What follows belongs to an exercise in optimizing a design on an open flow for small area; a production flow would make more cautious choices.
At most, simulation tests tie the RTL to the original design; equivalence was not proved.
Not every run is shown, and edits may drop behaviour that the tests do not exercise.
The RTL of runs 2, 10 and 11 was laid out without a check of its function.
The clock cells of runs 6, 7, 9 and 10 come from the design's own scripts or RTL, not from TritonCTS.
No driver is modelled on the clock port, so clock power and skew are understated where the tree is cut down; a real chip needs a root buffer or a tree.

$ cat flow/constraint.sdc
create_clock -name core_clock -period 8.0 [get_ports {clk}]
set_input_delay 1.6000 -clock core_clock [delete_from_list [all_inputs] [get_ports {clk}]]
set_output_delay 1.6000 -clock core_clock [all_outputs]
set_load 0.01 [all_outputs]
$ cat flow/design.v
module BP(
  clk,
  rst_n,
  in_valid,
  guy,
  in0,
  in1,
  in2,
  in3,
  in4,
  in5,
  in6,
  in7,
  out_valid,
  out
);
parameter IDLE=2'd0,LOAD=2'd1,OUT=2'd2;
reg [1:0]ns ,cs ;
input             clk, rst_n;
input             in_valid;
input       [2:0] guy;
input       [1:0] in0, in1, in2, in3, in4, in5, in6, in7;
output reg        out_valid;
output reg  [1:0] out;
reg [3:0]prev_pos;
reg [5:0]counter;
reg [5:0]cnta,cnt,cntc;
reg [5:0]cycle_gap[0:31];
reg [3:0]idx_gap[0:31];
reg [1:0]type_wall[0:31];
integer i;
reg [5:0]cnt2,cnt1;
reg [3:0]abs;
always@(*)
begin
  if(idx_gap[cnt1][3]) 
  begin
    abs=~(idx_gap[cnt1])+4'd1;
  end
  else begin
    abs=idx_gap[cnt1];
  end
end
always@(posedge clk or negedge rst_n)
begin
  if(!rst_n)
  begin
    cs <= IDLE ;
  end
  else begin
    cs <= ns ;
  end
end
always@(*)
begin
  case(cs)
  IDLE:begin
    if(in_valid)
    begin
      ns = LOAD ;
    end
    else begin
      ns = IDLE ;
    end
  end
  LOAD:begin
    if(in_valid)
    begin
      ns = LOAD;
    end
    else begin
      ns = OUT ; 
    end
  end
  OUT:begin
    if(counter < 6'd63)
    begin
      ns = OUT ;
    end
    else begin
      ns = IDLE ;
    end
  end
  default:ns = IDLE ;
  endcase
end
always@(posedge clk or negedge rst_n)begin 
  if(!rst_n)
  begin
    cnt<=6'd0;
  end
  else if(ns == IDLE)
  begin
      cnt<= 6'd0 ;
  end
  else if(ns == LOAD)
  begin
    if(in7!=2'b0)
    begin
      cnt<=cnt+6'd1;
    end
  end
end
always@(posedge clk or negedge rst_n)
begin
  if(!rst_n)
  begin
    for(i=0;i<32;i=i+1)
    begin
      idx_gap[i]<=0;
    end
  end
  else if( ns == IDLE)
  begin
    for(i=0;i<32;i=i+1)
    begin
      idx_gap[i]<=0;
    end
  end
  else if(ns == LOAD)
  begin
    if(in7 != 2'b00) begin
      if( in0 != 2'b11)begin
        idx_gap[cnt]<= $signed($signed(4'd7)-prev_pos);
      end
      else if(in1 != 2'b11) begin
        idx_gap[cnt]<= $signed($signed(4'd6)-prev_pos);
      end
      else if(in2 != 2'b11) begin
        idx_gap[cnt]<= $signed($signed(4'd5)-prev_pos);
      end
      else if(in3 != 2'b11) begin
        idx_gap[cnt]<= $signed($signed(4'd4)-prev_pos);
      end
      else if(in4 != 2'b11) begin
        idx_gap[cnt]<= $signed($signed(4'd3)-prev_pos);
      end
      else if(in5 != 2'b11) begin
        idx_gap[cnt]<= $signed($signed(4'd2)-prev_pos);
      end
      else if(in6 != 2'b11) begin
        idx_gap[cnt]<= $signed($signed(4'd1)-prev_pos);
      end
      else if(in7 != 2'b11) begin
       idx_gap[cnt]<= $signed($signed(4'd0)-prev_pos);
      end
    end
  end
end
always@(posedge clk or negedge rst_n)
begin
  if(!rst_n)
  begin
    prev_pos<=0;
  end
  else if(cs == IDLE  && in_valid)
  begin
    prev_pos<=7-guy;
  end
  else if(ns == LOAD)
  begin
    if(in7 != 2'b00) begin
      if( in0 != 2'b11)begin
        prev_pos<= $signed(4'd7);
      end
      else if(in1 != 2'b11) begin
        prev_pos<=$signed(4'd6);
      end
      else if(in2 != 2'b11) begin
        prev_pos<=$signed(4'd5);
      end
      else if(in3 != 2'b11) begin
        prev_pos<=$signed(4'd4);
      end
      else if(in4 != 2'b11) begin
        prev_pos<=$signed(4'd3);
      end
      else if(in5 != 2'b11) begin
        prev_pos<=$signed(4'd2);
      end
      else if(in6 != 2'b11) begin
        prev_pos<=$signed(4'd1);
      end
      else if(in7 != 2'b11) begin
        prev_pos<=$signed(4'd0);
      end
    end
  end
end
always@(posedge clk or negedge rst_n)begin
  if(!rst_n)
  begin
    for(i=0;i<32;i=i+1)
    begin
      type_wall[i]<=2'b00;
    end
  end
  else if (ns == IDLE )
  begin
    for(i=0;i<32;i=i+1)
    begin
      type_wall[i]<=2'b00;
    end
  end
  else if(ns == LOAD)
  begin
   if(in0 == 2'b01 || in1 == 2'b01 || in2 == 2'b01 ||in3 == 2'b01 || in4 == 2'b01 || in5 == 2'b01 ||in6 == 2'b01 || in7 == 2'b01 ) 
    begin
        type_wall[cnt]<=2'b01;
    end
    else if(in0 == 2'b10 || in1 == 2'b10 || in2 == 2'b10 ||in3 == 2'b10 || in4 == 2'b10 || in5 == 2'b10 ||in6 == 2'b10 || in7 == 2'b10) 
    begin
        type_wall[cnt]<=2'b10;
    end
  end
end
always@(posedge clk or negedge rst_n)
begin
  if(!rst_n) begin
    counter <= 6'd0;
  end
  else if( ns == IDLE )
  begin
    counter <=  6'd0;
  end
  else if( cs == OUT )
  begin
    counter <= counter + 6'd1;
  end
end
always@(posedge clk or negedge rst_n)
begin
  if(!rst_n) begin
    out_valid <= 1'b0;
  end
  else if( ns == IDLE) begin
    out_valid <= 1'b0;
  end
  else if( cs == OUT )
  begin
    out_valid<=1'b1;
  end
end
always@(posedge clk or negedge rst_n)
begin
  if(!rst_n)
  begin
    for(i=0;i<32;i=i+1)
    begin
      cycle_gap[i]<=0;
    end
  end
  else if(ns == IDLE)
  begin
    for(i=0;i<32;i=i+1)
    begin
      cycle_gap[i]<=0;
    end
  end
  else if( ns == LOAD)
  begin
    if(in7!=2'b00)
    begin
      cycle_gap[cnt]<=cntc-cnta;
    end
  end
end
always@(posedge clk or negedge rst_n)begin
  if(!rst_n)
  begin
    cntc<=6'd0;
  end
  else if(ns == IDLE)
  begin
      cntc<= 6'd0 ;
  end
  else if(ns == LOAD)
  begin
      cntc<=cntc+6'd1;
  end
end
always@(posedge clk or negedge rst_n)begin
  if(!rst_n)
  begin
    cnta <= 6'd0;
  end
  else if(ns ==IDLE)
  begin
    cnta<=6'd0;
  end
  else if( ns == LOAD)  
  begin
   if({in7}!=2'b0)
    begin
        cnta <= cntc;
    end
  end
end
always@(posedge clk or negedge rst_n)
begin
  if(!rst_n)
  begin
    cnt1<=6'd0;
    cnt2<=6'd0;
  end
  else if(ns == IDLE)
  begin
    cnt1<=6'd0;
    cnt2<=6'd0;
  end
  else if(cs == OUT)
  begin
    if(cycle_gap[cnt1]-1==cnt2)
    begin
      cnt1<=cnt1+6'd1;
      cnt2<=6'd0;
    end
    else begin
      cnt2<=cnt2+6'd1;
    end
  end
end
always@(posedge clk or negedge rst_n)
begin
  if(!rst_n) begin
    out <= 2'b0;
  end
  else if(ns == IDLE)
  begin
    out<=2'b0;
  end
  else if(cs == OUT)
  begin
    if(abs >  cnt2 )
    begin
     if(!idx_gap[cnt1][3])
      begin
        out<=2'b10;
      end
      else if(idx_gap[cnt1][3])
      begin
        out<=2'b01;
      end
    end
    else if(abs < cnt2 || abs == cnt2)
    begin
      if(cycle_gap[cnt1]-6'd1>cnt2  )
      begin
        out<=2'b00;
      end
      else if(cycle_gap[cnt1]-6'd1==cnt2)
      begin
        if(type_wall[cnt1]==2'b01)
        begin
          out<=2'b11;
        end
        else if(type_wall[cnt1]==2'b10)
        begin
          out<=2'b00;
        end
        else begin
          out<=2'b00;
        end
      end
    end
  end
end
endmodule
$ cat flow/config.mk
export PLATFORM = sky130hd
export DESIGN_NAME = BP
export DESIGN_NICKNAME = BP
export VERILOG_FILES = /design/flow/design.v
export SDC_FILE = /design/flow/constraint.sdc
export NUM_CORES = 4
export LEC_CHECK = 0
export CAP_MARGIN = 20
export CORE_MARGIN = 2
export CORE_UTILIZATION = 40
export SLEW_MARGIN = 20
$ cat flow/run.sh
#!/bin/bash
# synth_recipe.tcl (not shown) runs the flow's synth.tcl, then flattens the netlist and writes it again
# the make line also repeats each setting of config.mk as NAME=value (left out here)
make -C /OpenROAD-flow-scripts/flow DESIGN_CONFIG=/design/flow/config.mk WORK_HOME=/design/flow/orfs CLKGATE_MAP_FILE= SYNTH_SCRIPT=/design/flow/synth_recipe.tcl finish
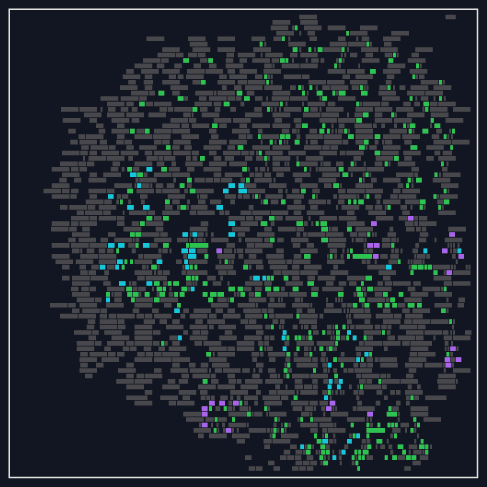
(run_1/logic_types.png)
(2 px per um)
- xor and xnor cells: purple (cells 24)
- aoi and oai cells: green (cells 330)
- and/or cells: cyan (cells 57)

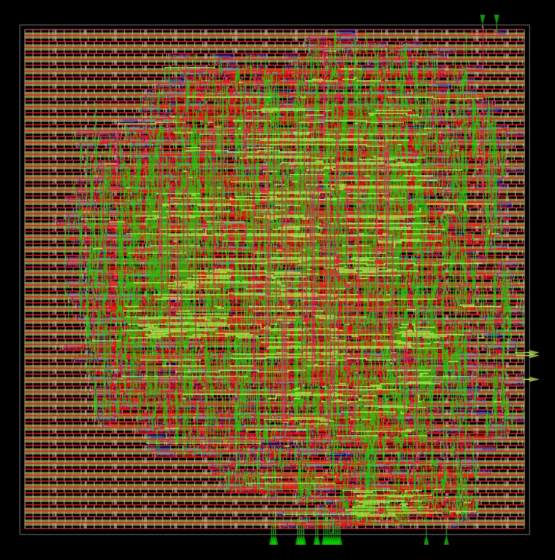
(run_1/routing.png)
met2 wirelength from detailed routing: 31700 um
Avg WL per Cell: 28.0 um
wire length on met3: 6010 um

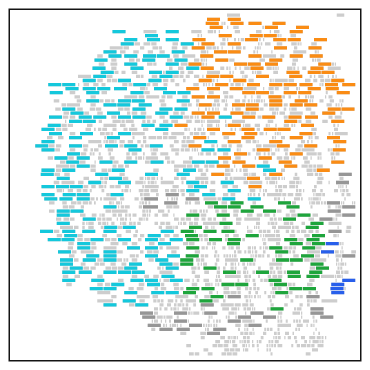
(run_1/flops_by_reg.png)
(1.5 px per um) Other sequential cells in the stronger gray, the rest of the logic in the fainter gray.
- type_wall: green (placed flops 64)
- idx_gap: orange (placed flops 128)
- counter: blue (placed flops 6; where lower right)
- cycle_gap: cyan (placed flops 192)
- not colored: 36

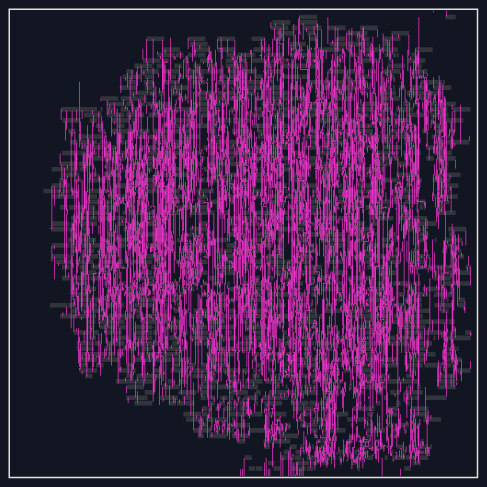
(run_1/layer_met2.png)
(2 px per um)
- longest straight run: 75.5 um
- nets with wire on the layer: 1670
- share of all routed wire: 44%
- wire length on this layer: 31.7 mm

==> impl_metrics.py, run 1 <==
metrics = {
    "setup_path": {
        "timing_worst_setup_path_type": "reg2reg",
        "worstPathCellList": "buf_4, nand2_1, nor2_1, ha_1, nor2_1, nor4b_2, o311ai_4, nand4_1, o32ai_1, ha_1, mux2_2, ha_1, nor2b_1, o21a_1, o21a_1, o2111a_1, a221oi_1, o31a_1, o21ai_0, o22ai_1",
        "cp.arrival_ns": 6.60,
        "cpMostUsedCell": "ha_1",
        "highest_cell_delay_on_the_worst_timing_path_ns": 0.85,
        "setup.worst_path.end_class": "flip-flop",
        "required_ns": 8.52,
        "slowest_stage": "dfrtp_4",
        "worst-path-max-fanout": 54,
        "critical_path.startpoint_type": "flip-flop",
    },
    "die": {
        "start_util": 0.403,
        "floorplan.core_area_um2": 52200,
        "die_outline_width_um": 233,
        "ioPinCount": 25,
        "placement_rows": 84,
        "die_y_um": 233,
        "die_area_um2": 54400,
    },
    "run": {
        "drv.max_cap_violation_count": 0,
    },
    "clock_tree": {
        "ctsRootBufferMaster": "clkbuf_16",
        "clkSlewWorstSetupHoldPaths_ns": 0.06,
        "htreeDepth": 2,
        "cts_setup_buffers": 0,
        "cts_resized": 0,
        "insertion_delay_ns": 0.61,
        "cts-root-to-sink-buffers": 3,
        "cts_tree": "yes",
        "hold_buffers": 0,
        "clock_buffer_count_from_cts": 47,
        "cts_num_sinks": 426,
    },
    "logic_synthesis": {
        "postSynthAreaPerCell_um2": 11.4,
        "synthTopCellsByArea": "dfrtp_1 51%, mux2_2 16%, o21ai_0 2.7%, nand2_1 2.7%, ha_1 2.3%",
        "synthDominantAreaCellType": "dfrtp_1",
        "synth_area_um2": 21000,
        "fraction_of_synthesis_flops_using_an_asynchronous_set_or_reset_pin": 1.00,
        "postSynth.topFlopCell": "dfrtp_1",
        "synth-seq-area-share": 0.507,
        "syn_inst": 1847,
        "area_share_of_the_largest_cell_type_after_synthesis": 0.507,
        "synthesized_netlist_net_count": 1909,
        "ys.warnings.count": 4,
        "edff_count_synth": 0,
        "synth_seq_cells": 426,
        "number_of_different_library_cells_in_the_post_synthesis_netlist": 72,
    },
    "placement": {
        "placed_area_um2": 22200,
        "preCtsSetupSlack_ns": 2.09,
        "buffer_ports.inserted": 24,
        "placer_congestion_estimate": 0.923,
        "dp_hpwl_um": 47900,
    },
    "drt": {
        "routed_wirelength_um": 71900,
        "drc": 0,
        "detailedRoute.firstIterationViolations": 1884,
        "first_pass_iters": 6,
        "antenna_left": 0,
        "detailroute.via_count": 15900,
        "post_drt_via_cell_ratio": 6.20,
    },
    "finish": {
        "design_area_um2": 23800,
        "flow.area_growth_from_synthesis_pct": 13.2,
        "nFillCells": 4721,
        "antenna-diode-count": 0,
        "finish.net_count": 1904,
        "layout-drive-gt1-share": 0.251,
    },
    "global_route": {
        "grt_antenna_before_repair": 0,
        "grt_overflow_total": 0,
        "globalRouteTotalUtil": 0.267,
        "first_global_vias": 15700,
        "grt_start_max_net_pins": 174,
        "grt_pass1_wl_um": 107000,
    },
    "sta": {
        "slew-limit-headroom": 0.243,
        "final-max-slew-violation-count": 0,
        "final.hold.worst_slack_ns": 0.479,
        "totalNegativeSetupSlack_ns": 0,
        "setup_repair_after_global_routing_missed_its_margin": "false",
        "tightest_slew_ns": 1.13,
        "clock.fmax_mhz": 165,
        "report.final.setup_viol": 0,
        "timing.final.crit_period_ns": 6.08,
        "setup_slack_ns": 1.92,
        "finalHoldViolCount": 0,
        "timing.final.crit_share": 0.760,
        "skew_ns": 0.0190,
    },
    "min_path": {
        "holdCritPathClass": "reg2reg",
    },
    "outcome": {
        "status": "timing/DRC/antenna clean",
    },
}
[run 1: placed cells by master, fill, tap and decap left out, drive strengths merged, types with 24 or more instances in the layout]
master,synthesis,layout
a21oi,42,42
a221oi,35,35
a22o,54,54
a22oi,50,50
buf,32,58
clkbuf,103,67
dfrtp,426,426
ha,39,39
inv,48,50
mux2,305,305
mux2i,24,24
nand2,149,149
nand3,24,24
nand4,26,26
nor2,83,83
o21ai,117,117
[run 1: worst max-delay path: cells and delay by family (launching register included)]
kind	cells	cell delay (ns)
and+or+nand+nor	6	0.98
buffers and inverters	1	0.47
adders and majority gates	3	1.20
AOI/OAI and AO/OA	9	2.15
muxes	1	0.26
DFF	1	0.85
[run 1: synthesized netlist by cell type (all sizes together) (15+ instances only)]
master / number
xnor2: 15
a31oi: 16
inv: 48
nand2b: 21
ha: 39
a221oi: 35
mux2i: 24
a222oi: 16
a22oi: 50
nor2: 83
clkbuf: 103
buf: 32
mux2: 305
dfrtp: 426
nand2: 149
nand4: 26
a21oi: 42
o21ai: 117
nand3: 24
and2: 16
a22o: 54
[run 1: path summary, 6_finish.rpt]
| check | start | endpoint | slack [ns] | cells past startpoint |
|---|---|---|---|---|
| setup / recovery | cnt1[2] | out[0] | 1.92 | 20 |
| hold / removal | out_valid | out_valid | 0.48 | 2 |
| setup reg to reg | cnt1[2] | out[0] | 1.92 | 20 |
| hold reg to reg | out_valid | out_valid | 0.48 | 2 |
| max in group asynchronous | rst_n | cnt1[2] | 5.43 | 2 |
| min in group asynchronous | rst_n | idx_gap[7][0] | 1.03 | 1 |
[run 1: sequential cells by signal, summed over array words and instances, names as in the netlist]
name / flops
cntc: 6
cnta: 6
out_valid: 1
idx_gap: 128
prev_pos: 3
cycle_gap: 192
out: 2
type_wall: 64
cnt1: 5
cs: 2
cnt2: 6
counter: 6
cnt: 5
[run 1: cells by family after synthesis]
logic type      count (synthesis)  share of synthesized area
xor+xnor                       24                    0.00999
flops                         426                      0.507
mux                           329                      0.175
compound gates                418                      0.140
simple gates                  427                      0.108
buf+inv                       183                     0.0360
fa+ha+maj                      40                     0.0242
[run 1: layout make-up]
class | count | area, um^2 | area share
well taps | 688 | 861 | 0.0361
clock buffers | 67 | 1330 | 0.0559
repair buffers | 81 | 711 | 0.0298
multi-input cells | 1238 | 9760 | 0.410
inverters | 48 | 180 | 0.00756
flip-flops and latches | 426 | 10700 | 0.448
clock inverters | 17 | 304 | 0.0128
[run 1: metal layers]
layer	vias up	global-route usage	routed length, um	part of all wire
met3	171	0.0548	6010	0.084
met2	736	0.404	31700	0.44
li1	6803	-	-	-
met1	8183	0.371	30900	0.43
met5	-	0	0	0
met4	0	0.116	3280	0.046
[run 1: through the flow]
step / std cells / utilization
finish: 2565 / 0.456
global route: 2565 / 0.456
CTS: 2564 / 0.455
detailed placement: 2480 / 0.424
global placement: 2480 / 0.424
floorplan: 1847 / -
==> run_1/wires.png <==
(2 px per um) Only two layers are drawn.
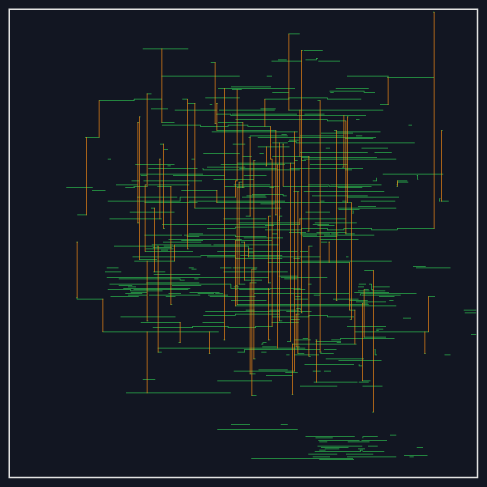

==> run 1 -> run 2 <==
==> flow/design.v (replaced) <==
module BP(
  clk,
  rst_n,
  in_valid,
  guy,
  in0,
  in1,
  in2,
  in3,
  in4,
  in5,
  in6,
  in7,
  out_valid,
  out
);
input             clk, rst_n;
input             in_valid;
input       [2:0] guy;
input       [1:0] in0, in1, in2, in3, in4, in5, in6, in7;
output reg        out_valid;
output reg  [1:0] out;
localparam NS = 71;           
localparam C0 = 8'd123;       
reg  [7:0] c;
reg  [NS-1:0] s;
reg  [2:0] f [0:30];
reg  [4:0] k;
reg  [2:0] lane;
reg        skip;
wire idle  = ~|c;
wire start = idle & in_valid;
wire ob    = |in0;
wire ty    = ~&{in0[1], in1[1], in2[1], in3[1], in4[1], in5[1], in6[1], in7[1]};
wire g1 = ~&in1, g2 = ~&in2, g3 = ~&in3, g4 = ~&in4, g5 = ~&in5, g6 = ~&in6, g7 = ~&in7;
wire [2:0] q = {g4|g5|g6|g7, g2|g3|g6|g7, g1|g3|g5|g7};
wire push  = in_valid & ob;
wire fill  = ~in_valid & |k[2:0];
wire win   = c[7] & c[6] & |c[5:0];
reg  [2:0] tgt;
always @(*)
  case (k[4:3])
    2'd1: tgt = f[6];
    2'd2: tgt = f[14];
    2'd3: tgt = f[22];
    default: tgt = f[30];
  endcase
wire ne    = lane != tgt;
wire gt    = tgt > lane;
wire m     = s[NS-1] & ~skip;
wire j     = m & s[NS-2];
wire pop   = win & m;
wire sh    = start | push | fill | pop;
wire [1:0] mv = ne ? (gt ? 2'b01 : 2'b10) : {j, j};
integer i;
always @(posedge clk or negedge rst_n) begin
  if (!rst_n) begin
    c <= 8'd0;
    out_valid <= 1'b0;
    out <= 2'b00;
  end else begin
    if (start) c <= C0;
    else if (!idle) c <= c + 8'd1;
    out_valid <= win;
    out <= win ? mv : 2'b00;
  end
end
always @(posedge clk) begin
  s <= {s[NS-2:1], s[0] | (in_valid & ob), ob & ty};
  skip <= pop;
  if (start) k <= 5'd1;
  else if (push | fill) k <= k + 5'd1;
  if (start | push) f[0] <= start ? guy : q;
  if (sh) for (i = 1; i < 31; i = i + 1) f[i] <= f[i-1];
  if (start) lane <= guy;
  else if (win & ne) lane <= gt ? lane + 3'd1 : lane - 3'd1;
end
endmodule
--- a/flow/config.mk
+++ b/flow/config.mk
@@ -7,5 +7,8 @@
 export LEC_CHECK = 0
 export CAP_MARGIN = 20
 export CORE_MARGIN = 2
-export CORE_UTILIZATION = 40
+export CORE_UTILIZATION = 60
+export CTS_BUF_LIST = sky130_fd_sc_hd__clkbuf_4 sky130_fd_sc_hd__clkbuf_8
+export CTS_CLUSTER_DIAMETER = 40
+export CTS_CLUSTER_SIZE = 20
 export SLEW_MARGIN = 20
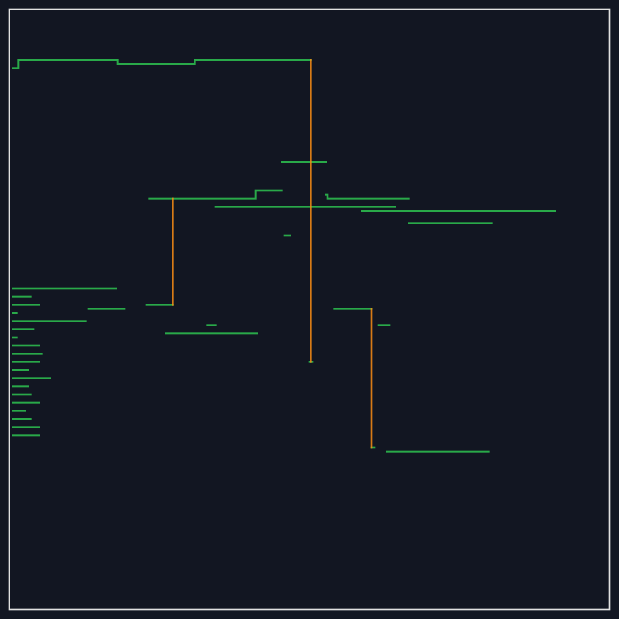
(run_2/wires.png)
(6 px per um) Only two layers are drawn.
- metal 4: orange (wire length 91.1 um)
- metal 3: green (wire length 315 um)

==> impl_metrics.py, run 2 <==
metrics = {
    "drt": {
        "detailedRoute.firstIterationViolations": 144,
        "routed_wirelength_um": 7030,
        "drc": 0,
        "post_drt_via_cell_ratio": 5.13,
        "first_pass_iters": 4,
        "antenna_left": 0,
        "detailroute.via_count": 2362,
    },
    "logic_synthesis": {
        "synthMostInstantiatedCell": "edfxtp_1",
        "synth_area_um2": 5510,
        "synth-seq-area-share": 0.854,
        "edff_count_synth": 96,
        "synthDominantAreaCellType": "edfxtp_1",
        "postSynth.topFlopCell": "edfxtp_1",
        "fraction_of_synthesis_flops_using_an_asynchronous_set_or_reset_pin": 0.0598,
        "postSynthAreaPerCell_um2": 18.6,
        "synthTopCellsByArea": "edfxtp_1 52%, dfxtp_1 28%, dfrtp_1 5.0%, ha_1 1.6%, mux4_2 1.2%",
        "synth_seq_cells": 184,
        "number_of_different_library_cells_in_the_post_synthesis_netlist": 41,
        "ys.warnings.count": 2,
        "area_share_of_the_largest_cell_type_after_synthesis": 0.524,
        "syn_inst": 296,
        "synthesized_netlist_net_count": 326,
        "synth.cells.most_frequent": "96 x edfxtp_1, 77 x dfxtp_1, 14 x inv_1",
    },
    "sta": {
        "totalNegativeSetupSlack_ns": 0,
        "clock.fmax_mhz": 279,
        "skew_ns": 0.0129,
        "finalHoldViolCount": 0,
        "slew-limit-headroom": 0.591,
        "report.final.setup_viol": 0,
        "timing.final.crit_period_ns": 3.58,
        "timing.final.crit_share": 0.448,
        "final-max-slew-violation-count": 0,
        "setup_slack_ns": 4.42,
        "tightest_slew_ns": 0.614,
        "setup_repair_after_global_routing_missed_its_margin": "false",
    },
    "min_path": {
        "holdCritStartpoint": "s[24]",
        "hold_depth": 0,
        "holdCritPathClass": "reg2reg",
    },
    "setup_path": {
        "worstPathCellList": "clkdlybuf4s50_1, nand4b_1, o311ai_4, buf_4",
        "critPathCapture": "f[5][2]",
        "r2r_start": "k[4]",
        "highest_cell_delay_on_the_worst_timing_path_ns": 0.72,
        "total_buffers_and_inverters_traversed_by_the_critical_path": 2,
        "setup.worst_path.end_class": "flip-flop",
        "timing.critical_path.depth": 4,
        "worst-path-max-fanout": 50,
        "critical_path.startpoint_type": "input port",
        "worst-r2r-cell-count": 9,
        "timing.reg2reg.setup_slack_ns": 4.94,
        "critical-path-top-delay-family": "buffers and inverters",
        "cp.arrival_ns": 3.65,
        "timing.critical_path.from": "in_valid",
        "critical_path.reg2reg.endpoint": "lane[2]",
        "timing_worst_setup_path_type": "in2reg",
    },
    "finish": {
        "largest_registers": "f x93, s x71, c x8",
        "flow.area_growth_from_synthesis_pct": 14.5,
        "multiInputGateArea_um2": 762,
        "most_common_cell_after_layout_fill_and_taps_aside": "edfxtp_1",
        "layout-drive-gt1-share": 0.128,
        "largest_register_ffs": 93,
        "nFillCells": 566,
        "regMostFlops": "f",
        "antenna-diode-count": 0,
        "layout.area.seq_um2": 4700,
        "highest_count_cells_in_the_layout_ignoring_fill_and_taps": "96 x edfxtp_1, 77 x dfxtp_1, 24 x clkdlybuf4s50_1",
        "finish.net_count": 369,
    },
    "clock_tree": {
        "cts_resized": 0,
        "hold_buffers": 0,
        "insertion_delay_ns": 0.43,
        "cts_num_sinks": 184,
        "htreeDepth": 4,
        "clkSlewWorstSetupHoldPaths_ns": 0.10,
        "cts_tree": "yes",
        "clock_buffer_count_from_cts": 17,
        "cts-root-to-sink-buffers": 2,
    },
    "die": {
        "ioPinCount": 25,
        "placement_rows": 34,
        "die_outline_width_um": 99.8,
        "die_area_um2": 9960,
        "die_y_um": 99.8,
        "start_util": 0.625,
    },
    "placement": {
        "dp_hpwl_um": 4290,
        "placer_congestion_estimate": 0.782,
        "preCtsSetupSlack_ns": 3.95,
        "buffer_ports.inserted": 24,
    },
    "outcome": {
        "status": "timing/DRC/antenna clean",
    },
    "global_route": {
        "first_global_vias": 2400,
        "grt_antenna_before_repair": 0,
        "grt_start_max_net_pins": 51,
        "grt_overflow_total": 0,
        "globalRouteTotalUtil": 0.160,
        "grt_pass1_wl_um": 11800,
    },
    "run": {
        "drv.max_cap_violation_count": 0,
    },
}
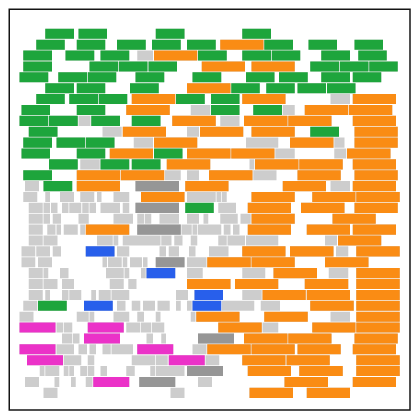
(run_2/flops_by_reg.png)
(4 px per um) Other sequential cells in the stronger gray, the rest of the logic in the fainter gray.
- s: green (placed flops 71)
- c: magenta (placed flops 8; where lower left)
- f: orange (placed flops 93)
- k: blue (placed flops 5)
- not colored: 7

run 2: cell count changes after synthesis, moves of 73 or more:
cell      previous run  this run
nor2_1              83        10
dfxtp_1              0        77
mux2_2             305         1
dfrtp_1            426        11
edfxtp_1             0        96
clkbuf_1           103         1
nand2_1            149         6
o21ai_0            114         3
run 2: worst min path at each step:
stage / slack, ns / endpoint
2_1_floorplan: 0.31 / s[10]
3_3_place_gp: 0.31 / s[68]
3_5_place_dp: 0.31 / s[9]
4_1_cts: 0.32 / s[66]
5_1_grt: 0.33 / s[66]
6_report: 0.33 / s[25]
run 2: layout make-up:
class | count | area share
clock buffer | 18 | 0.0383
sequential | 184 | 0.746
clock inverter | 14 | 0.0250
inverter | 14 | 0.00834
tap | 108 | 0.0214
timing repair buffer | 26 | 0.0405
multi-input combinational | 96 | 0.121
run 2: cell families (layout without fill, tap and decap cells):
group,after synthesis,after routing,synth area share
AO/OA/AOI/OAI,20,20,0.0234
XOR/XNOR,8,8,0.0127
flip-flops,184,184,0.854
buffers and inverters,16,72,0.0111
multiplexers,7,7,0.0198
adder cells (fa/ha/maj),8,8,0.0195
AND/OR/NAND/NOR,53,53,0.0598
run 2: metrics by stage:
stage,instance area [um^2],hold slack [ns],cells,utilization
after global routing,6300,0.326,460,0.716
final,6300,0.328,460,0.716
after global placement,5900,0.311,428,0.671
after floorplan,5510,0.310,296,-
after CTS,6300,0.323,460,0.716
after detailed placement,5900,0.312,428,0.671
run 2: metal layers:
metal  GRT usage  part of all wire  vias to the layer above
li1            -                 -                     1168
met3      0.0613             0.045                        6
met5           0                 0                        -
met1       0.234              0.51                     1137
met4      0.0643             0.013                        0
met2       0.218              0.43                       51
==> run_2/routing.png <==
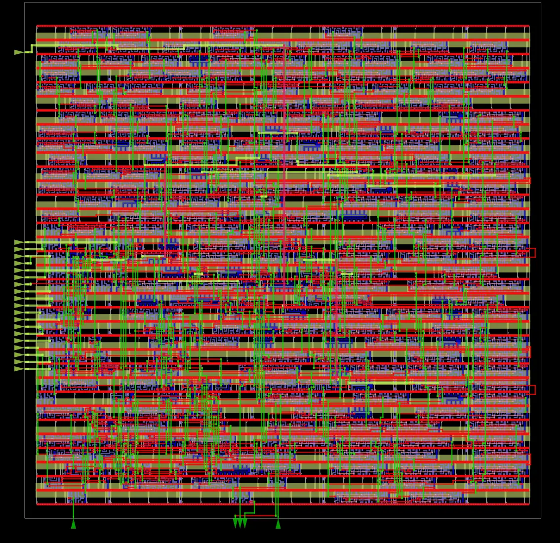

==> run 2 -> run 3 <==
--- a/flow/design.v
+++ b/flow/design.v
@@ -20,8 +20,8 @@
 input       [1:0] in0, in1, in2, in3, in4, in5, in6, in7;
 output reg        out_valid;
 output reg  [1:0] out;
-localparam NS = 71;           
-localparam C0 = 8'd123;       
+localparam NS = 95;           
+localparam C0 = 8'd99;        
 reg  [7:0] c;
 reg  [NS-1:0] s;
 reg  [2:0] f [0:30];
@@ -35,16 +35,9 @@
 wire g1 = ~&in1, g2 = ~&in2, g3 = ~&in3, g4 = ~&in4, g5 = ~&in5, g6 = ~&in6, g7 = ~&in7;
 wire [2:0] q = {g4|g5|g6|g7, g2|g3|g6|g7, g1|g3|g5|g7};
 wire push  = in_valid & ob;
-wire fill  = ~in_valid & |k[2:0];
+wire fill  = ~in_valid & |k;
 wire win   = c[7] & c[6] & |c[5:0];
-reg  [2:0] tgt;
-always @(*)
-  case (k[4:3])
-    2'd1: tgt = f[6];
-    2'd2: tgt = f[14];
-    2'd3: tgt = f[22];
-    default: tgt = f[30];
-  endcase
+wire [2:0] tgt = f[30];
 wire ne    = lane != tgt;
 wire gt    = tgt > lane;
 wire m     = s[NS-1] & ~skip;
==> flow/config.mk (replaced) <==
export PLATFORM = sky130hd
export DESIGN_NAME = BP
export DESIGN_NICKNAME = BP
export VERILOG_FILES = /design/flow/design.v
export SDC_FILE = /design/flow/constraint.sdc
export NUM_CORES = 4
export LEC_CHECK = 0
export CAP_MARGIN = 20
export CORE_MARGIN = 2
export CORE_UTILIZATION = 40
export SLEW_MARGIN = 20
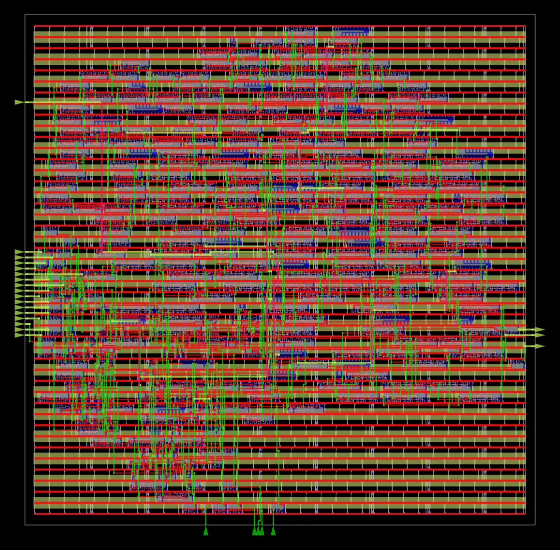
(run_3/routing.png)
Tot GR Track Use: 0.0979
total routed wire length on the met1 layer: 3920 um
Avg WL per Cell: 13.6 um
aggregate routed wire length: 7590 um

==> impl_metrics.py, run 3 <==
metrics = {
    "outcome": {
        "status": "timing/DRC/antenna clean",
    },
    "logic_synthesis": {
        "synthTopCellsByArea": "edfxtp_1 49%, dfxtp_1 34%, dfrtp_1 4.7%, ha_1 1.5%, nor2_1 0.89%",
        "synthMostInstantiatedCell": "dfxtp_1",
        "postSynth.topFlopCell": "dfxtp_1",
        "edff_count_synth": 96,
        "synth-seq-area-share": 0.881,
        "ys.warnings.count": 2,
        "synthesized_netlist_net_count": 344,
        "synth.cells.most_frequent": "101 x dfxtp_1, 96 x edfxtp_1, 14 x nor2_1",
        "area_share_of_the_largest_cell_type_after_synthesis": 0.490,
        "fraction_of_synthesis_flops_using_an_asynchronous_set_or_reset_pin": 0.0529,
        "synthDominantAreaCellType": "edfxtp_1",
        "syn_inst": 314,
        "postSynthAreaPerCell_um2": 18.7,
    },
    "global_route": {
        "grt_start_max_net_pins": 91,
        "grt_antenna_before_repair": 0,
        "first_global_vias": 2484,
        "grt_overflow_total": 0,
        "grt_pass1_wl_um": 12400,
    },
    "sta": {
        "report.final.setup_viol": 0,
        "totalNegativeSetupSlack_ns": 0,
        "timing.final.crit_share": 0.440,
        "setup_repair_after_global_routing_missed_its_margin": "false",
        "slew-limit-headroom": 0.643,
        "finalHoldViolCount": 0,
        "tightest_slew_ns": 0.534,
        "skew_ns": 0.00863,
        "final-max-slew-violation-count": 0,
    },
    "clock_tree": {
        "hold_buffers": 0,
        "cts_tree": "yes",
        "cts_resized": 0,
        "htreeDepth": 1,
        "insertion_delay_ns": 0.48,
        "clock_buffer_count_from_cts": 21,
        "cts_num_sinks": 208,
        "clkSlewWorstSetupHoldPaths_ns": 0.06,
        "cts-root-to-sink-buffers": 3,
    },
    "min_path": {
        "holdCritStartpoint": "s[52]",
        "holdCritPathClass": "reg2reg",
    },
    "finish": {
        "finish.net_count": 390,
        "largest_register_ffs": 95,
        "layout-drive-gt1-share": 0.107,
        "flow.area_growth_from_synthesis_pct": 19.3,
        "finish.utilization": 0.486,
        "antenna-diode-count": 0,
        "design_area_um2": 7010,
        "largest_registers": "s x95, f x93, c x8",
        "regMostFlops": "s",
        "highest_count_cells_in_the_layout_ignoring_fill_and_taps": "101 x dfxtp_1, 96 x edfxtp_1, 24 x clkdlybuf4s50_1",
    },
    "setup_path": {
        "timing_worst_setup_path_type": "in2reg",
        "required_ns": 8.15,
        "r2r_start": "c[0]",
        "setup.worst_path.end_class": "flip-flop",
        "timing.critical_path.from": "in_valid",
        "cp.arrival_ns": 3.67,
        "critical_path.startpoint_type": "input port",
        "worst-path-max-fanout": 63,
    },
    "die": {
        "start_util": 0.408,
        "placement_rows": 44,
        "die_outline_width_um": 125,
        "die_area_um2": 15700,
        "die_y_um": 125,
        "ioPinCount": 25,
    },
    "placement": {
        "dp_hpwl_um": 4210,
    },
    "drt": {
        "first_pass_iters": 4,
        "drc": 0,
        "post_drt_via_cell_ratio": 4.42,
    },
    "run": {
        "drv.max_cap_violation_count": 0,
    },
}
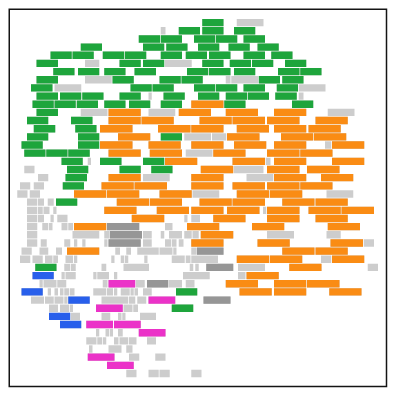
(run_3/flops_by_reg.png)
(3 px per um) Other sequential cells in the stronger gray, the rest of the logic in the fainter gray.
- s: green (placed flops 95)
- c: magenta (placed flops 8)
- f: orange (placed flops 93)
- k: blue (placed flops 5; where lower left)
- not colored: 7

==> run 3: cells by family (layout without fill, tap and decap cells) <==
logic type | after synthesis | count (layout) | synth area share
AO/OA/AOI/OAI | 18 | 18 | 0.0174
flip-flops | 208 | 208 | 0.881
buffers and inverters | 13 | 73 | 0.00872
multiplexers | 3 | 3 | 0.00511
XOR/XNOR | 9 | 9 | 0.0134
adder cells (fa/ha/maj) | 8 | 8 | 0.0183
AND/OR/NAND/NOR | 55 | 55 | 0.0562
==> run 3: final timing paths <==
kind / end / slack [ns] / cells after the start
min reg2reg: s[53] / 0.32 / 0
max: f[18][0] / 4.48 / 5
min: s[53] / 0.32 / 0
max reg2reg: f[18][0] / 5.47 / 7
min in group asynchronous: c[7] / 1.47 / 1
max in group asynchronous: c[2] / 6.18 / 1
==> run 3: area by class of cell <==
class	count	area, um^2	share of cell area
tap	184	230	0.0328
sequential	208	5180	0.738
inverter	11	41.3	0.00589
clock buffer	27	578	0.0824
multi-input combinational	93	654	0.0933
timing repair buffer	25	268	0.0382
clock inverter	10	62.6	0.00892
==> run 3: layer usage <==
layer	global-route usage	share of wire
met3	0.0252	0.043
met2	0.136	0.42
met5	0	0
met4	0.0399	0.023
met1	0.147	0.52
==> run 3: critical path: stages <==
cell and delay [ns]:
clkdlybuf4s50_1 0.60, nor4b_1 0.35, and2_1 0.32, or3_4 0.43, buf_16 0.34
==> run 3: metrics by stage <==
step | setup WS, ns | cells
4_1_cts | 4.23 | 557
3_5_place_dp | 3.71 | 520
6_report | 4.48 | 558
5_1_grt | 4.26 | 558
3_3_place_gp | 3.84 | 520
2_1_floorplan | 3.40 | 314
==> run_3/logic_types.png <==
(4 px per um)
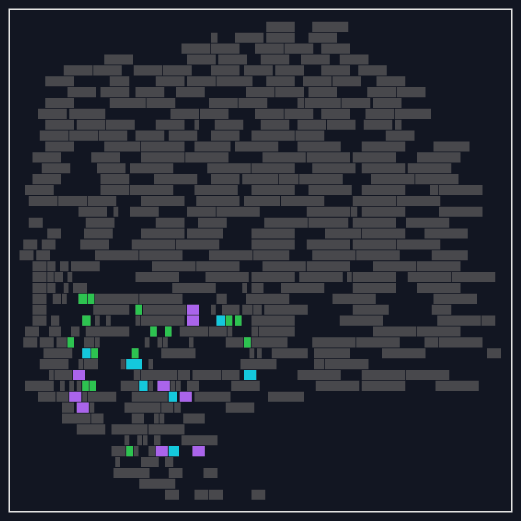

==> run 3 -> run 4 <==
==> flow/design.v (replaced) <==
module BP(
  clk,
  rst_n,
  in_valid,
  guy,
  in0,
  in1,
  in2,
  in3,
  in4,
  in5,
  in6,
  in7,
  out_valid,
  out
);
input             clk, rst_n;
input             in_valid;
input       [2:0] guy;
input       [1:0] in0, in1, in2, in3, in4, in5, in6, in7;
output            out_valid;
output      [1:0] out;
localparam NS = 71;
reg  [6:0] c;
reg  [NS-1:0] s;
reg  [2:0] f [0:30];
reg  [4:0] k;
reg  [2:0] lane;
reg        skip;
reg  [2:0] tgt;
wire idle  = ~|c;
wire start = idle & in_valid;
wire ob    = |in0;
wire ty    = ~&{in0[1], in1[1], in2[1], in3[1], in4[1], in5[1], in6[1], in7[1]};
wire g1 = ~&in1, g2 = ~&in2, g3 = ~&in3, g4 = ~&in4, g5 = ~&in5, g6 = ~&in6, g7 = ~&in7;
wire [2:0] q = {g4|g5|g6|g7, g2|g3|g6|g7, g1|g3|g5|g7};
wire push  = in_valid & ob;
wire fill  = ~in_valid & |k[2:0];
wire win   = c[6] & |c[5:0];
wire ne    = lane != tgt;
wire gt    = tgt > lane;
wire m     = s[NS-1] & ~skip;
wire j     = m & s[NS-2];
wire pop   = win & m;
wire sh    = start | push | fill | pop;
integer i;
always @(*)
  case (k[4:3])
    2'd1: tgt = f[6];
    2'd2: tgt = f[14];
    2'd3: tgt = f[22];
    default: tgt = f[30];
  endcase
assign out_valid = win;
assign out = ~win ? 2'b00 : ne ? (gt ? 2'b01 : 2'b10) : {j, j};
always @(posedge clk or negedge rst_n) begin
  if (!rst_n) c <= 7'd0;
  else if (start) c <= 7'd58;
  else if (!idle && !in_valid) c <= c + 7'd1;
end
always @(posedge clk) begin
  s <= {s[NS-2:1], s[0] | (in_valid & ob), ob & ty};
  skip <= pop;
  if (start) k <= 5'd1;
  else if (push | fill) k <= k + 5'd1;
  if (start | push) f[0] <= start ? guy : q;
  if (sh) for (i = 1; i < 31; i = i + 1) f[i] <= f[i-1];
  if (start) lane <= guy;
  else if (win & ne) lane <= gt ? lane + 3'd1 : lane - 3'd1;
end
endmodule
==> flow/flow/run.sh (new file) <==
#!/bin/bash
# Standard ORFS layout (standard.sh), with two changes:
#  - CTS without dummy clock loads, using small clock buffers;
#  - port buffers of the smallest buffer cell.
set -euo pipefail
export CTS_ARGS="-sink_clustering_enable -repair_clock_nets -dont_use_dummy_load -buf_list sky130_fd_sc_hd__clkbuf_8 -sink_clustering_size 20"
export BUFFER_PORTS_ARGS="-buffer_cell sky130_fd_sc_hd__buf_1"
bash standard.sh > standard.log 2>&1
==> flow/standard.sh (new file) <==
#!/bin/bash
# synth_recipe.tcl (not shown) runs the flow's synth.tcl, then flattens the netlist and writes it again
# the make line also repeats each setting of config.mk as NAME=value (left out here)
make -C /OpenROAD-flow-scripts/flow DESIGN_CONFIG=/design/flow/config.mk WORK_HOME=/design/flow/orfs CLKGATE_MAP_FILE= SYNTH_SCRIPT=/design/flow/synth_recipe.tcl "${@:-finish}"
--- a/flow/config.mk
+++ b/flow/config.mk
@@ -7,5 +7,5 @@
 export LEC_CHECK = 0
 export CAP_MARGIN = 20
 export CORE_MARGIN = 2
-export CORE_UTILIZATION = 40
+export CORE_UTILIZATION = 70
 export SLEW_MARGIN = 20
removed: flow/run.sh
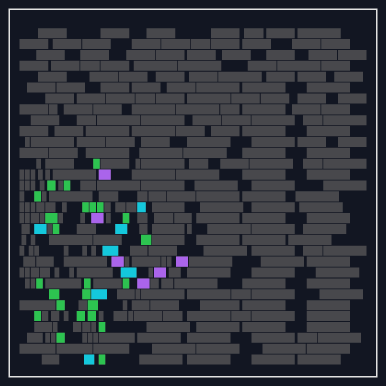
(run_4/logic_types.png)
(4 px per um)
- xor and xnor cells: purple (cells 6)
- and/or cells: cyan (cells 7)
- aoi and oai cells: green (cells 24)

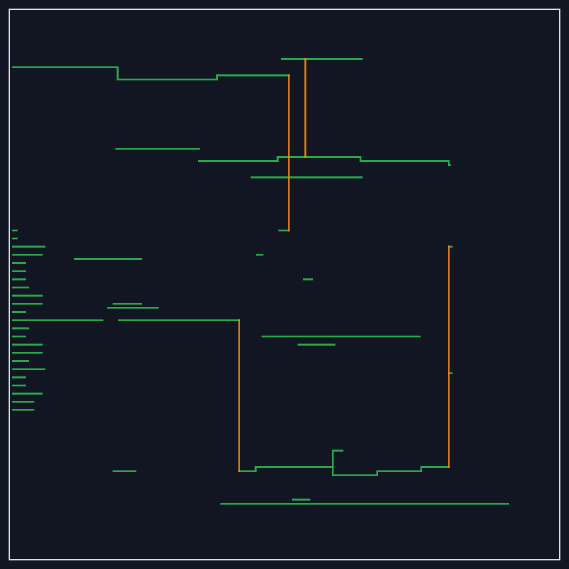
(run_4/wires.png)
(6 px per um) Only two layers are drawn.
- metal 3: green (wire length 401 um)
- metal 4: orange (wire length 104 um)

==> impl_metrics.py, run 4 <==
metrics = {
    "setup_path": {
        "required_ns": 6.40,
        "setup.worst_path.end_class": "output port",
        "critical_path.startpoint_type": "flip-flop",
        "cp.arrival_ns": 2.50,
        "timing_worst_setup_path_type": "reg2out",
        "worst-path-max-fanout": 5,
    },
    "sta": {
        "setup_repair_after_global_routing_missed_its_margin": "false",
        "final-max-slew-violation-count": 0,
        "slew-limit-headroom": 0.535,
        "report.final.setup_viol": 0,
        "setup_slack_ns": 3.90,
        "skew_ns": 0.0339,
        "finalHoldViolCount": 0,
        "totalNegativeSetupSlack_ns": 0,
        "tightest_slew_ns": 0.698,
        "timing.final.crit_share": 0.512,
    },
    "finish": {
        "finish.net_count": 362,
        "largest_register_ffs": 93,
        "regMostFlops": "f",
        "flow.area_growth_from_synthesis_pct": 8.76,
        "design_area_um2": 5830,
        "antenna-diode-count": 0,
        "largest_registers": "f x93, s x71, c x7",
        "finish.utilization": 0.795,
        "layout-drive-gt1-share": 0.0851,
        "highest_count_cells_in_the_layout_ignoring_fill_and_taps": "96 x edfxtp_1, 77 x dfxtp_1, 24 x buf_1",
    },
    "clock_tree": {
        "cts_resized": 0,
        "cts_setup_buffers": 0,
        "clock_buffer_count_from_cts": 17,
        "insertion_delay_ns": 0.44,
        "cts-root-to-sink-buffers": 2,
        "cts_num_sinks": 180,
        "hold_buffers": 0,
        "clkSlewWorstSetupHoldPaths_ns": 0.09,
        "htreeDepth": 4,
        "cts_tree": "yes",
    },
    "logic_synthesis": {
        "ys.warnings.count": 2,
        "synthTopCellsByArea": "edfxtp_1 54%, dfxtp_1 29%, dfrtp_1 3.3%, ha_1 1.9%, mux4_2 1.3%",
        "synth-seq-area-share": 0.859,
        "syn_inst": 290,
        "synthMostInstantiatedCell": "edfxtp_1",
        "synthesized_netlist_net_count": 321,
        "synthDominantAreaCellType": "edfxtp_1",
        "edff_count_synth": 96,
        "fraction_of_synthesis_flops_using_an_asynchronous_set_or_reset_pin": 0.0389,
        "area_share_of_the_largest_cell_type_after_synthesis": 0.538,
        "synth.cells.most_frequent": "96 x edfxtp_1, 77 x dfxtp_1, 12 x inv_1, 12 x nor2_1, 9 x nand2_1",
        "postSynth.topFlopCell": "edfxtp_1",
        "postSynthAreaPerCell_um2": 18.5,
    },
    "min_path": {
        "holdCritPathClass": "reg2reg",
    },
    "run": {
        "drv.max_cap_violation_count": 0,
    },
    "drt": {
        "routed_wirelength_um": 7280,
        "post_drt_via_cell_ratio": 5.37,
        "first_pass_iters": 5,
    },
    "placement": {
        "preCtsSetupSlack_ns": 4.20,
        "dp_hpwl_um": 4290,
        "placed_area_um2": 5560,
    },
    "global_route": {
        "grt_start_max_net_pins": 91,
        "first_global_vias": 2324,
        "grt_overflow_total": 0,
        "globalRouteTotalUtil": 0.193,
        "grt_pass1_wl_um": 11600,
        "grt_antenna_before_repair": 0,
    },
    "die": {
        "placement_rows": 31,
        "die_y_um": 91.5,
        "ioPinCount": 25,
        "start_util": 0.731,
        "die_outline_width_um": 91.5,
        "floorplan.core_area_um2": 7330,
    },
    "outcome": {
        "status": "timing/DRC/antenna clean",
    },
}
[run 4: changes by cell type after synthesis, sizes merged, moves of 3 or more]
cell / delta
dfrtp: -4
nand3: -3
nor4b: -5
a31oi: +4
o21ai: +3
dfxtp: -24
mux4: +3
[run 4: metrics by stage]
stage               hold WS (ns)  std cells
floorplan                  0.310        290
global placement           0.312        410
detailed placement         0.312        410
CTS                        0.307        427
global route               0.317        428
finish                     0.309        428
[run 4: cell families (layout without fill, tap and decap cells)]
logic type | after synthesis | in the layout | synth area share
DFF | 180 | 180 | 0.859
and+or+nand+nor | 46 | 46 | 0.0481
AOI/OAI and AO/OA | 28 | 28 | 0.0318
buffers and inverters | 15 | 54 | 0.0105
adders and majority gates | 9 | 9 | 0.0224
xor gates and xnor gates | 6 | 6 | 0.00981
muxes | 6 | 6 | 0.0187
[run 4: area by class of cell]
type / instances / area, um^2 / share of cell area
Multi-Input combinational cell: 95 / 706 / 0.121
Clock buffer: 17 / 234 / 0.0402
Inverter: 12 / 45.0 / 0.00773
Tap cell: 99 / 124 / 0.0213
Sequential cell: 180 / 4600 / 0.790
Timing Repair Buffer: 25 / 118 / 0.0202
[run 4: path summary, 6_finish.rpt]
path	startpoint	endpoint	slack, ns	cells past startpoint
worst max-delay path	k[3]	out[1]	3.90	8
worst min-delay path	s[49]	s[50]	0.31	0
worst max register to register	c[0]	f[9][1]	4.86	8
worst min register to register	s[49]	s[50]	0.31	0
max in group asynchronous	rst_n	c[5]	6.67	1
min in group asynchronous	rst_n	c[2]	1.05	1
[run 4: worst max-delay path, cell delays in order, from the launching register on]
cell and delay, ns:
dfxtp_1 0.44, mux4_2 0.52, inv_1 0.08, ha_1 0.23
nand2b_1 0.15, a21o_1 0.17, a21o_1 0.17, a21oi_1 0.15
buf_1 0.18
[run 4: layer usage]
layer	wire (um)	part of all wire	up-vias	GRT usage
met5	0	0	-	0
met4	104	0.014	0	0.0833
met2	3450	0.47	61	0.279
li1	-	-	1128	-
met3	400	0.055	9	0.0639
met1	3320	0.46	1102	0.273
==> run 4 -> run 5 <==
==> flow/flow/run.sh (replaced) <==
#!/bin/bash
# Standard ORFS layout (standard.sh), with two changes:
#  - CTS without dummy clock loads, clkbuf_8 clock buffers;
#  - port buffers of the smallest buffer cell.
set -euo pipefail
export CTS_ARGS="-sink_clustering_enable -repair_clock_nets -dont_use_dummy_load -buf_list sky130_fd_sc_hd__clkbuf_8 -sink_clustering_size 20"
export BUFFER_PORTS_ARGS="-buffer_cell sky130_fd_sc_hd__buf_1"
bash standard.sh > standard.log 2>&1
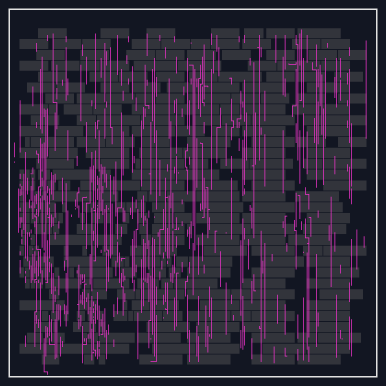
(run_5/layer_met2.png)
(4 px per um)
- wire length on this layer: 3450 um
- main direction: vertical
- nets with wire on the layer: 321

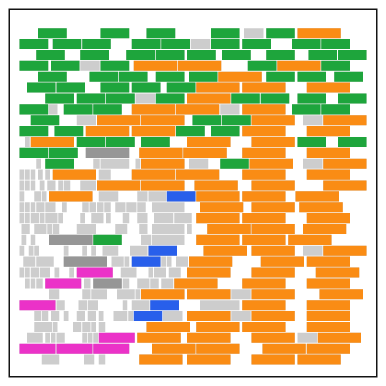
(run_5/flops_by_reg.png)
(4 px per um) Other sequential cells in the stronger gray, the rest of the logic in the fainter gray.
- c: magenta (placed flops 7; where lower left)
- f: orange (placed flops 93)
- s: green (placed flops 71)
- k: blue (placed flops 5)
- not colored: 4

==> impl_metrics.py, run 5 <==
metrics = {
    "drt": {
        "post_drt_via_cell_ratio": 5.37,
    },
    "setup_path": {
        "worst-r2r-cell-count": 8,
        "r2r_start": "c[0]",
        "timing.reg2reg.setup_slack_ns": 4.86,
        "required_ns": 6.40,
        "cp.arrival_ns": 2.50,
        "setup.worst_path.end_class": "output port",
    },
    "die": {
        "start_util": 0.731,
        "die_outline_width_um": 91.5,
        "floorplan.core_area_um2": 7330,
        "ioPinCount": 25,
    },
    "logic_synthesis": {
        "synthesized_netlist_net_count": 321,
        "synthXorXnorAreaFrac": 0.00981,
        "complex_gate_fraction_of_the_synthesized_area": 0.0318,
        "synthDominantAreaCellType": "edfxtp_1",
        "synthAdderAreaFrac": 0.0224,
        "synth-seq-area-share": 0.859,
        "edff_count_synth": 96,
        "syn_inst": 290,
        "postSynthAreaPerCell_um2": 18.5,
        "area_share_of_the_largest_cell_type_after_synthesis": 0.538,
    },
    "sta": {
        "setup_repair_after_global_routing_missed_its_margin": "false",
        "setup_slack_ns": 3.90,
        "timing.final.crit_share": 0.512,
        "tightest_slew_ns": 0.698,
        "skew_ns": 0.0339,
        "report.final.setup_viol": 0,
        "totalNegativeSetupSlack_ns": 0,
    },
    "min_path": {
        "holdCritPathClass": "reg2reg",
        "holdCritStartpoint": "s[49]",
        "worstHoldEndpoint": "s[50]",
        "hold_depth": 0,
    },
    "global_route": {
        "grt_pass1_wl_um": 11600,
        "globalRouteTotalUtil": 0.193,
        "grt_start_max_net_pins": 91,
    },
    "run": {
        "drv.max_cap_violation_count": 0,
    },
    "outcome": {
        "status": "timing/DRC/antenna clean",
    },
    "placement": {
        "dp_hpwl_um": 4290,
    },
    "clock_tree": {
        "clkSlewWorstSetupHoldPaths_ns": 0.09,
        "clock_buffer_count_from_cts": 17,
        "insertion_delay_ns": 0.44,
    },
    "finish": {
        "flow.area_growth_from_synthesis_pct": 8.76,
        "antenna-diode-count": 0,
    },
}
run 5: cell counts in the layout (fill, tap and decap cells not counted):
No cell type changed its count.
run 5: kinds of logic (layout without fill, tap and decap cells):
| group | Yosys count | after routing |
|---|---|---|
| multiplexers | 6 | 6 |
| XOR/XNOR | 6 | 6 |
| AO/OA/AOI/OAI | 28 | 28 |
| flip-flops | 180 | 180 |
| buffers and inverters | 15 | 54 |
| AND/OR/NAND/NOR | 46 | 46 |
| adder cells (fa/ha/maj) | 9 | 9 |
run 5: final cells by class:
| type | count | area (um^2) |
|---|---|---|
| clock buffers | 17 | 234 |
| flip-flops and latches | 180 | 4600 |
| repair buffers | 25 | 118 |
| well taps | 99 | 124 |
| fillers | 367 | 1510 |
| inverters | 12 | 45.0 |
| multi-input cells | 95 | 706 |
run 5: worst max path at each step:
| stage | start | endpoint | slack (ns) | cells past startpoint |
|---|---|---|---|---|
| final | k[3] | out[1] | 3.90 | 8 |
| after global routing | k[3] | out[1] | 3.74 | 8 |
| after CTS | k[3] | out[1] | 3.88 | 8 |
| after detailed placement | in_valid | f[13][1] | 4.20 | 3 |
| after global placement | in_valid | f[11][1] | 4.25 | 3 |
| after floorplan | in_valid | f[10][0] | 3.48 | 3 |
run 5: critical path, cell delays in order (launching register included):
cell      delay (ns)
dfxtp_1         0.44
mux4_2          0.52
inv_1           0.08
ha_1            0.23
nand2b_1        0.15
a21o_1          0.17
a21o_1          0.17
a21oi_1         0.15
buf_1           0.18
run 5: metrics by stage:
step	cells	area, um^2
floorplan	290	5360
global placement	410	5560
detailed placement	410	5560
CTS	427	5800
global route	428	5830
finish	428	5830
run 5: per-layer routing:
metal	GRT usage	up-vias	share of wire
met5	0	-	0
met4	0.0833	0	0.014
met3	0.0639	9	0.055
met2	0.279	61	0.47
met1	0.273	1102	0.46
li1	-	1128	-
==> run_5/routing.png <==
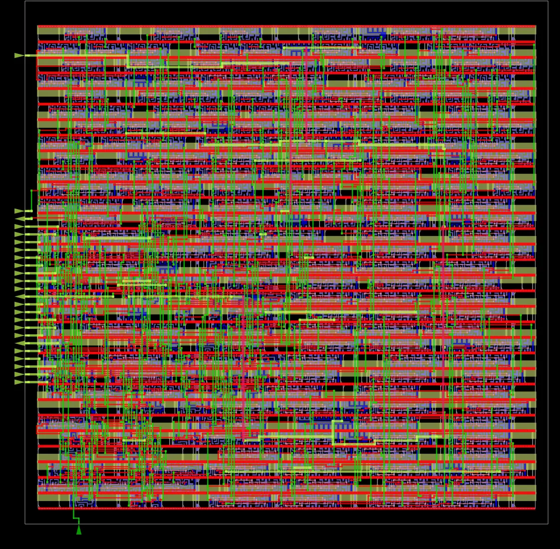

==> run 5 -> run 6 <==
==> flow/flow/run.sh (replaced) <==
#!/bin/bash
# Standard ORFS layout (standard.sh), with two changes:
#  - after CTS, flow/clocktree.tcl rebuilds the clock tree: one root buffer
#    and one leaf buffer per cluster of about CT_SINKS flip-flops;
#  - port buffers of the smallest buffer cell.
set -euo pipefail
export CTS_ARGS="-sink_clustering_enable -repair_clock_nets -dont_use_dummy_load -buf_list sky130_fd_sc_hd__clkbuf_8"
export POST_CTS_TCL="$(pwd)/flow/clocktree.tcl"
export CT_LEAF=sky130_fd_sc_hd__clkbuf_8
export CT_ROOT=sky130_fd_sc_hd__clkbuf_4
export CT_SINKS=18
export BUFFER_PORTS_ARGS="-buffer_cell sky130_fd_sc_hd__buf_1"
bash standard.sh > standard.log 2>&1
==> flow/flow/clocktree.tcl (new file) <==
# Rebuild the clock tree after CTS: leaf buffers over k-means clusters of the
# flip-flops, all driven by one root buffer on the clock port.
set block [ord::get_db_block]
set db [ord::get_db]
set leaf_cell [expr {[info exists ::env(CT_LEAF)] ? $::env(CT_LEAF) : "sky130_fd_sc_hd__clkbuf_8"}]
set root_cell [expr {[info exists ::env(CT_ROOT)] ? $::env(CT_ROOT) : "sky130_fd_sc_hd__clkbuf_4"}]
set per_leaf  [expr {[info exists ::env(CT_SINKS)] ? $::env(CT_SINKS) : 20}]

set clknet [[$block findBTerm clk] getNet]

# remove the CTS buffers and their nets
foreach inst [$block getInsts] {
  set name [$inst getName]
  if {[string match "clkbuf_*" $name] || [string match "clkload*" $name]} {
    foreach it [$inst getITerms] {
      set n [$it getNet]
      if {$n eq "NULL" || $n eq ""} continue
      if {[$it isOutputSignal]} {
        foreach s [$n getITerms] { if {$s ne $it} { $s disconnect; $s connect $clknet } }
        $it disconnect
        if {[llength [$n getITerms]] == 0 && [llength [$n getBTerms]] == 0} { odb::dbNet_destroy $n }
      } else { $it disconnect }
    }
    odb::dbInst_destroy $inst
  }
}

# clock sinks
set sinks {}
foreach it [$clknet getITerms] {
  set inst [$it getInst]
  set bb [$inst getBBox]
  lappend sinks [list $it [expr {([$bb xMin]+[$bb xMax])/2.0}] [expr {([$bb yMin]+[$bb yMax])/2.0}]]
}
set n [llength $sinks]
set k [expr {int(ceil(double($n)/$per_leaf))}]
puts "clocktree: $n sinks, $k leaves of $leaf_cell"

# k-means, seeded from sinks sorted along x
set sorted [lsort -real -index 1 $sinks]
set cents {}
for {set i 0} {$i < $k} {incr i} {
  set s [lindex $sorted [expr {int(($i+0.5)*$n/$k)}]]
  lappend cents [list [lindex $s 1] [lindex $s 2]]
}
for {set iter 0} {$iter < 50} {incr iter} {
  set assign {}
  for {set i 0} {$i < $k} {incr i} { set sx($i) 0; set sy($i) 0; set cnt($i) 0 }
  foreach s $sinks {
    set best 0; set bd 1e18
    for {set i 0} {$i < $k} {incr i} {
      set c [lindex $cents $i]
      set d [expr {abs([lindex $s 1]-[lindex $c 0]) + abs([lindex $s 2]-[lindex $c 1])}]
      if {$d < $bd && $cnt($i) < $per_leaf} { set bd $d; set best $i }
    }
    incr cnt($best)
    set sx($best) [expr {$sx($best)+[lindex $s 1]}]
    set sy($best) [expr {$sy($best)+[lindex $s 2]}]
    lappend assign $best
  }
  set cents {}
  for {set i 0} {$i < $k} {incr i} {
    if {$cnt($i) > 0} { lappend cents [list [expr {$sx($i)/$cnt($i)}] [expr {$sy($i)/$cnt($i)}]] } else { lappend cents [list 0 0] }
  }
}

set rootnet [odb::dbNet_create $block "clknet_root"]
$rootnet setSigType CLOCK
set root [odb::dbInst_create $block [$db findMaster $root_cell] "clkbuf_root"]
set ax 0; set ay 0
for {set i 0} {$i < $k} {incr i} {
  set c [lindex $cents $i]
  set net($i) [odb::dbNet_create $block "clknet_leaf_$i"]
  $net($i) setSigType CLOCK
  set b [odb::dbInst_create $block [$db findMaster $leaf_cell] "clkbuf_leaf_$i"]
  $b setLocation [expr {int([lindex $c 0])}] [expr {int([lindex $c 1])}]
  $b setPlacementStatus PLACED
  [$b findITerm A] connect $rootnet
  [$b findITerm X] connect $net($i)
  set ax [expr {$ax + [lindex $c 0]}]; set ay [expr {$ay + [lindex $c 1]}]
}
foreach s $sinks a $assign {
  set it [lindex $s 0]
  $it disconnect
  $it connect $net($a)
}
$root setLocation [expr {int($ax/$k)}] [expr {int($ay/$k)}]
$root setPlacementStatus PLACED
[$root findITerm A] connect $clknet
[$root findITerm X] connect $rootnet

detailed_placement
check_placement -verbose
estimate_parasitics -placement
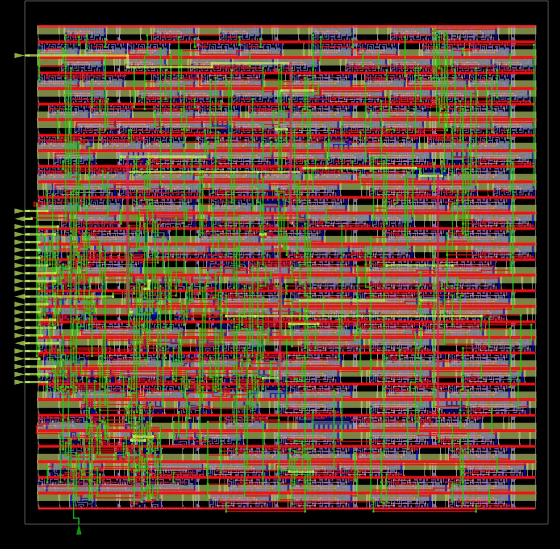
(run_6/routing.png)
Tot GR Track Use: 0.176
wire length on met3: 310 um

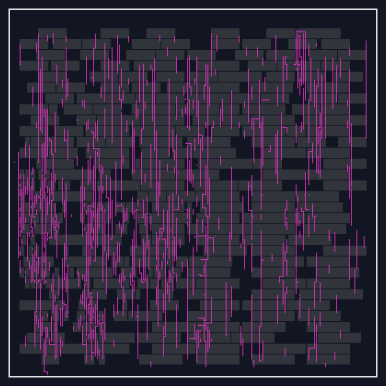
(run_6/layer_met2.png)
(4 px per um)
- wire length on this layer: 3180 um
- longest straight run: 34.7 um
- nets with wire on the layer: 312
- main direction: vertical
- share of all routed wire: 45%

==> impl_metrics.py, run 6 <==
metrics = {
    "setup_path": {
        "timing.reg2reg.setup_slack_ns": 4.86,
        "highest_cell_delay_on_the_worst_timing_path_ns": 0.53,
        "slowest_stage": "mux4_2",
        "cp.arrival_ns": 2.61,
        "critical_path.reg2reg.endpoint": "f[18][2]",
        "total_buffers_and_inverters_traversed_by_the_critical_path": 2,
        "worst-path-max-fanout": 5,
        "setup.worst_path.end_class": "output port",
        "worstPathCellList": "mux4_2, inv_1, ha_1, nand2b_1, a21o_1, a21o_1, a21oi_1, buf_1",
        "critical-path-top-delay-family": "multiplexers",
        "required_ns": 6.40,
        "cpMostUsedCell": "a21o_1",
        "r2r_start": "c[0]",
        "worst-r2r-cell-count": 8,
    },
    "finish": {
        "nFillCells": 379,
        "finish.net_count": 356,
        "most_common_cell_after_layout_fill_and_taps_aside": "edfxtp_1",
        "multiInputGateArea_um2": 706,
        "layout.area.seq_um2": 4600,
        "layout-drive-gt1-share": 0.0681,
        "antenna-diode-count": 0,
        "highest_count_cells_in_the_layout_ignoring_fill_and_taps": "96 x edfxtp_1, 77 x dfxtp_1, 24 x buf_1",
        "flow.area_growth_from_synthesis_pct": 7.10,
        "regMostFlops": "f",
        "largest_registers": "f x93, s x71, c x7",
        "design_area_um2": 5740,
        "finalNonFillerCells": 422,
    },
    "die": {
        "die_area_um2": 8370,
        "die_outline_width_um": 91.5,
        "ioPinCount": 25,
        "die_y_um": 91.5,
        "floorplan.core_area_um2": 7330,
        "start_util": 0.731,
    },
    "placement": {
        "dp_hpwl_um": 4290,
        "placed_area_um2": 5560,
        "buffer_ports.inserted": 24,
        "placer_congestion_estimate": 0.839,
        "post_placement_cell_count": 410,
    },
    "logic_synthesis": {
        "postSynthAreaPerCell_um2": 18.5,
        "number_of_different_library_cells_in_the_post_synthesis_netlist": 37,
        "synthTopCellsByArea": "edfxtp_1 54%, dfxtp_1 29%, dfrtp_1 3.3%, ha_1 1.9%, mux4_2 1.3%",
        "edff_count_synth": 96,
        "synthesized_netlist_net_count": 321,
        "synth_seq_cells": 180,
        "area_share_of_the_largest_cell_type_after_synthesis": 0.538,
        "postSynth.topFlopCell": "edfxtp_1",
        "syn_inst": 290,
        "synth-seq-area-share": 0.859,
        "synth_area_um2": 5360,
        "synthDominantAreaCellType": "edfxtp_1",
        "ys.warnings.count": 2,
        "fraction_of_synthesis_flops_using_an_asynchronous_set_or_reset_pin": 0.0389,
    },
    "sta": {
        "finalHoldViolCount": 0,
        "totalNegativeSetupSlack_ns": 0,
        "skew_ns": 0.0178,
        "setup_repair_after_global_routing_missed_its_margin": "false",
        "tightest_slew_ns": 0.676,
        "timing.final.crit_share": 0.526,
        "final.hold.worst_slack_ns": 0.335,
        "clock.fmax_mhz": 238,
        "report.final.setup_viol": 0,
    },
    "min_path": {
        "holdCritStartpoint": "s[27]",
        "worstHoldEndpoint": "s[28]",
        "holdCritPathClass": "reg2reg",
        "hold_depth": 0,
    },
    "global_route": {
        "grt_antenna_before_repair": 0,
        "grt_overflow_total": 0,
        "grt_start_max_net_pins": 91,
        "first_global_vias": 2259,
        "grt_pass1_wl_um": 11300,
    },
    "drt": {
        "detailroute.via_count": 2285,
        "post_drt_via_cell_ratio": 5.41,
        "drt-wirelength-per-cell_um": 16.6,
        "routed_wirelength_um": 7000,
        "detailedRoute.firstIterationViolations": 173,
        "drc": 0,
        "first_pass_iters": 5,
    },
    "run": {
        "drv.max_cap_violation_count": 0,
    },
    "outcome": {
        "status": "timing/DRC/antenna clean",
    },
    "clock_tree": {
        "clkSlewWorstSetupHoldPaths_ns": 0.11,
        "insertion_delay_ns": 0.49,
    },
}
[run 6: changes by cell type in the layout (fill, tap and decap cells not counted)]
cell      previous run  this run
clkbuf_8            17        10
clkbuf_4             0         1
[run 6: cells by family after synthesis]
| group | count (synthesis) | share of synthesized area |
|---|---|---|
| flip-flops | 180 | 0.859 |
| AND/OR/NAND/NOR | 46 | 0.0481 |
| buffers and inverters | 15 | 0.0105 |
| multiplexers | 6 | 0.0187 |
| AO/OA/AOI/OAI | 28 | 0.0318 |
| adder cells (fa/ha/maj) | 9 | 0.0224 |
| XOR/XNOR | 6 | 0.00981 |
[run 6: routing by layer]
metal	track usage	wire length, um
met3	0.0232	310
met4	0.0404	119
met2	0.268	3180
met1	0.277	3390
met5	0	0
[run 6: metrics by stage]
step           worst slack (ns)   util
2_1_floorplan              3.48      -
3_3_place_gp               4.25  0.759
3_5_place_dp               4.20  0.759
5_1_grt                    3.63  0.783
6_report                   3.79  0.783
[run 6: worst max-delay path by stage]
stage	from	end	slack, ns	cells past startpoint
6_report	k[3]	out[1]	3.79	8
5_1_grt	k[3]	out[1]	3.63	8
2_1_floorplan	in_valid	f[10][0]	3.48	3
3_3_place_gp	in_valid	f[11][1]	4.25	3
3_5_place_dp	in_valid	f[13][1]	4.20	3
[run 6: final cells by class]
cell class	instances	area share
Sequential cell	180	0.802
Tap cell	99	0.0216
Buffer	11	0.0253
Inverter	12	0.00785
Timing Repair Buffer	25	0.0205
Multi-Input combinational cell	95	0.123
==> run_6/flops_by_reg.png <==
(4 px per um) Other sequential cells in the stronger gray, the rest of the logic in the fainter gray.
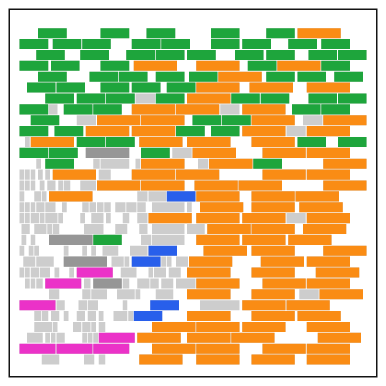

==> run 6 -> run 7 <==
--- a/flow/config.mk
+++ b/flow/config.mk
@@ -7,5 +7,5 @@
 export LEC_CHECK = 0
 export CAP_MARGIN = 20
 export CORE_MARGIN = 2
-export CORE_UTILIZATION = 70
+export CORE_UTILIZATION = 80
 export SLEW_MARGIN = 20
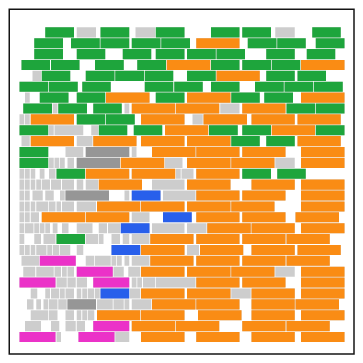
(run_7/flops_by_reg.png)
(4 px per um) Other sequential cells in the stronger gray, the rest of the logic in the fainter gray.
- c: magenta (placed flops 7; where lower left)
- s: green (placed flops 71)
- k: blue (placed flops 5)
- f: orange (placed flops 93)

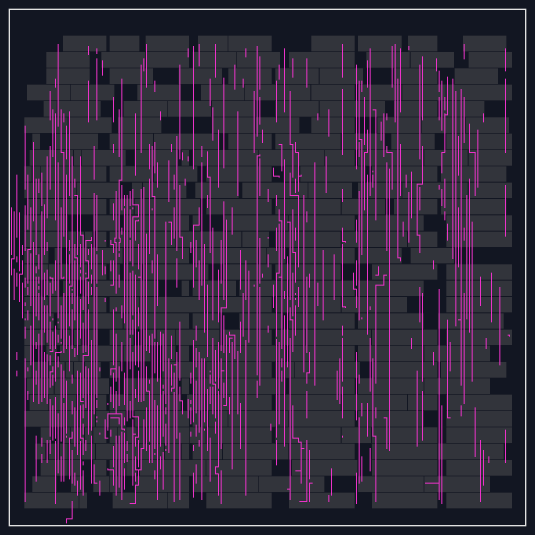
(run_7/layer_met2.png)
(6 px per um)
- share of all routed wire: 49%
- nets with wire on the layer: 319
- main direction: vertical
- longest straight run: 49.3 um

==> impl_metrics.py, run 7 <==
metrics = {
    "logic_synthesis": {
        "area_share_of_the_largest_cell_type_after_synthesis": 0.538,
        "synth-seq-area-share": 0.859,
        "synthesized_netlist_net_count": 321,
        "number_of_different_library_cells_in_the_post_synthesis_netlist": 37,
        "edff_count_synth": 96,
        "fraction_of_synthesis_flops_using_an_asynchronous_set_or_reset_pin": 0.0389,
        "postSynth.topFlopCell": "edfxtp_1",
        "syn_inst": 290,
        "synth_area_um2": 5360,
        "ys.warnings.count": 2,
    },
    "drt": {
        "detailroute.via_count": 2455,
        "detailedRoute.firstIterationViolations": 267,
        "first_pass_iters": 5,
        "drc": 0,
    },
    "sta": {
        "timing.final.crit_share": 0.547,
        "clock.fmax_mhz": 228,
        "setup_repair_after_global_routing_missed_its_margin": "false",
        "totalNegativeSetupSlack_ns": 0,
    },
    "setup_path": {
        "critical_path.reg2reg.endpoint": "f[9][0]",
        "cp.arrival_ns": 2.78,
        "required_ns": 6.40,
        "setup.worst_path.end_class": "output port",
        "worst-path-max-fanout": 5,
    },
    "min_path": {
        "worstHoldEndpoint": "s[28]",
        "holdCritPathClass": "reg2reg",
        "holdCritStartpoint": "s[27]",
        "hold_depth": 0,
    },
    "die": {
        "die_y_um": 85.8,
        "die_outline_width_um": 85.8,
        "start_util": 0.834,
    },
    "global_route": {
        "grt_overflow_total": 0,
        "first_global_vias": 2469,
    },
    "finish": {
        "finish.net_count": 356,
        "regMostFlops": "f",
        "flow.area_growth_from_synthesis_pct": 6.59,
        "nFillCells": 212,
        "largest_registers": "f x93, s x71, c x7",
    },
    "clock_tree": {
        "clkSlewWorstSetupHoldPaths_ns": 0.10,
    },
    "outcome": {
        "status": "timing/DRC/antenna clean",
    },
}
[run 7: cell counts in the layout (fill, tap and decap cells not counted)]
Identical to the previous run, type by type.
[run 7: layout make-up]
| class | instances | area share |
|---|---|---|
| inverters | 12 | 0.00789 |
| repair buffers | 25 | 0.0206 |
| multi-input cells | 95 | 0.124 |
| flip-flops and latches | 180 | 0.806 |
| plain buffers | 11 | 0.0254 |
| well taps | 77 | 0.0169 |
[run 7: worst max path at each step]
stage | start | end | slack, ns | cells past startpoint
global route | k[3] | out[1] | 3.55 | 8
finish | k[3] | out[1] | 3.62 | 8
global placement | in_valid | f[12][0] | 4.27 | 3
floorplan | in_valid | f[10][0] | 3.48 | 3
detailed placement | in_valid | f[12][2] | 4.15 | 3
[run 7: logic make-up after synthesis]
kind of cell | synth area share
DFF | 0.859
and+or+nand+nor | 0.0481
AOI/OAI and AO/OA | 0.0318
buffers and inverters | 0.0105
adders and majority gates | 0.0224
xor gates and xnor gates | 0.00981
muxes | 0.0187
[run 7: critical path: stages, from the launching register on]
cell and delay, ns:
dfxtp_1 0.48, mux4_2 0.53, inv_1 0.10, ha_1 0.26, nand2b_1 0.16, a21o_1 0.21, a21o_1 0.19, a21oi_1 0.15
buf_1 0.18
[run 7: stage by stage]
| step | instance area, um^2 | setup WS (ns) | cells | hold slack, ns |
|---|---|---|---|---|
| after floorplan | 5360 | 3.48 | 290 | 0.310 |
| after global placement | 5540 | 4.27 | 388 | 0.311 |
| after detailed placement | 5540 | 4.15 | 388 | 0.313 |
| after global routing | 5710 | 3.55 | 400 | 0.338 |
| final | 5710 | 3.62 | 400 | 0.329 |
[run 7: routing by layer]
metal | track usage | vias up | wire [um]
li1 | - | 1113 | -
met1 | 0.344 | 1176 | 3560
met4 | 0.0664 | 0 | 214
met3 | 0.0366 | 23 | 595
met5 | 0 | - | 0
met2 | 0.411 | 143 | 4210
==> run 7 -> run 8 <==
--- a/flow/config.mk
+++ b/flow/config.mk
@@ -7,5 +7,6 @@
 export LEC_CHECK = 0
 export CAP_MARGIN = 20
 export CORE_MARGIN = 2
-export CORE_UTILIZATION = 80
+export CORE_UTILIZATION = 88
+export PLACE_DENSITY = 0.9
 export SLEW_MARGIN = 20
==> impl_metrics.py, run 8 <==
metrics = {
    "outcome": {
        "status": "did not finish",
        "failed_stage": "detailed placement (3_5_place_dp)",
        "run.stop_error": "[ERROR DPL-0033] detailed placement checks failed during check placement.",
    },
    "die": {
        "ioPinCount": 25,
        "placement_rows": 28,
        "die_y_um": 82.0,
        "start_util": 0.910,
        "die_outline_width_um": 82.0,
    },
    "logic_synthesis": {
        "synth_area_um2": 5360,
        "synthTopCellsByArea": "edfxtp_1 54%, dfxtp_1 29%, dfrtp_1 3.3%, ha_1 1.9%, mux4_2 1.3%",
        "syn_inst": 290,
        "number_of_different_library_cells_in_the_post_synthesis_netlist": 37,
        "fraction_of_synthesis_flops_using_an_asynchronous_set_or_reset_pin": 0.0389,
        "area_share_of_the_largest_cell_type_after_synthesis": 0.538,
        "synthDominantAreaCellType": "edfxtp_1",
        "synth_seq_cells": 180,
        "postSynthAreaPerCell_um2": 18.5,
        "ys.warnings.count": 2,
        "edff_count_synth": 96,
        "postSynth.topFlopCell": "edfxtp_1",
        "synthMostInstantiatedCell": "edfxtp_1",
        "synth.cells.most_frequent": "96 x edfxtp_1, 77 x dfxtp_1, 12 x inv_1, 12 x nor2_1, 9 x nand2_1",
        "synth-seq-area-share": 0.859,
        "synthesized_netlist_net_count": 321,
    },
    "placement": {
        "buffer_ports.inserted": 24,
        "dp_hpwl_um": 8850,
        "placer_congestion_estimate": 0.781,
    },
}
[run 8: logic make-up after synthesis]
group / Yosys count / synth area share
flip-flops: 180 / 0.859
AND/OR/NAND/NOR: 46 / 0.0481
AO/OA/AOI/OAI: 28 / 0.0318
buffers and inverters: 15 / 0.0105
adder cells (fa/ha/maj): 9 / 0.0224
XOR/XNOR: 6 / 0.00981
multiplexers: 6 / 0.0187
[run 8: how the worst max path moves through the flow]
stage                   cells past startpoint     start        to  slack, ns
after floorplan                             3  in_valid  f[10][0]       3.48
after global placement                      3  in_valid  f[20][1]       4.29
[run 8: per-stage QoR]
step                    area [um^2]  instances  hold WS [ns]
after floorplan                5360        290         0.310
after global placement         5530        386         0.312
==> run 8 -> run 9 <==
==> flow/config.mk (replaced) <==
export PLATFORM = sky130hd
export DESIGN_NAME = BP
export DESIGN_NICKNAME = BP
export VERILOG_FILES = /design/flow/design.v
export SDC_FILE = /design/flow/constraint.sdc
export NUM_CORES = 4
export LEC_CHECK = 0
export CAP_MARGIN = 0
export CORE_MARGIN = 2
export CORE_UTILIZATION = 70
export SLEW_MARGIN = 0
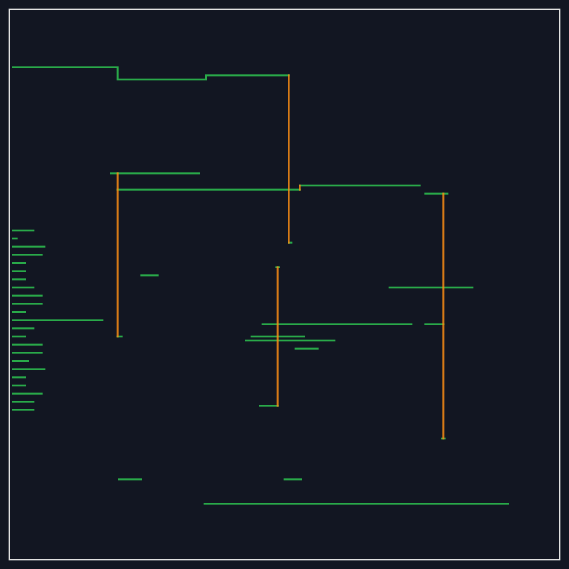
(run_9/wires.png)
(6 px per um) Only two layers are drawn.
- metal 4: orange (wire length 120 um)
- metal 3: green (wire length 340 um)

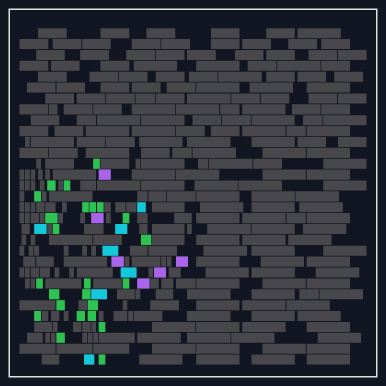
(run_9/logic_types.png)
(4 px per um)
- and/or cells: cyan (cells 7)
- xor and xnor cells: purple (cells 6)
- aoi and oai cells: green (cells 24)

==> impl_metrics.py, run 9 <==
metrics = {
    "logic_synthesis": {
        "synthesized_netlist_net_count": 321,
        "postSynth.topFlopCell": "edfxtp_1",
        "synth_seq_cells": 180,
        "synthDominantAreaCellType": "edfxtp_1",
        "synth_area_um2": 5360,
        "area_share_of_the_largest_cell_type_after_synthesis": 0.538,
        "edff_count_synth": 96,
        "synth-seq-area-share": 0.859,
        "syn_inst": 290,
        "postSynthAreaPerCell_um2": 18.5,
        "synthMostInstantiatedCell": "edfxtp_1",
        "synthTopCellsByArea": "edfxtp_1 54%, dfxtp_1 29%, dfrtp_1 3.3%, ha_1 1.9%, mux4_2 1.3%",
        "number_of_different_library_cells_in_the_post_synthesis_netlist": 37,
        "synth.cells.most_frequent": "96 x edfxtp_1, 77 x dfxtp_1, 12 x inv_1, 12 x nor2_1, 9 x nand2_1",
        "fraction_of_synthesis_flops_using_an_asynchronous_set_or_reset_pin": 0.0389,
    },
    "placement": {
        "placer_congestion_estimate": 0.839,
        "buffer_ports.inserted": 24,
        "dp_hpwl_um": 4290,
    },
    "finish": {
        "regMostFlops": "f",
        "nFillCells": 383,
        "antenna-diode-count": 0,
        "finish.utilization": 0.779,
    },
    "global_route": {
        "first_global_vias": 2259,
        "globalRouteTotalUtil": 0.176,
        "grt_antenna_before_repair": 0,
    },
    "die": {
        "die_y_um": 91.5,
        "ioPinCount": 25,
        "start_util": 0.731,
        "die_outline_width_um": 91.5,
        "floorplan.core_area_um2": 7330,
        "placement_rows": 31,
    },
    "sta": {
        "slew-limit-headroom": 0.271,
        "clock.fmax_mhz": 239,
    },
    "drt": {
        "post_drt_via_cell_ratio": 5.37,
    },
    "setup_path": {
        "slowest_stage": "mux4_2",
        "total_buffers_and_inverters_traversed_by_the_critical_path": 2,
        "critical_path.startpoint_type": "flip-flop",
    },
    "clock_tree": {
        "cts_num_sinks": 180,
    },
    "outcome": {
        "status": "timing/DRC/antenna clean",
    },
}
==> run 9: cell counts after synthesis <==
Identical to the previous run, type by type.
==> run 9: logic make-up (layout without fill, tap and decap cells) <==
family,count (synthesis),count (layout),share of synthesized area
multiplexers,6,6,0.0187
AND/OR/NAND/NOR,46,46,0.0481
adder cells (fa/ha/maj),9,9,0.0224
XOR/XNOR,6,6,0.00981
flip-flops,180,180,0.859
buffers and inverters,15,47,0.0105
AO/OA/AOI/OAI,28,28,0.0318
==> run 9: how the worst min path moves through the flow <==
stage / end / depth (start not counted)
after global routing: s[52] / 0
final: s[28] / 0
after floorplan: s[10] / 0
after global placement: s[58] / 0
after detailed placement: s[68] / 0
==> run 9: cell type report <==
| type | count | area share |
|---|---|---|
| timing repair buffer | 24 | 0.0158 |
| sequential | 180 | 0.806 |
| tap | 99 | 0.0217 |
| multi-input combinational | 95 | 0.124 |
| inverter | 12 | 0.00789 |
| buffer | 11 | 0.0254 |
==> run 9: worst register-to-register path: cells and delay by family (launching register included) <==
| kind | cells | cell delay [ns] |
|---|---|---|
| buffers and inverters | 1 | 0.10 |
| DFF | 1 | 0.45 |
| and+or+nand+nor | 4 | 1.58 |
| adders and majority gates | 2 | 0.76 |
==> run 9: through the flow <==
step / setup slack (ns) / hold WS, ns / instances / area (um^2)
after floorplan: 3.48 / 0.310 / 290 / 5360
after global placement: 4.25 / 0.312 / 410 / 5560
after global routing: 3.64 / 0.344 / 421 / 5710
final: 3.82 / 0.331 / 421 / 5710
after detailed placement: 4.20 / 0.312 / 410 / 5560
==> run 9: layer usage <==
layer / wire length [um] / share of wire / global-route usage
met1: 3360 / 0.49 / 0.277
met2: 3110 / 0.45 / 0.268
met3: 339 / 0.049 / 0.0232
met4: 119 / 0.017 / 0.0404
met5: 0 / 0 / 0
==> run_9/flops_by_reg.png <==
(4 px per um) Other sequential cells in the stronger gray, the rest of the logic in the fainter gray.
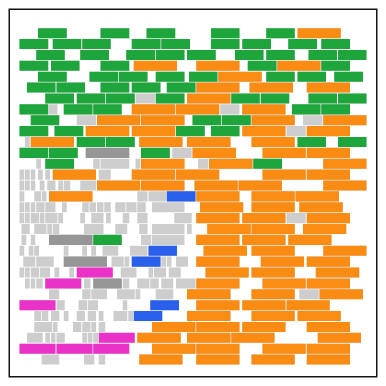

==> run 9 -> run 10 <==
--- a/flow/design.v
+++ b/flow/design.v
@@ -55,8 +55,8 @@
 assign out = ~win ? 2'b00 : ne ? (gt ? 2'b01 : 2'b10) : {j, j};
 always @(posedge clk or negedge rst_n) begin
   if (!rst_n) c <= 7'd0;
-  else if (start) c <= 7'd58;
-  else if (!idle && !in_valid) c <= c + 7'd1;
+  else if (in_valid) c <= 7'd58;
+  else c <= c + {6'd0, ~idle};
 end
 always @(posedge clk) begin
   s <= {s[NS-2:1], s[0] | (in_valid & ob), ob & ty};
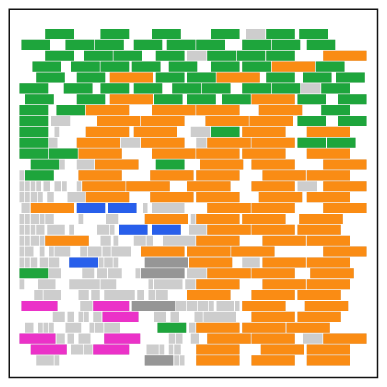
(run_10/flops_by_reg.png)
(4 px per um) Other sequential cells in the stronger gray, the rest of the logic in the fainter gray.
- k: blue (placed flops 5)
- c: magenta (placed flops 7; where lower left)
- f: orange (placed flops 93)
- s: green (placed flops 71)
- not colored: 4

==> impl_metrics.py, run 10 <==
metrics = {
    "logic_synthesis": {
        "number_of_different_library_cells_in_the_post_synthesis_netlist": 39,
        "synthMostInstantiatedCell": "edfxtp_1",
        "area_share_of_the_largest_cell_type_after_synthesis": 0.536,
        "synth_area_um2": 5380,
        "synth.area.mux_share": 0.0144,
        "complex_gate_fraction_of_the_synthesized_area": 0.0235,
        "postSynthAreaPerCell_um2": 18.9,
        "synthDominantAreaCellType": "edfxtp_1",
        "postSynth.topFlopCell": "edfxtp_1",
        "synthXorXnorAreaFrac": 0.0163,
        "edff_count_synth": 96,
        "synthesized_netlist_net_count": 315,
        "syn_inst": 284,
        "synth_simple_gate_area_frac": 0.0602,
        "synth.cells.most_frequent": "96 x edfxtp_1, 77 x dfxtp_1, 13 x nor2_1",
        "synthAdderAreaFrac": 0.0223,
        "main_combinational_cell_family_by_area_after_synthesis": "simple AND/OR/NAND/NOR gates",
        "synth-seq-area-share": 0.855,
        "fraction_of_synthesis_flops_using_an_asynchronous_set_or_reset_pin": 0.0389,
        "ys.warnings.count": 2,
        "synthTopCellsByArea": "edfxtp_1 54%, dfxtp_1 29%, dfrtp_1 3.3%, ha_1 1.9%, mux4_2 1.3%",
        "synth_seq_cells": 180,
    },
    "finish": {
        "antenna-diode-count": 0,
        "flow.area_growth_from_synthesis_pct": 6.49,
        "finish.net_count": 350,
        "finalNonFillerCells": 416,
        "layout-drive-gt1-share": 0.0852,
        "largest_register_ffs": 93,
        "nFillCells": 376,
        "highest_count_cells_in_the_layout_ignoring_fill_and_taps": "96 x edfxtp_1, 77 x dfxtp_1, 24 x buf_1",
        "most_common_cell_after_layout_fill_and_taps_aside": "edfxtp_1",
        "design_area_um2": 5730,
        "layout.area.seq_um2": 4600,
        "regMostFlops": "f",
        "multiInputGateArea_um2": 741,
    },
    "global_route": {
        "globalRouteTotalUtil": 0.179,
        "grt_overflow_total": 0,
        "grt_antenna_before_repair": 0,
        "grt_start_max_net_pins": 91,
        "grt_pass1_wl_um": 11500,
        "first_global_vias": 2295,
    },
    "sta": {
        "finalHoldViolCount": 0,
        "timing.final.crit_share": 0.535,
        "slew-limit-headroom": 0.256,
        "final.hold.worst_slack_ns": 0.329,
        "report.final.setup_viol": 0,
        "clock.fmax_mhz": 234,
        "setup_repair_after_global_routing_missed_its_margin": "false",
    },
    "drt": {
        "detailedRoute.firstIterationViolations": 228,
        "antenna_left": 0,
        "post_drt_via_cell_ratio": 5.46,
        "drt-wirelength-per-cell_um": 17.3,
        "drc": 0,
    },
    "die": {
        "ioPinCount": 25,
        "floorplan.core_area_um2": 7330,
        "placement_rows": 31,
        "start_util": 0.734,
        "die_outline_width_um": 91.7,
        "die_y_um": 91.7,
    },
    "placement": {
        "buffer_ports.inserted": 24,
        "post_placement_cell_count": 405,
        "placer_congestion_estimate": 0.748,
        "placed_area_um2": 5580,
        "dp_hpwl_um": 4590,
    },
    "setup_path": {
        "critical_path.startpoint_type": "flip-flop",
        "setup.worst_path.end_class": "output port",
        "worstPathCellList": "mux4_2, inv_1, ha_1, nand2b_1, a21o_1, a21o_1, a21oi_1, buf_1",
        "worst-path-max-fanout": 5,
        "timing_worst_setup_path_type": "reg2out",
        "slowest_stage": "mux4_2",
        "cpMostUsedCell": "a21o_1",
    },
    "run": {
        "drv.max_cap_violation_count": 0,
    },
    "clock_tree": {
        "cts_num_sinks": 180,
        "clkSlewWorstSetupHoldPaths_ns": 0.11,
    },
    "outcome": {
        "status": "timing/DRC/antenna clean",
    },
    "min_path": {
        "holdCritPathClass": "reg2reg",
    },
}
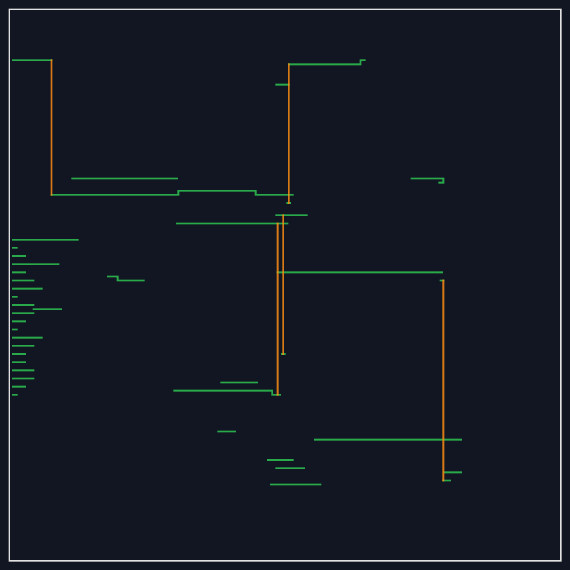
(run_10/wires.png)
(6 px per um) Only two layers are drawn.
- metal 3: green (wire length 286 um)
- metal 4: orange (wire length 131 um)

-- run 10: cell types whose count changed after synthesis, sizes merged, moves of 3 or more --
| cell | before | now |
|---|---|---|
| nand3 | 1 | 4 |
| o21ai | 7 | 2 |
| nor2 | 12 | 15 |
| a31oi | 6 | 1 |
| nand2 | 9 | 5 |
| inv | 12 | 8 |
-- run 10: worst max-delay path, delay by kind of cell, from the launching register on --
| kind | cells | cell delay (ns) |
|---|---|---|
| multiplexers | 1 | 0.54 |
| AND/OR/NAND/NOR | 1 | 0.15 |
| flip-flops | 1 | 0.50 |
| adder cells (fa/ha/maj) | 1 | 0.24 |
| buffers and inverters | 2 | 0.24 |
| AO/OA/AOI/OAI | 3 | 0.51 |
-- run 10: kinds of logic (layout without fill, tap and decap cells) --
logic type,count (synthesis),after routing
xor+xnor,10,10
simple gates,54,54
mux,4,4
buf+inv,10,43
fa+ha+maj,9,9
compound gates,17,17
flops,180,180
-- run 10: final cells by class --
type,count,share of cell area
flip-flops and latches,180,0.803
multi-input cells,94,0.129
plain buffers,11,0.0253
well taps,99,0.0216
repair buffers,24,0.0157
inverters,8,0.00524
-- run 10: metal layers --
| layer | up-vias | GRT usage | share of wire | wire length, um |
|---|---|---|---|---|
| li1 | 1083 | - | - | - |
| met5 | - | 0 | 0 | 0 |
| met2 | 59 | 0.291 | 0.48 | 3450 |
| met3 | 12 | 0.0296 | 0.040 | 286 |
| met4 | 0 | 0.0417 | 0.018 | 130 |
| met1 | 1117 | 0.261 | 0.46 | 3350 |
-- run 10: final timing paths --
| path | cells after the start | from | slack, ns | endpoint |
|---|---|---|---|---|
| setup reg to reg | 5 | c[0] | 5.12 | f[25][0] |
| min in group asynchronous | 1 | rst_n | 0.96 | c[2] |
| hold reg to reg | 0 | s[42] | 0.33 | s[43] |
| hold / removal | 0 | s[42] | 0.33 | s[43] |
| max in group asynchronous | 1 | rst_n | 6.77 | c[0] |
| setup / recovery | 8 | k[3] | 3.72 | out[1] |
-- run 10: through the flow --
stage | util | setup WS (ns)
after global placement | 0.762 | 4.10
after floorplan | - | 3.25
after global routing | 0.782 | 3.60
final | 0.782 | 3.72
after detailed placement | 0.762 | 3.96
==> run 10 -> run 11 <==
--- a/flow/design.v
+++ b/flow/design.v
@@ -35,33 +35,33 @@
 wire g1 = ~&in1, g2 = ~&in2, g3 = ~&in3, g4 = ~&in4, g5 = ~&in5, g6 = ~&in6, g7 = ~&in7;
 wire [2:0] q = {g4|g5|g6|g7, g2|g3|g6|g7, g1|g3|g5|g7};
 wire push  = in_valid & ob;
-wire fill  = ~in_valid & |k[2:0];
+wire fill  = ~in_valid & ~&k[2:0];
 wire win   = c[6] & |c[5:0];
 wire ne    = lane != tgt;
 wire gt    = tgt > lane;
 wire m     = s[NS-1] & ~skip;
 wire j     = m & s[NS-2];
 wire pop   = win & m;
-wire sh    = start | push | fill | pop;
+wire sh    = push | fill | pop;
 integer i;
 always @(*)
   case (k[4:3])
-    2'd1: tgt = f[6];
-    2'd2: tgt = f[14];
-    2'd3: tgt = f[22];
+    2'd0: tgt = f[6];
+    2'd1: tgt = f[14];
+    2'd2: tgt = f[22];
     default: tgt = f[30];
   endcase
 assign out_valid = win;
 assign out = ~win ? 2'b00 : ne ? (gt ? 2'b01 : 2'b10) : {j, j};
 always @(posedge clk or negedge rst_n) begin
   if (!rst_n) c <= 7'd0;
-  else if (in_valid) c <= 7'd58;
-  else c <= c + {6'd0, ~idle};
+  else if (start) c <= 7'd58;
+  else if (!idle && !in_valid) c <= c + 7'd1;
 end
 always @(posedge clk) begin
   s <= {s[NS-2:1], s[0] | (in_valid & ob), ob & ty};
   skip <= pop;
-  if (start) k <= 5'd1;
+  if (start) k <= 5'd0;
   else if (push | fill) k <= k + 5'd1;
   if (start | push) f[0] <= start ? guy : q;
   if (sh) for (i = 1; i < 31; i = i + 1) f[i] <= f[i-1];
==> impl_metrics.py, run 11 <==
metrics = {
    "outcome": {
        "status": "did not finish",
        "failed_stage": "detailed placement (3_5_place_dp)",
        "run.stop_error": "[ERROR DPL-0033] detailed placement checks failed during check placement.",
    },
    "logic_synthesis": {
        "postSynthAreaPerCell_um2": 18.4,
        "synthMostInstantiatedCell": "edfxtp_1",
        "synth_seq_cells": 180,
        "edff_count_synth": 96,
        "syn_inst": 293,
        "fraction_of_synthesis_flops_using_an_asynchronous_set_or_reset_pin": 0.0389,
        "synth-seq-area-share": 0.853,
        "synth.cells.most_frequent": "96 x edfxtp_1, 77 x dfxtp_1, 10 x inv_1, 10 x nand2_1, 10 x nor2_1",
        "postSynth.topFlopCell": "edfxtp_1",
        "synthTopCellsByArea": "edfxtp_1 53%, dfxtp_1 29%, dfrtp_1 3.2%, ha_1 1.9%, mux4_2 1.3%",
        "number_of_different_library_cells_in_the_post_synthesis_netlist": 37,
        "synthDominantAreaCellType": "edfxtp_1",
        "area_share_of_the_largest_cell_type_after_synthesis": 0.535,
        "synthesized_netlist_net_count": 324,
        "synth_area_um2": 5390,
        "ys.warnings.count": 2,
    },
    "die": {
        "die_outline_width_um": 91.8,
        "start_util": 0.731,
        "placement_rows": 31,
        "ioPinCount": 25,
        "die_y_um": 91.8,
    },
    "placement": {
        "dp_hpwl_um": 4530,
        "buffer_ports.inserted": 24,
        "placer_congestion_estimate": 0.842,
    },
}
[run 11: how the worst max path moves through the flow]
stage          cells past startpoint  slack [ns]        to
3_3_place_gp                       8        4.28    out[1]
2_1_floorplan                      2        3.40  f[10][0]
[run 11: cell families after synthesis]
logic type	synth area share
buffers and inverters	0.0109
muxes	0.0186
adders and majority gates	0.0223
DFF	0.853
and+or+nand+nor	0.0529
AOI/OAI and AO/OA	0.0339
xor gates and xnor gates	0.00812
[run 11: through the flow]
step	cells	setup WS, ns	instance area, um^2	hold WS (ns)
2_1_floorplan	293	3.40	5390	0.310
3_3_place_gp	412	4.28	5600	0.312

[what the ideal ports hide]
No port has a modelled driver above. Below, the same layouts with a new extraction and two added sets of constraints.
Step 1: set_driving_cell puts a clkbuf_16 on clk and a buf_2 on each other input, an assumption about the parent block.
Step 2 moves the port delays by t, midway between the first and last clock arrival at a register: inputs arrive t later, outputs are due t later. That takes back most of the time a late clock gives input paths.
Slacks: ideal ports / drivers / drivers and shift; pairs: ideal ports / drivers.
run | t, ns | setup WS [ns] | worst hold slack (ns)
run 1 | 0.659 | 1.922 / 1.922 / 1.922 | 0.479 / 0.479 / 0.479
run 2 | 0.457 | 4.415 / 4.419 / 3.963 | 0.328 / 0.328 / 0.328
run 3 | 0.516 | 4.479 / 4.492 / 3.977 | 0.325 / 0.325 / 0.325
run 4 | 0.455 | 3.901 / 3.870 / 4.325 | 0.309 / 0.309 / 0.309
run 5 | 0.455 | 3.901 / 3.870 / 4.325 | 0.309 / 0.309 / 0.309
run 6 | 0.512 | 3.790 / 3.762 / 4.274 | 0.335 / 0.335 / 0.335
run 7 | 0.530 | 3.623 / 3.598 / 4.127 | 0.329 / 0.329 / 0.329
run 9 | 0.511 | 3.816 / 3.788 / 4.226 | 0.331 / 0.331 / 0.331
run 10 | 0.528 | 3.720 / 3.693 / 3.988 | 0.329 / 0.329 / 0.329
After both steps every run listed still meets setup and hold. The setup slack of run 3, which loses most, moves by +0.013 ns with the drivers and by -0.502 ns with both steps.
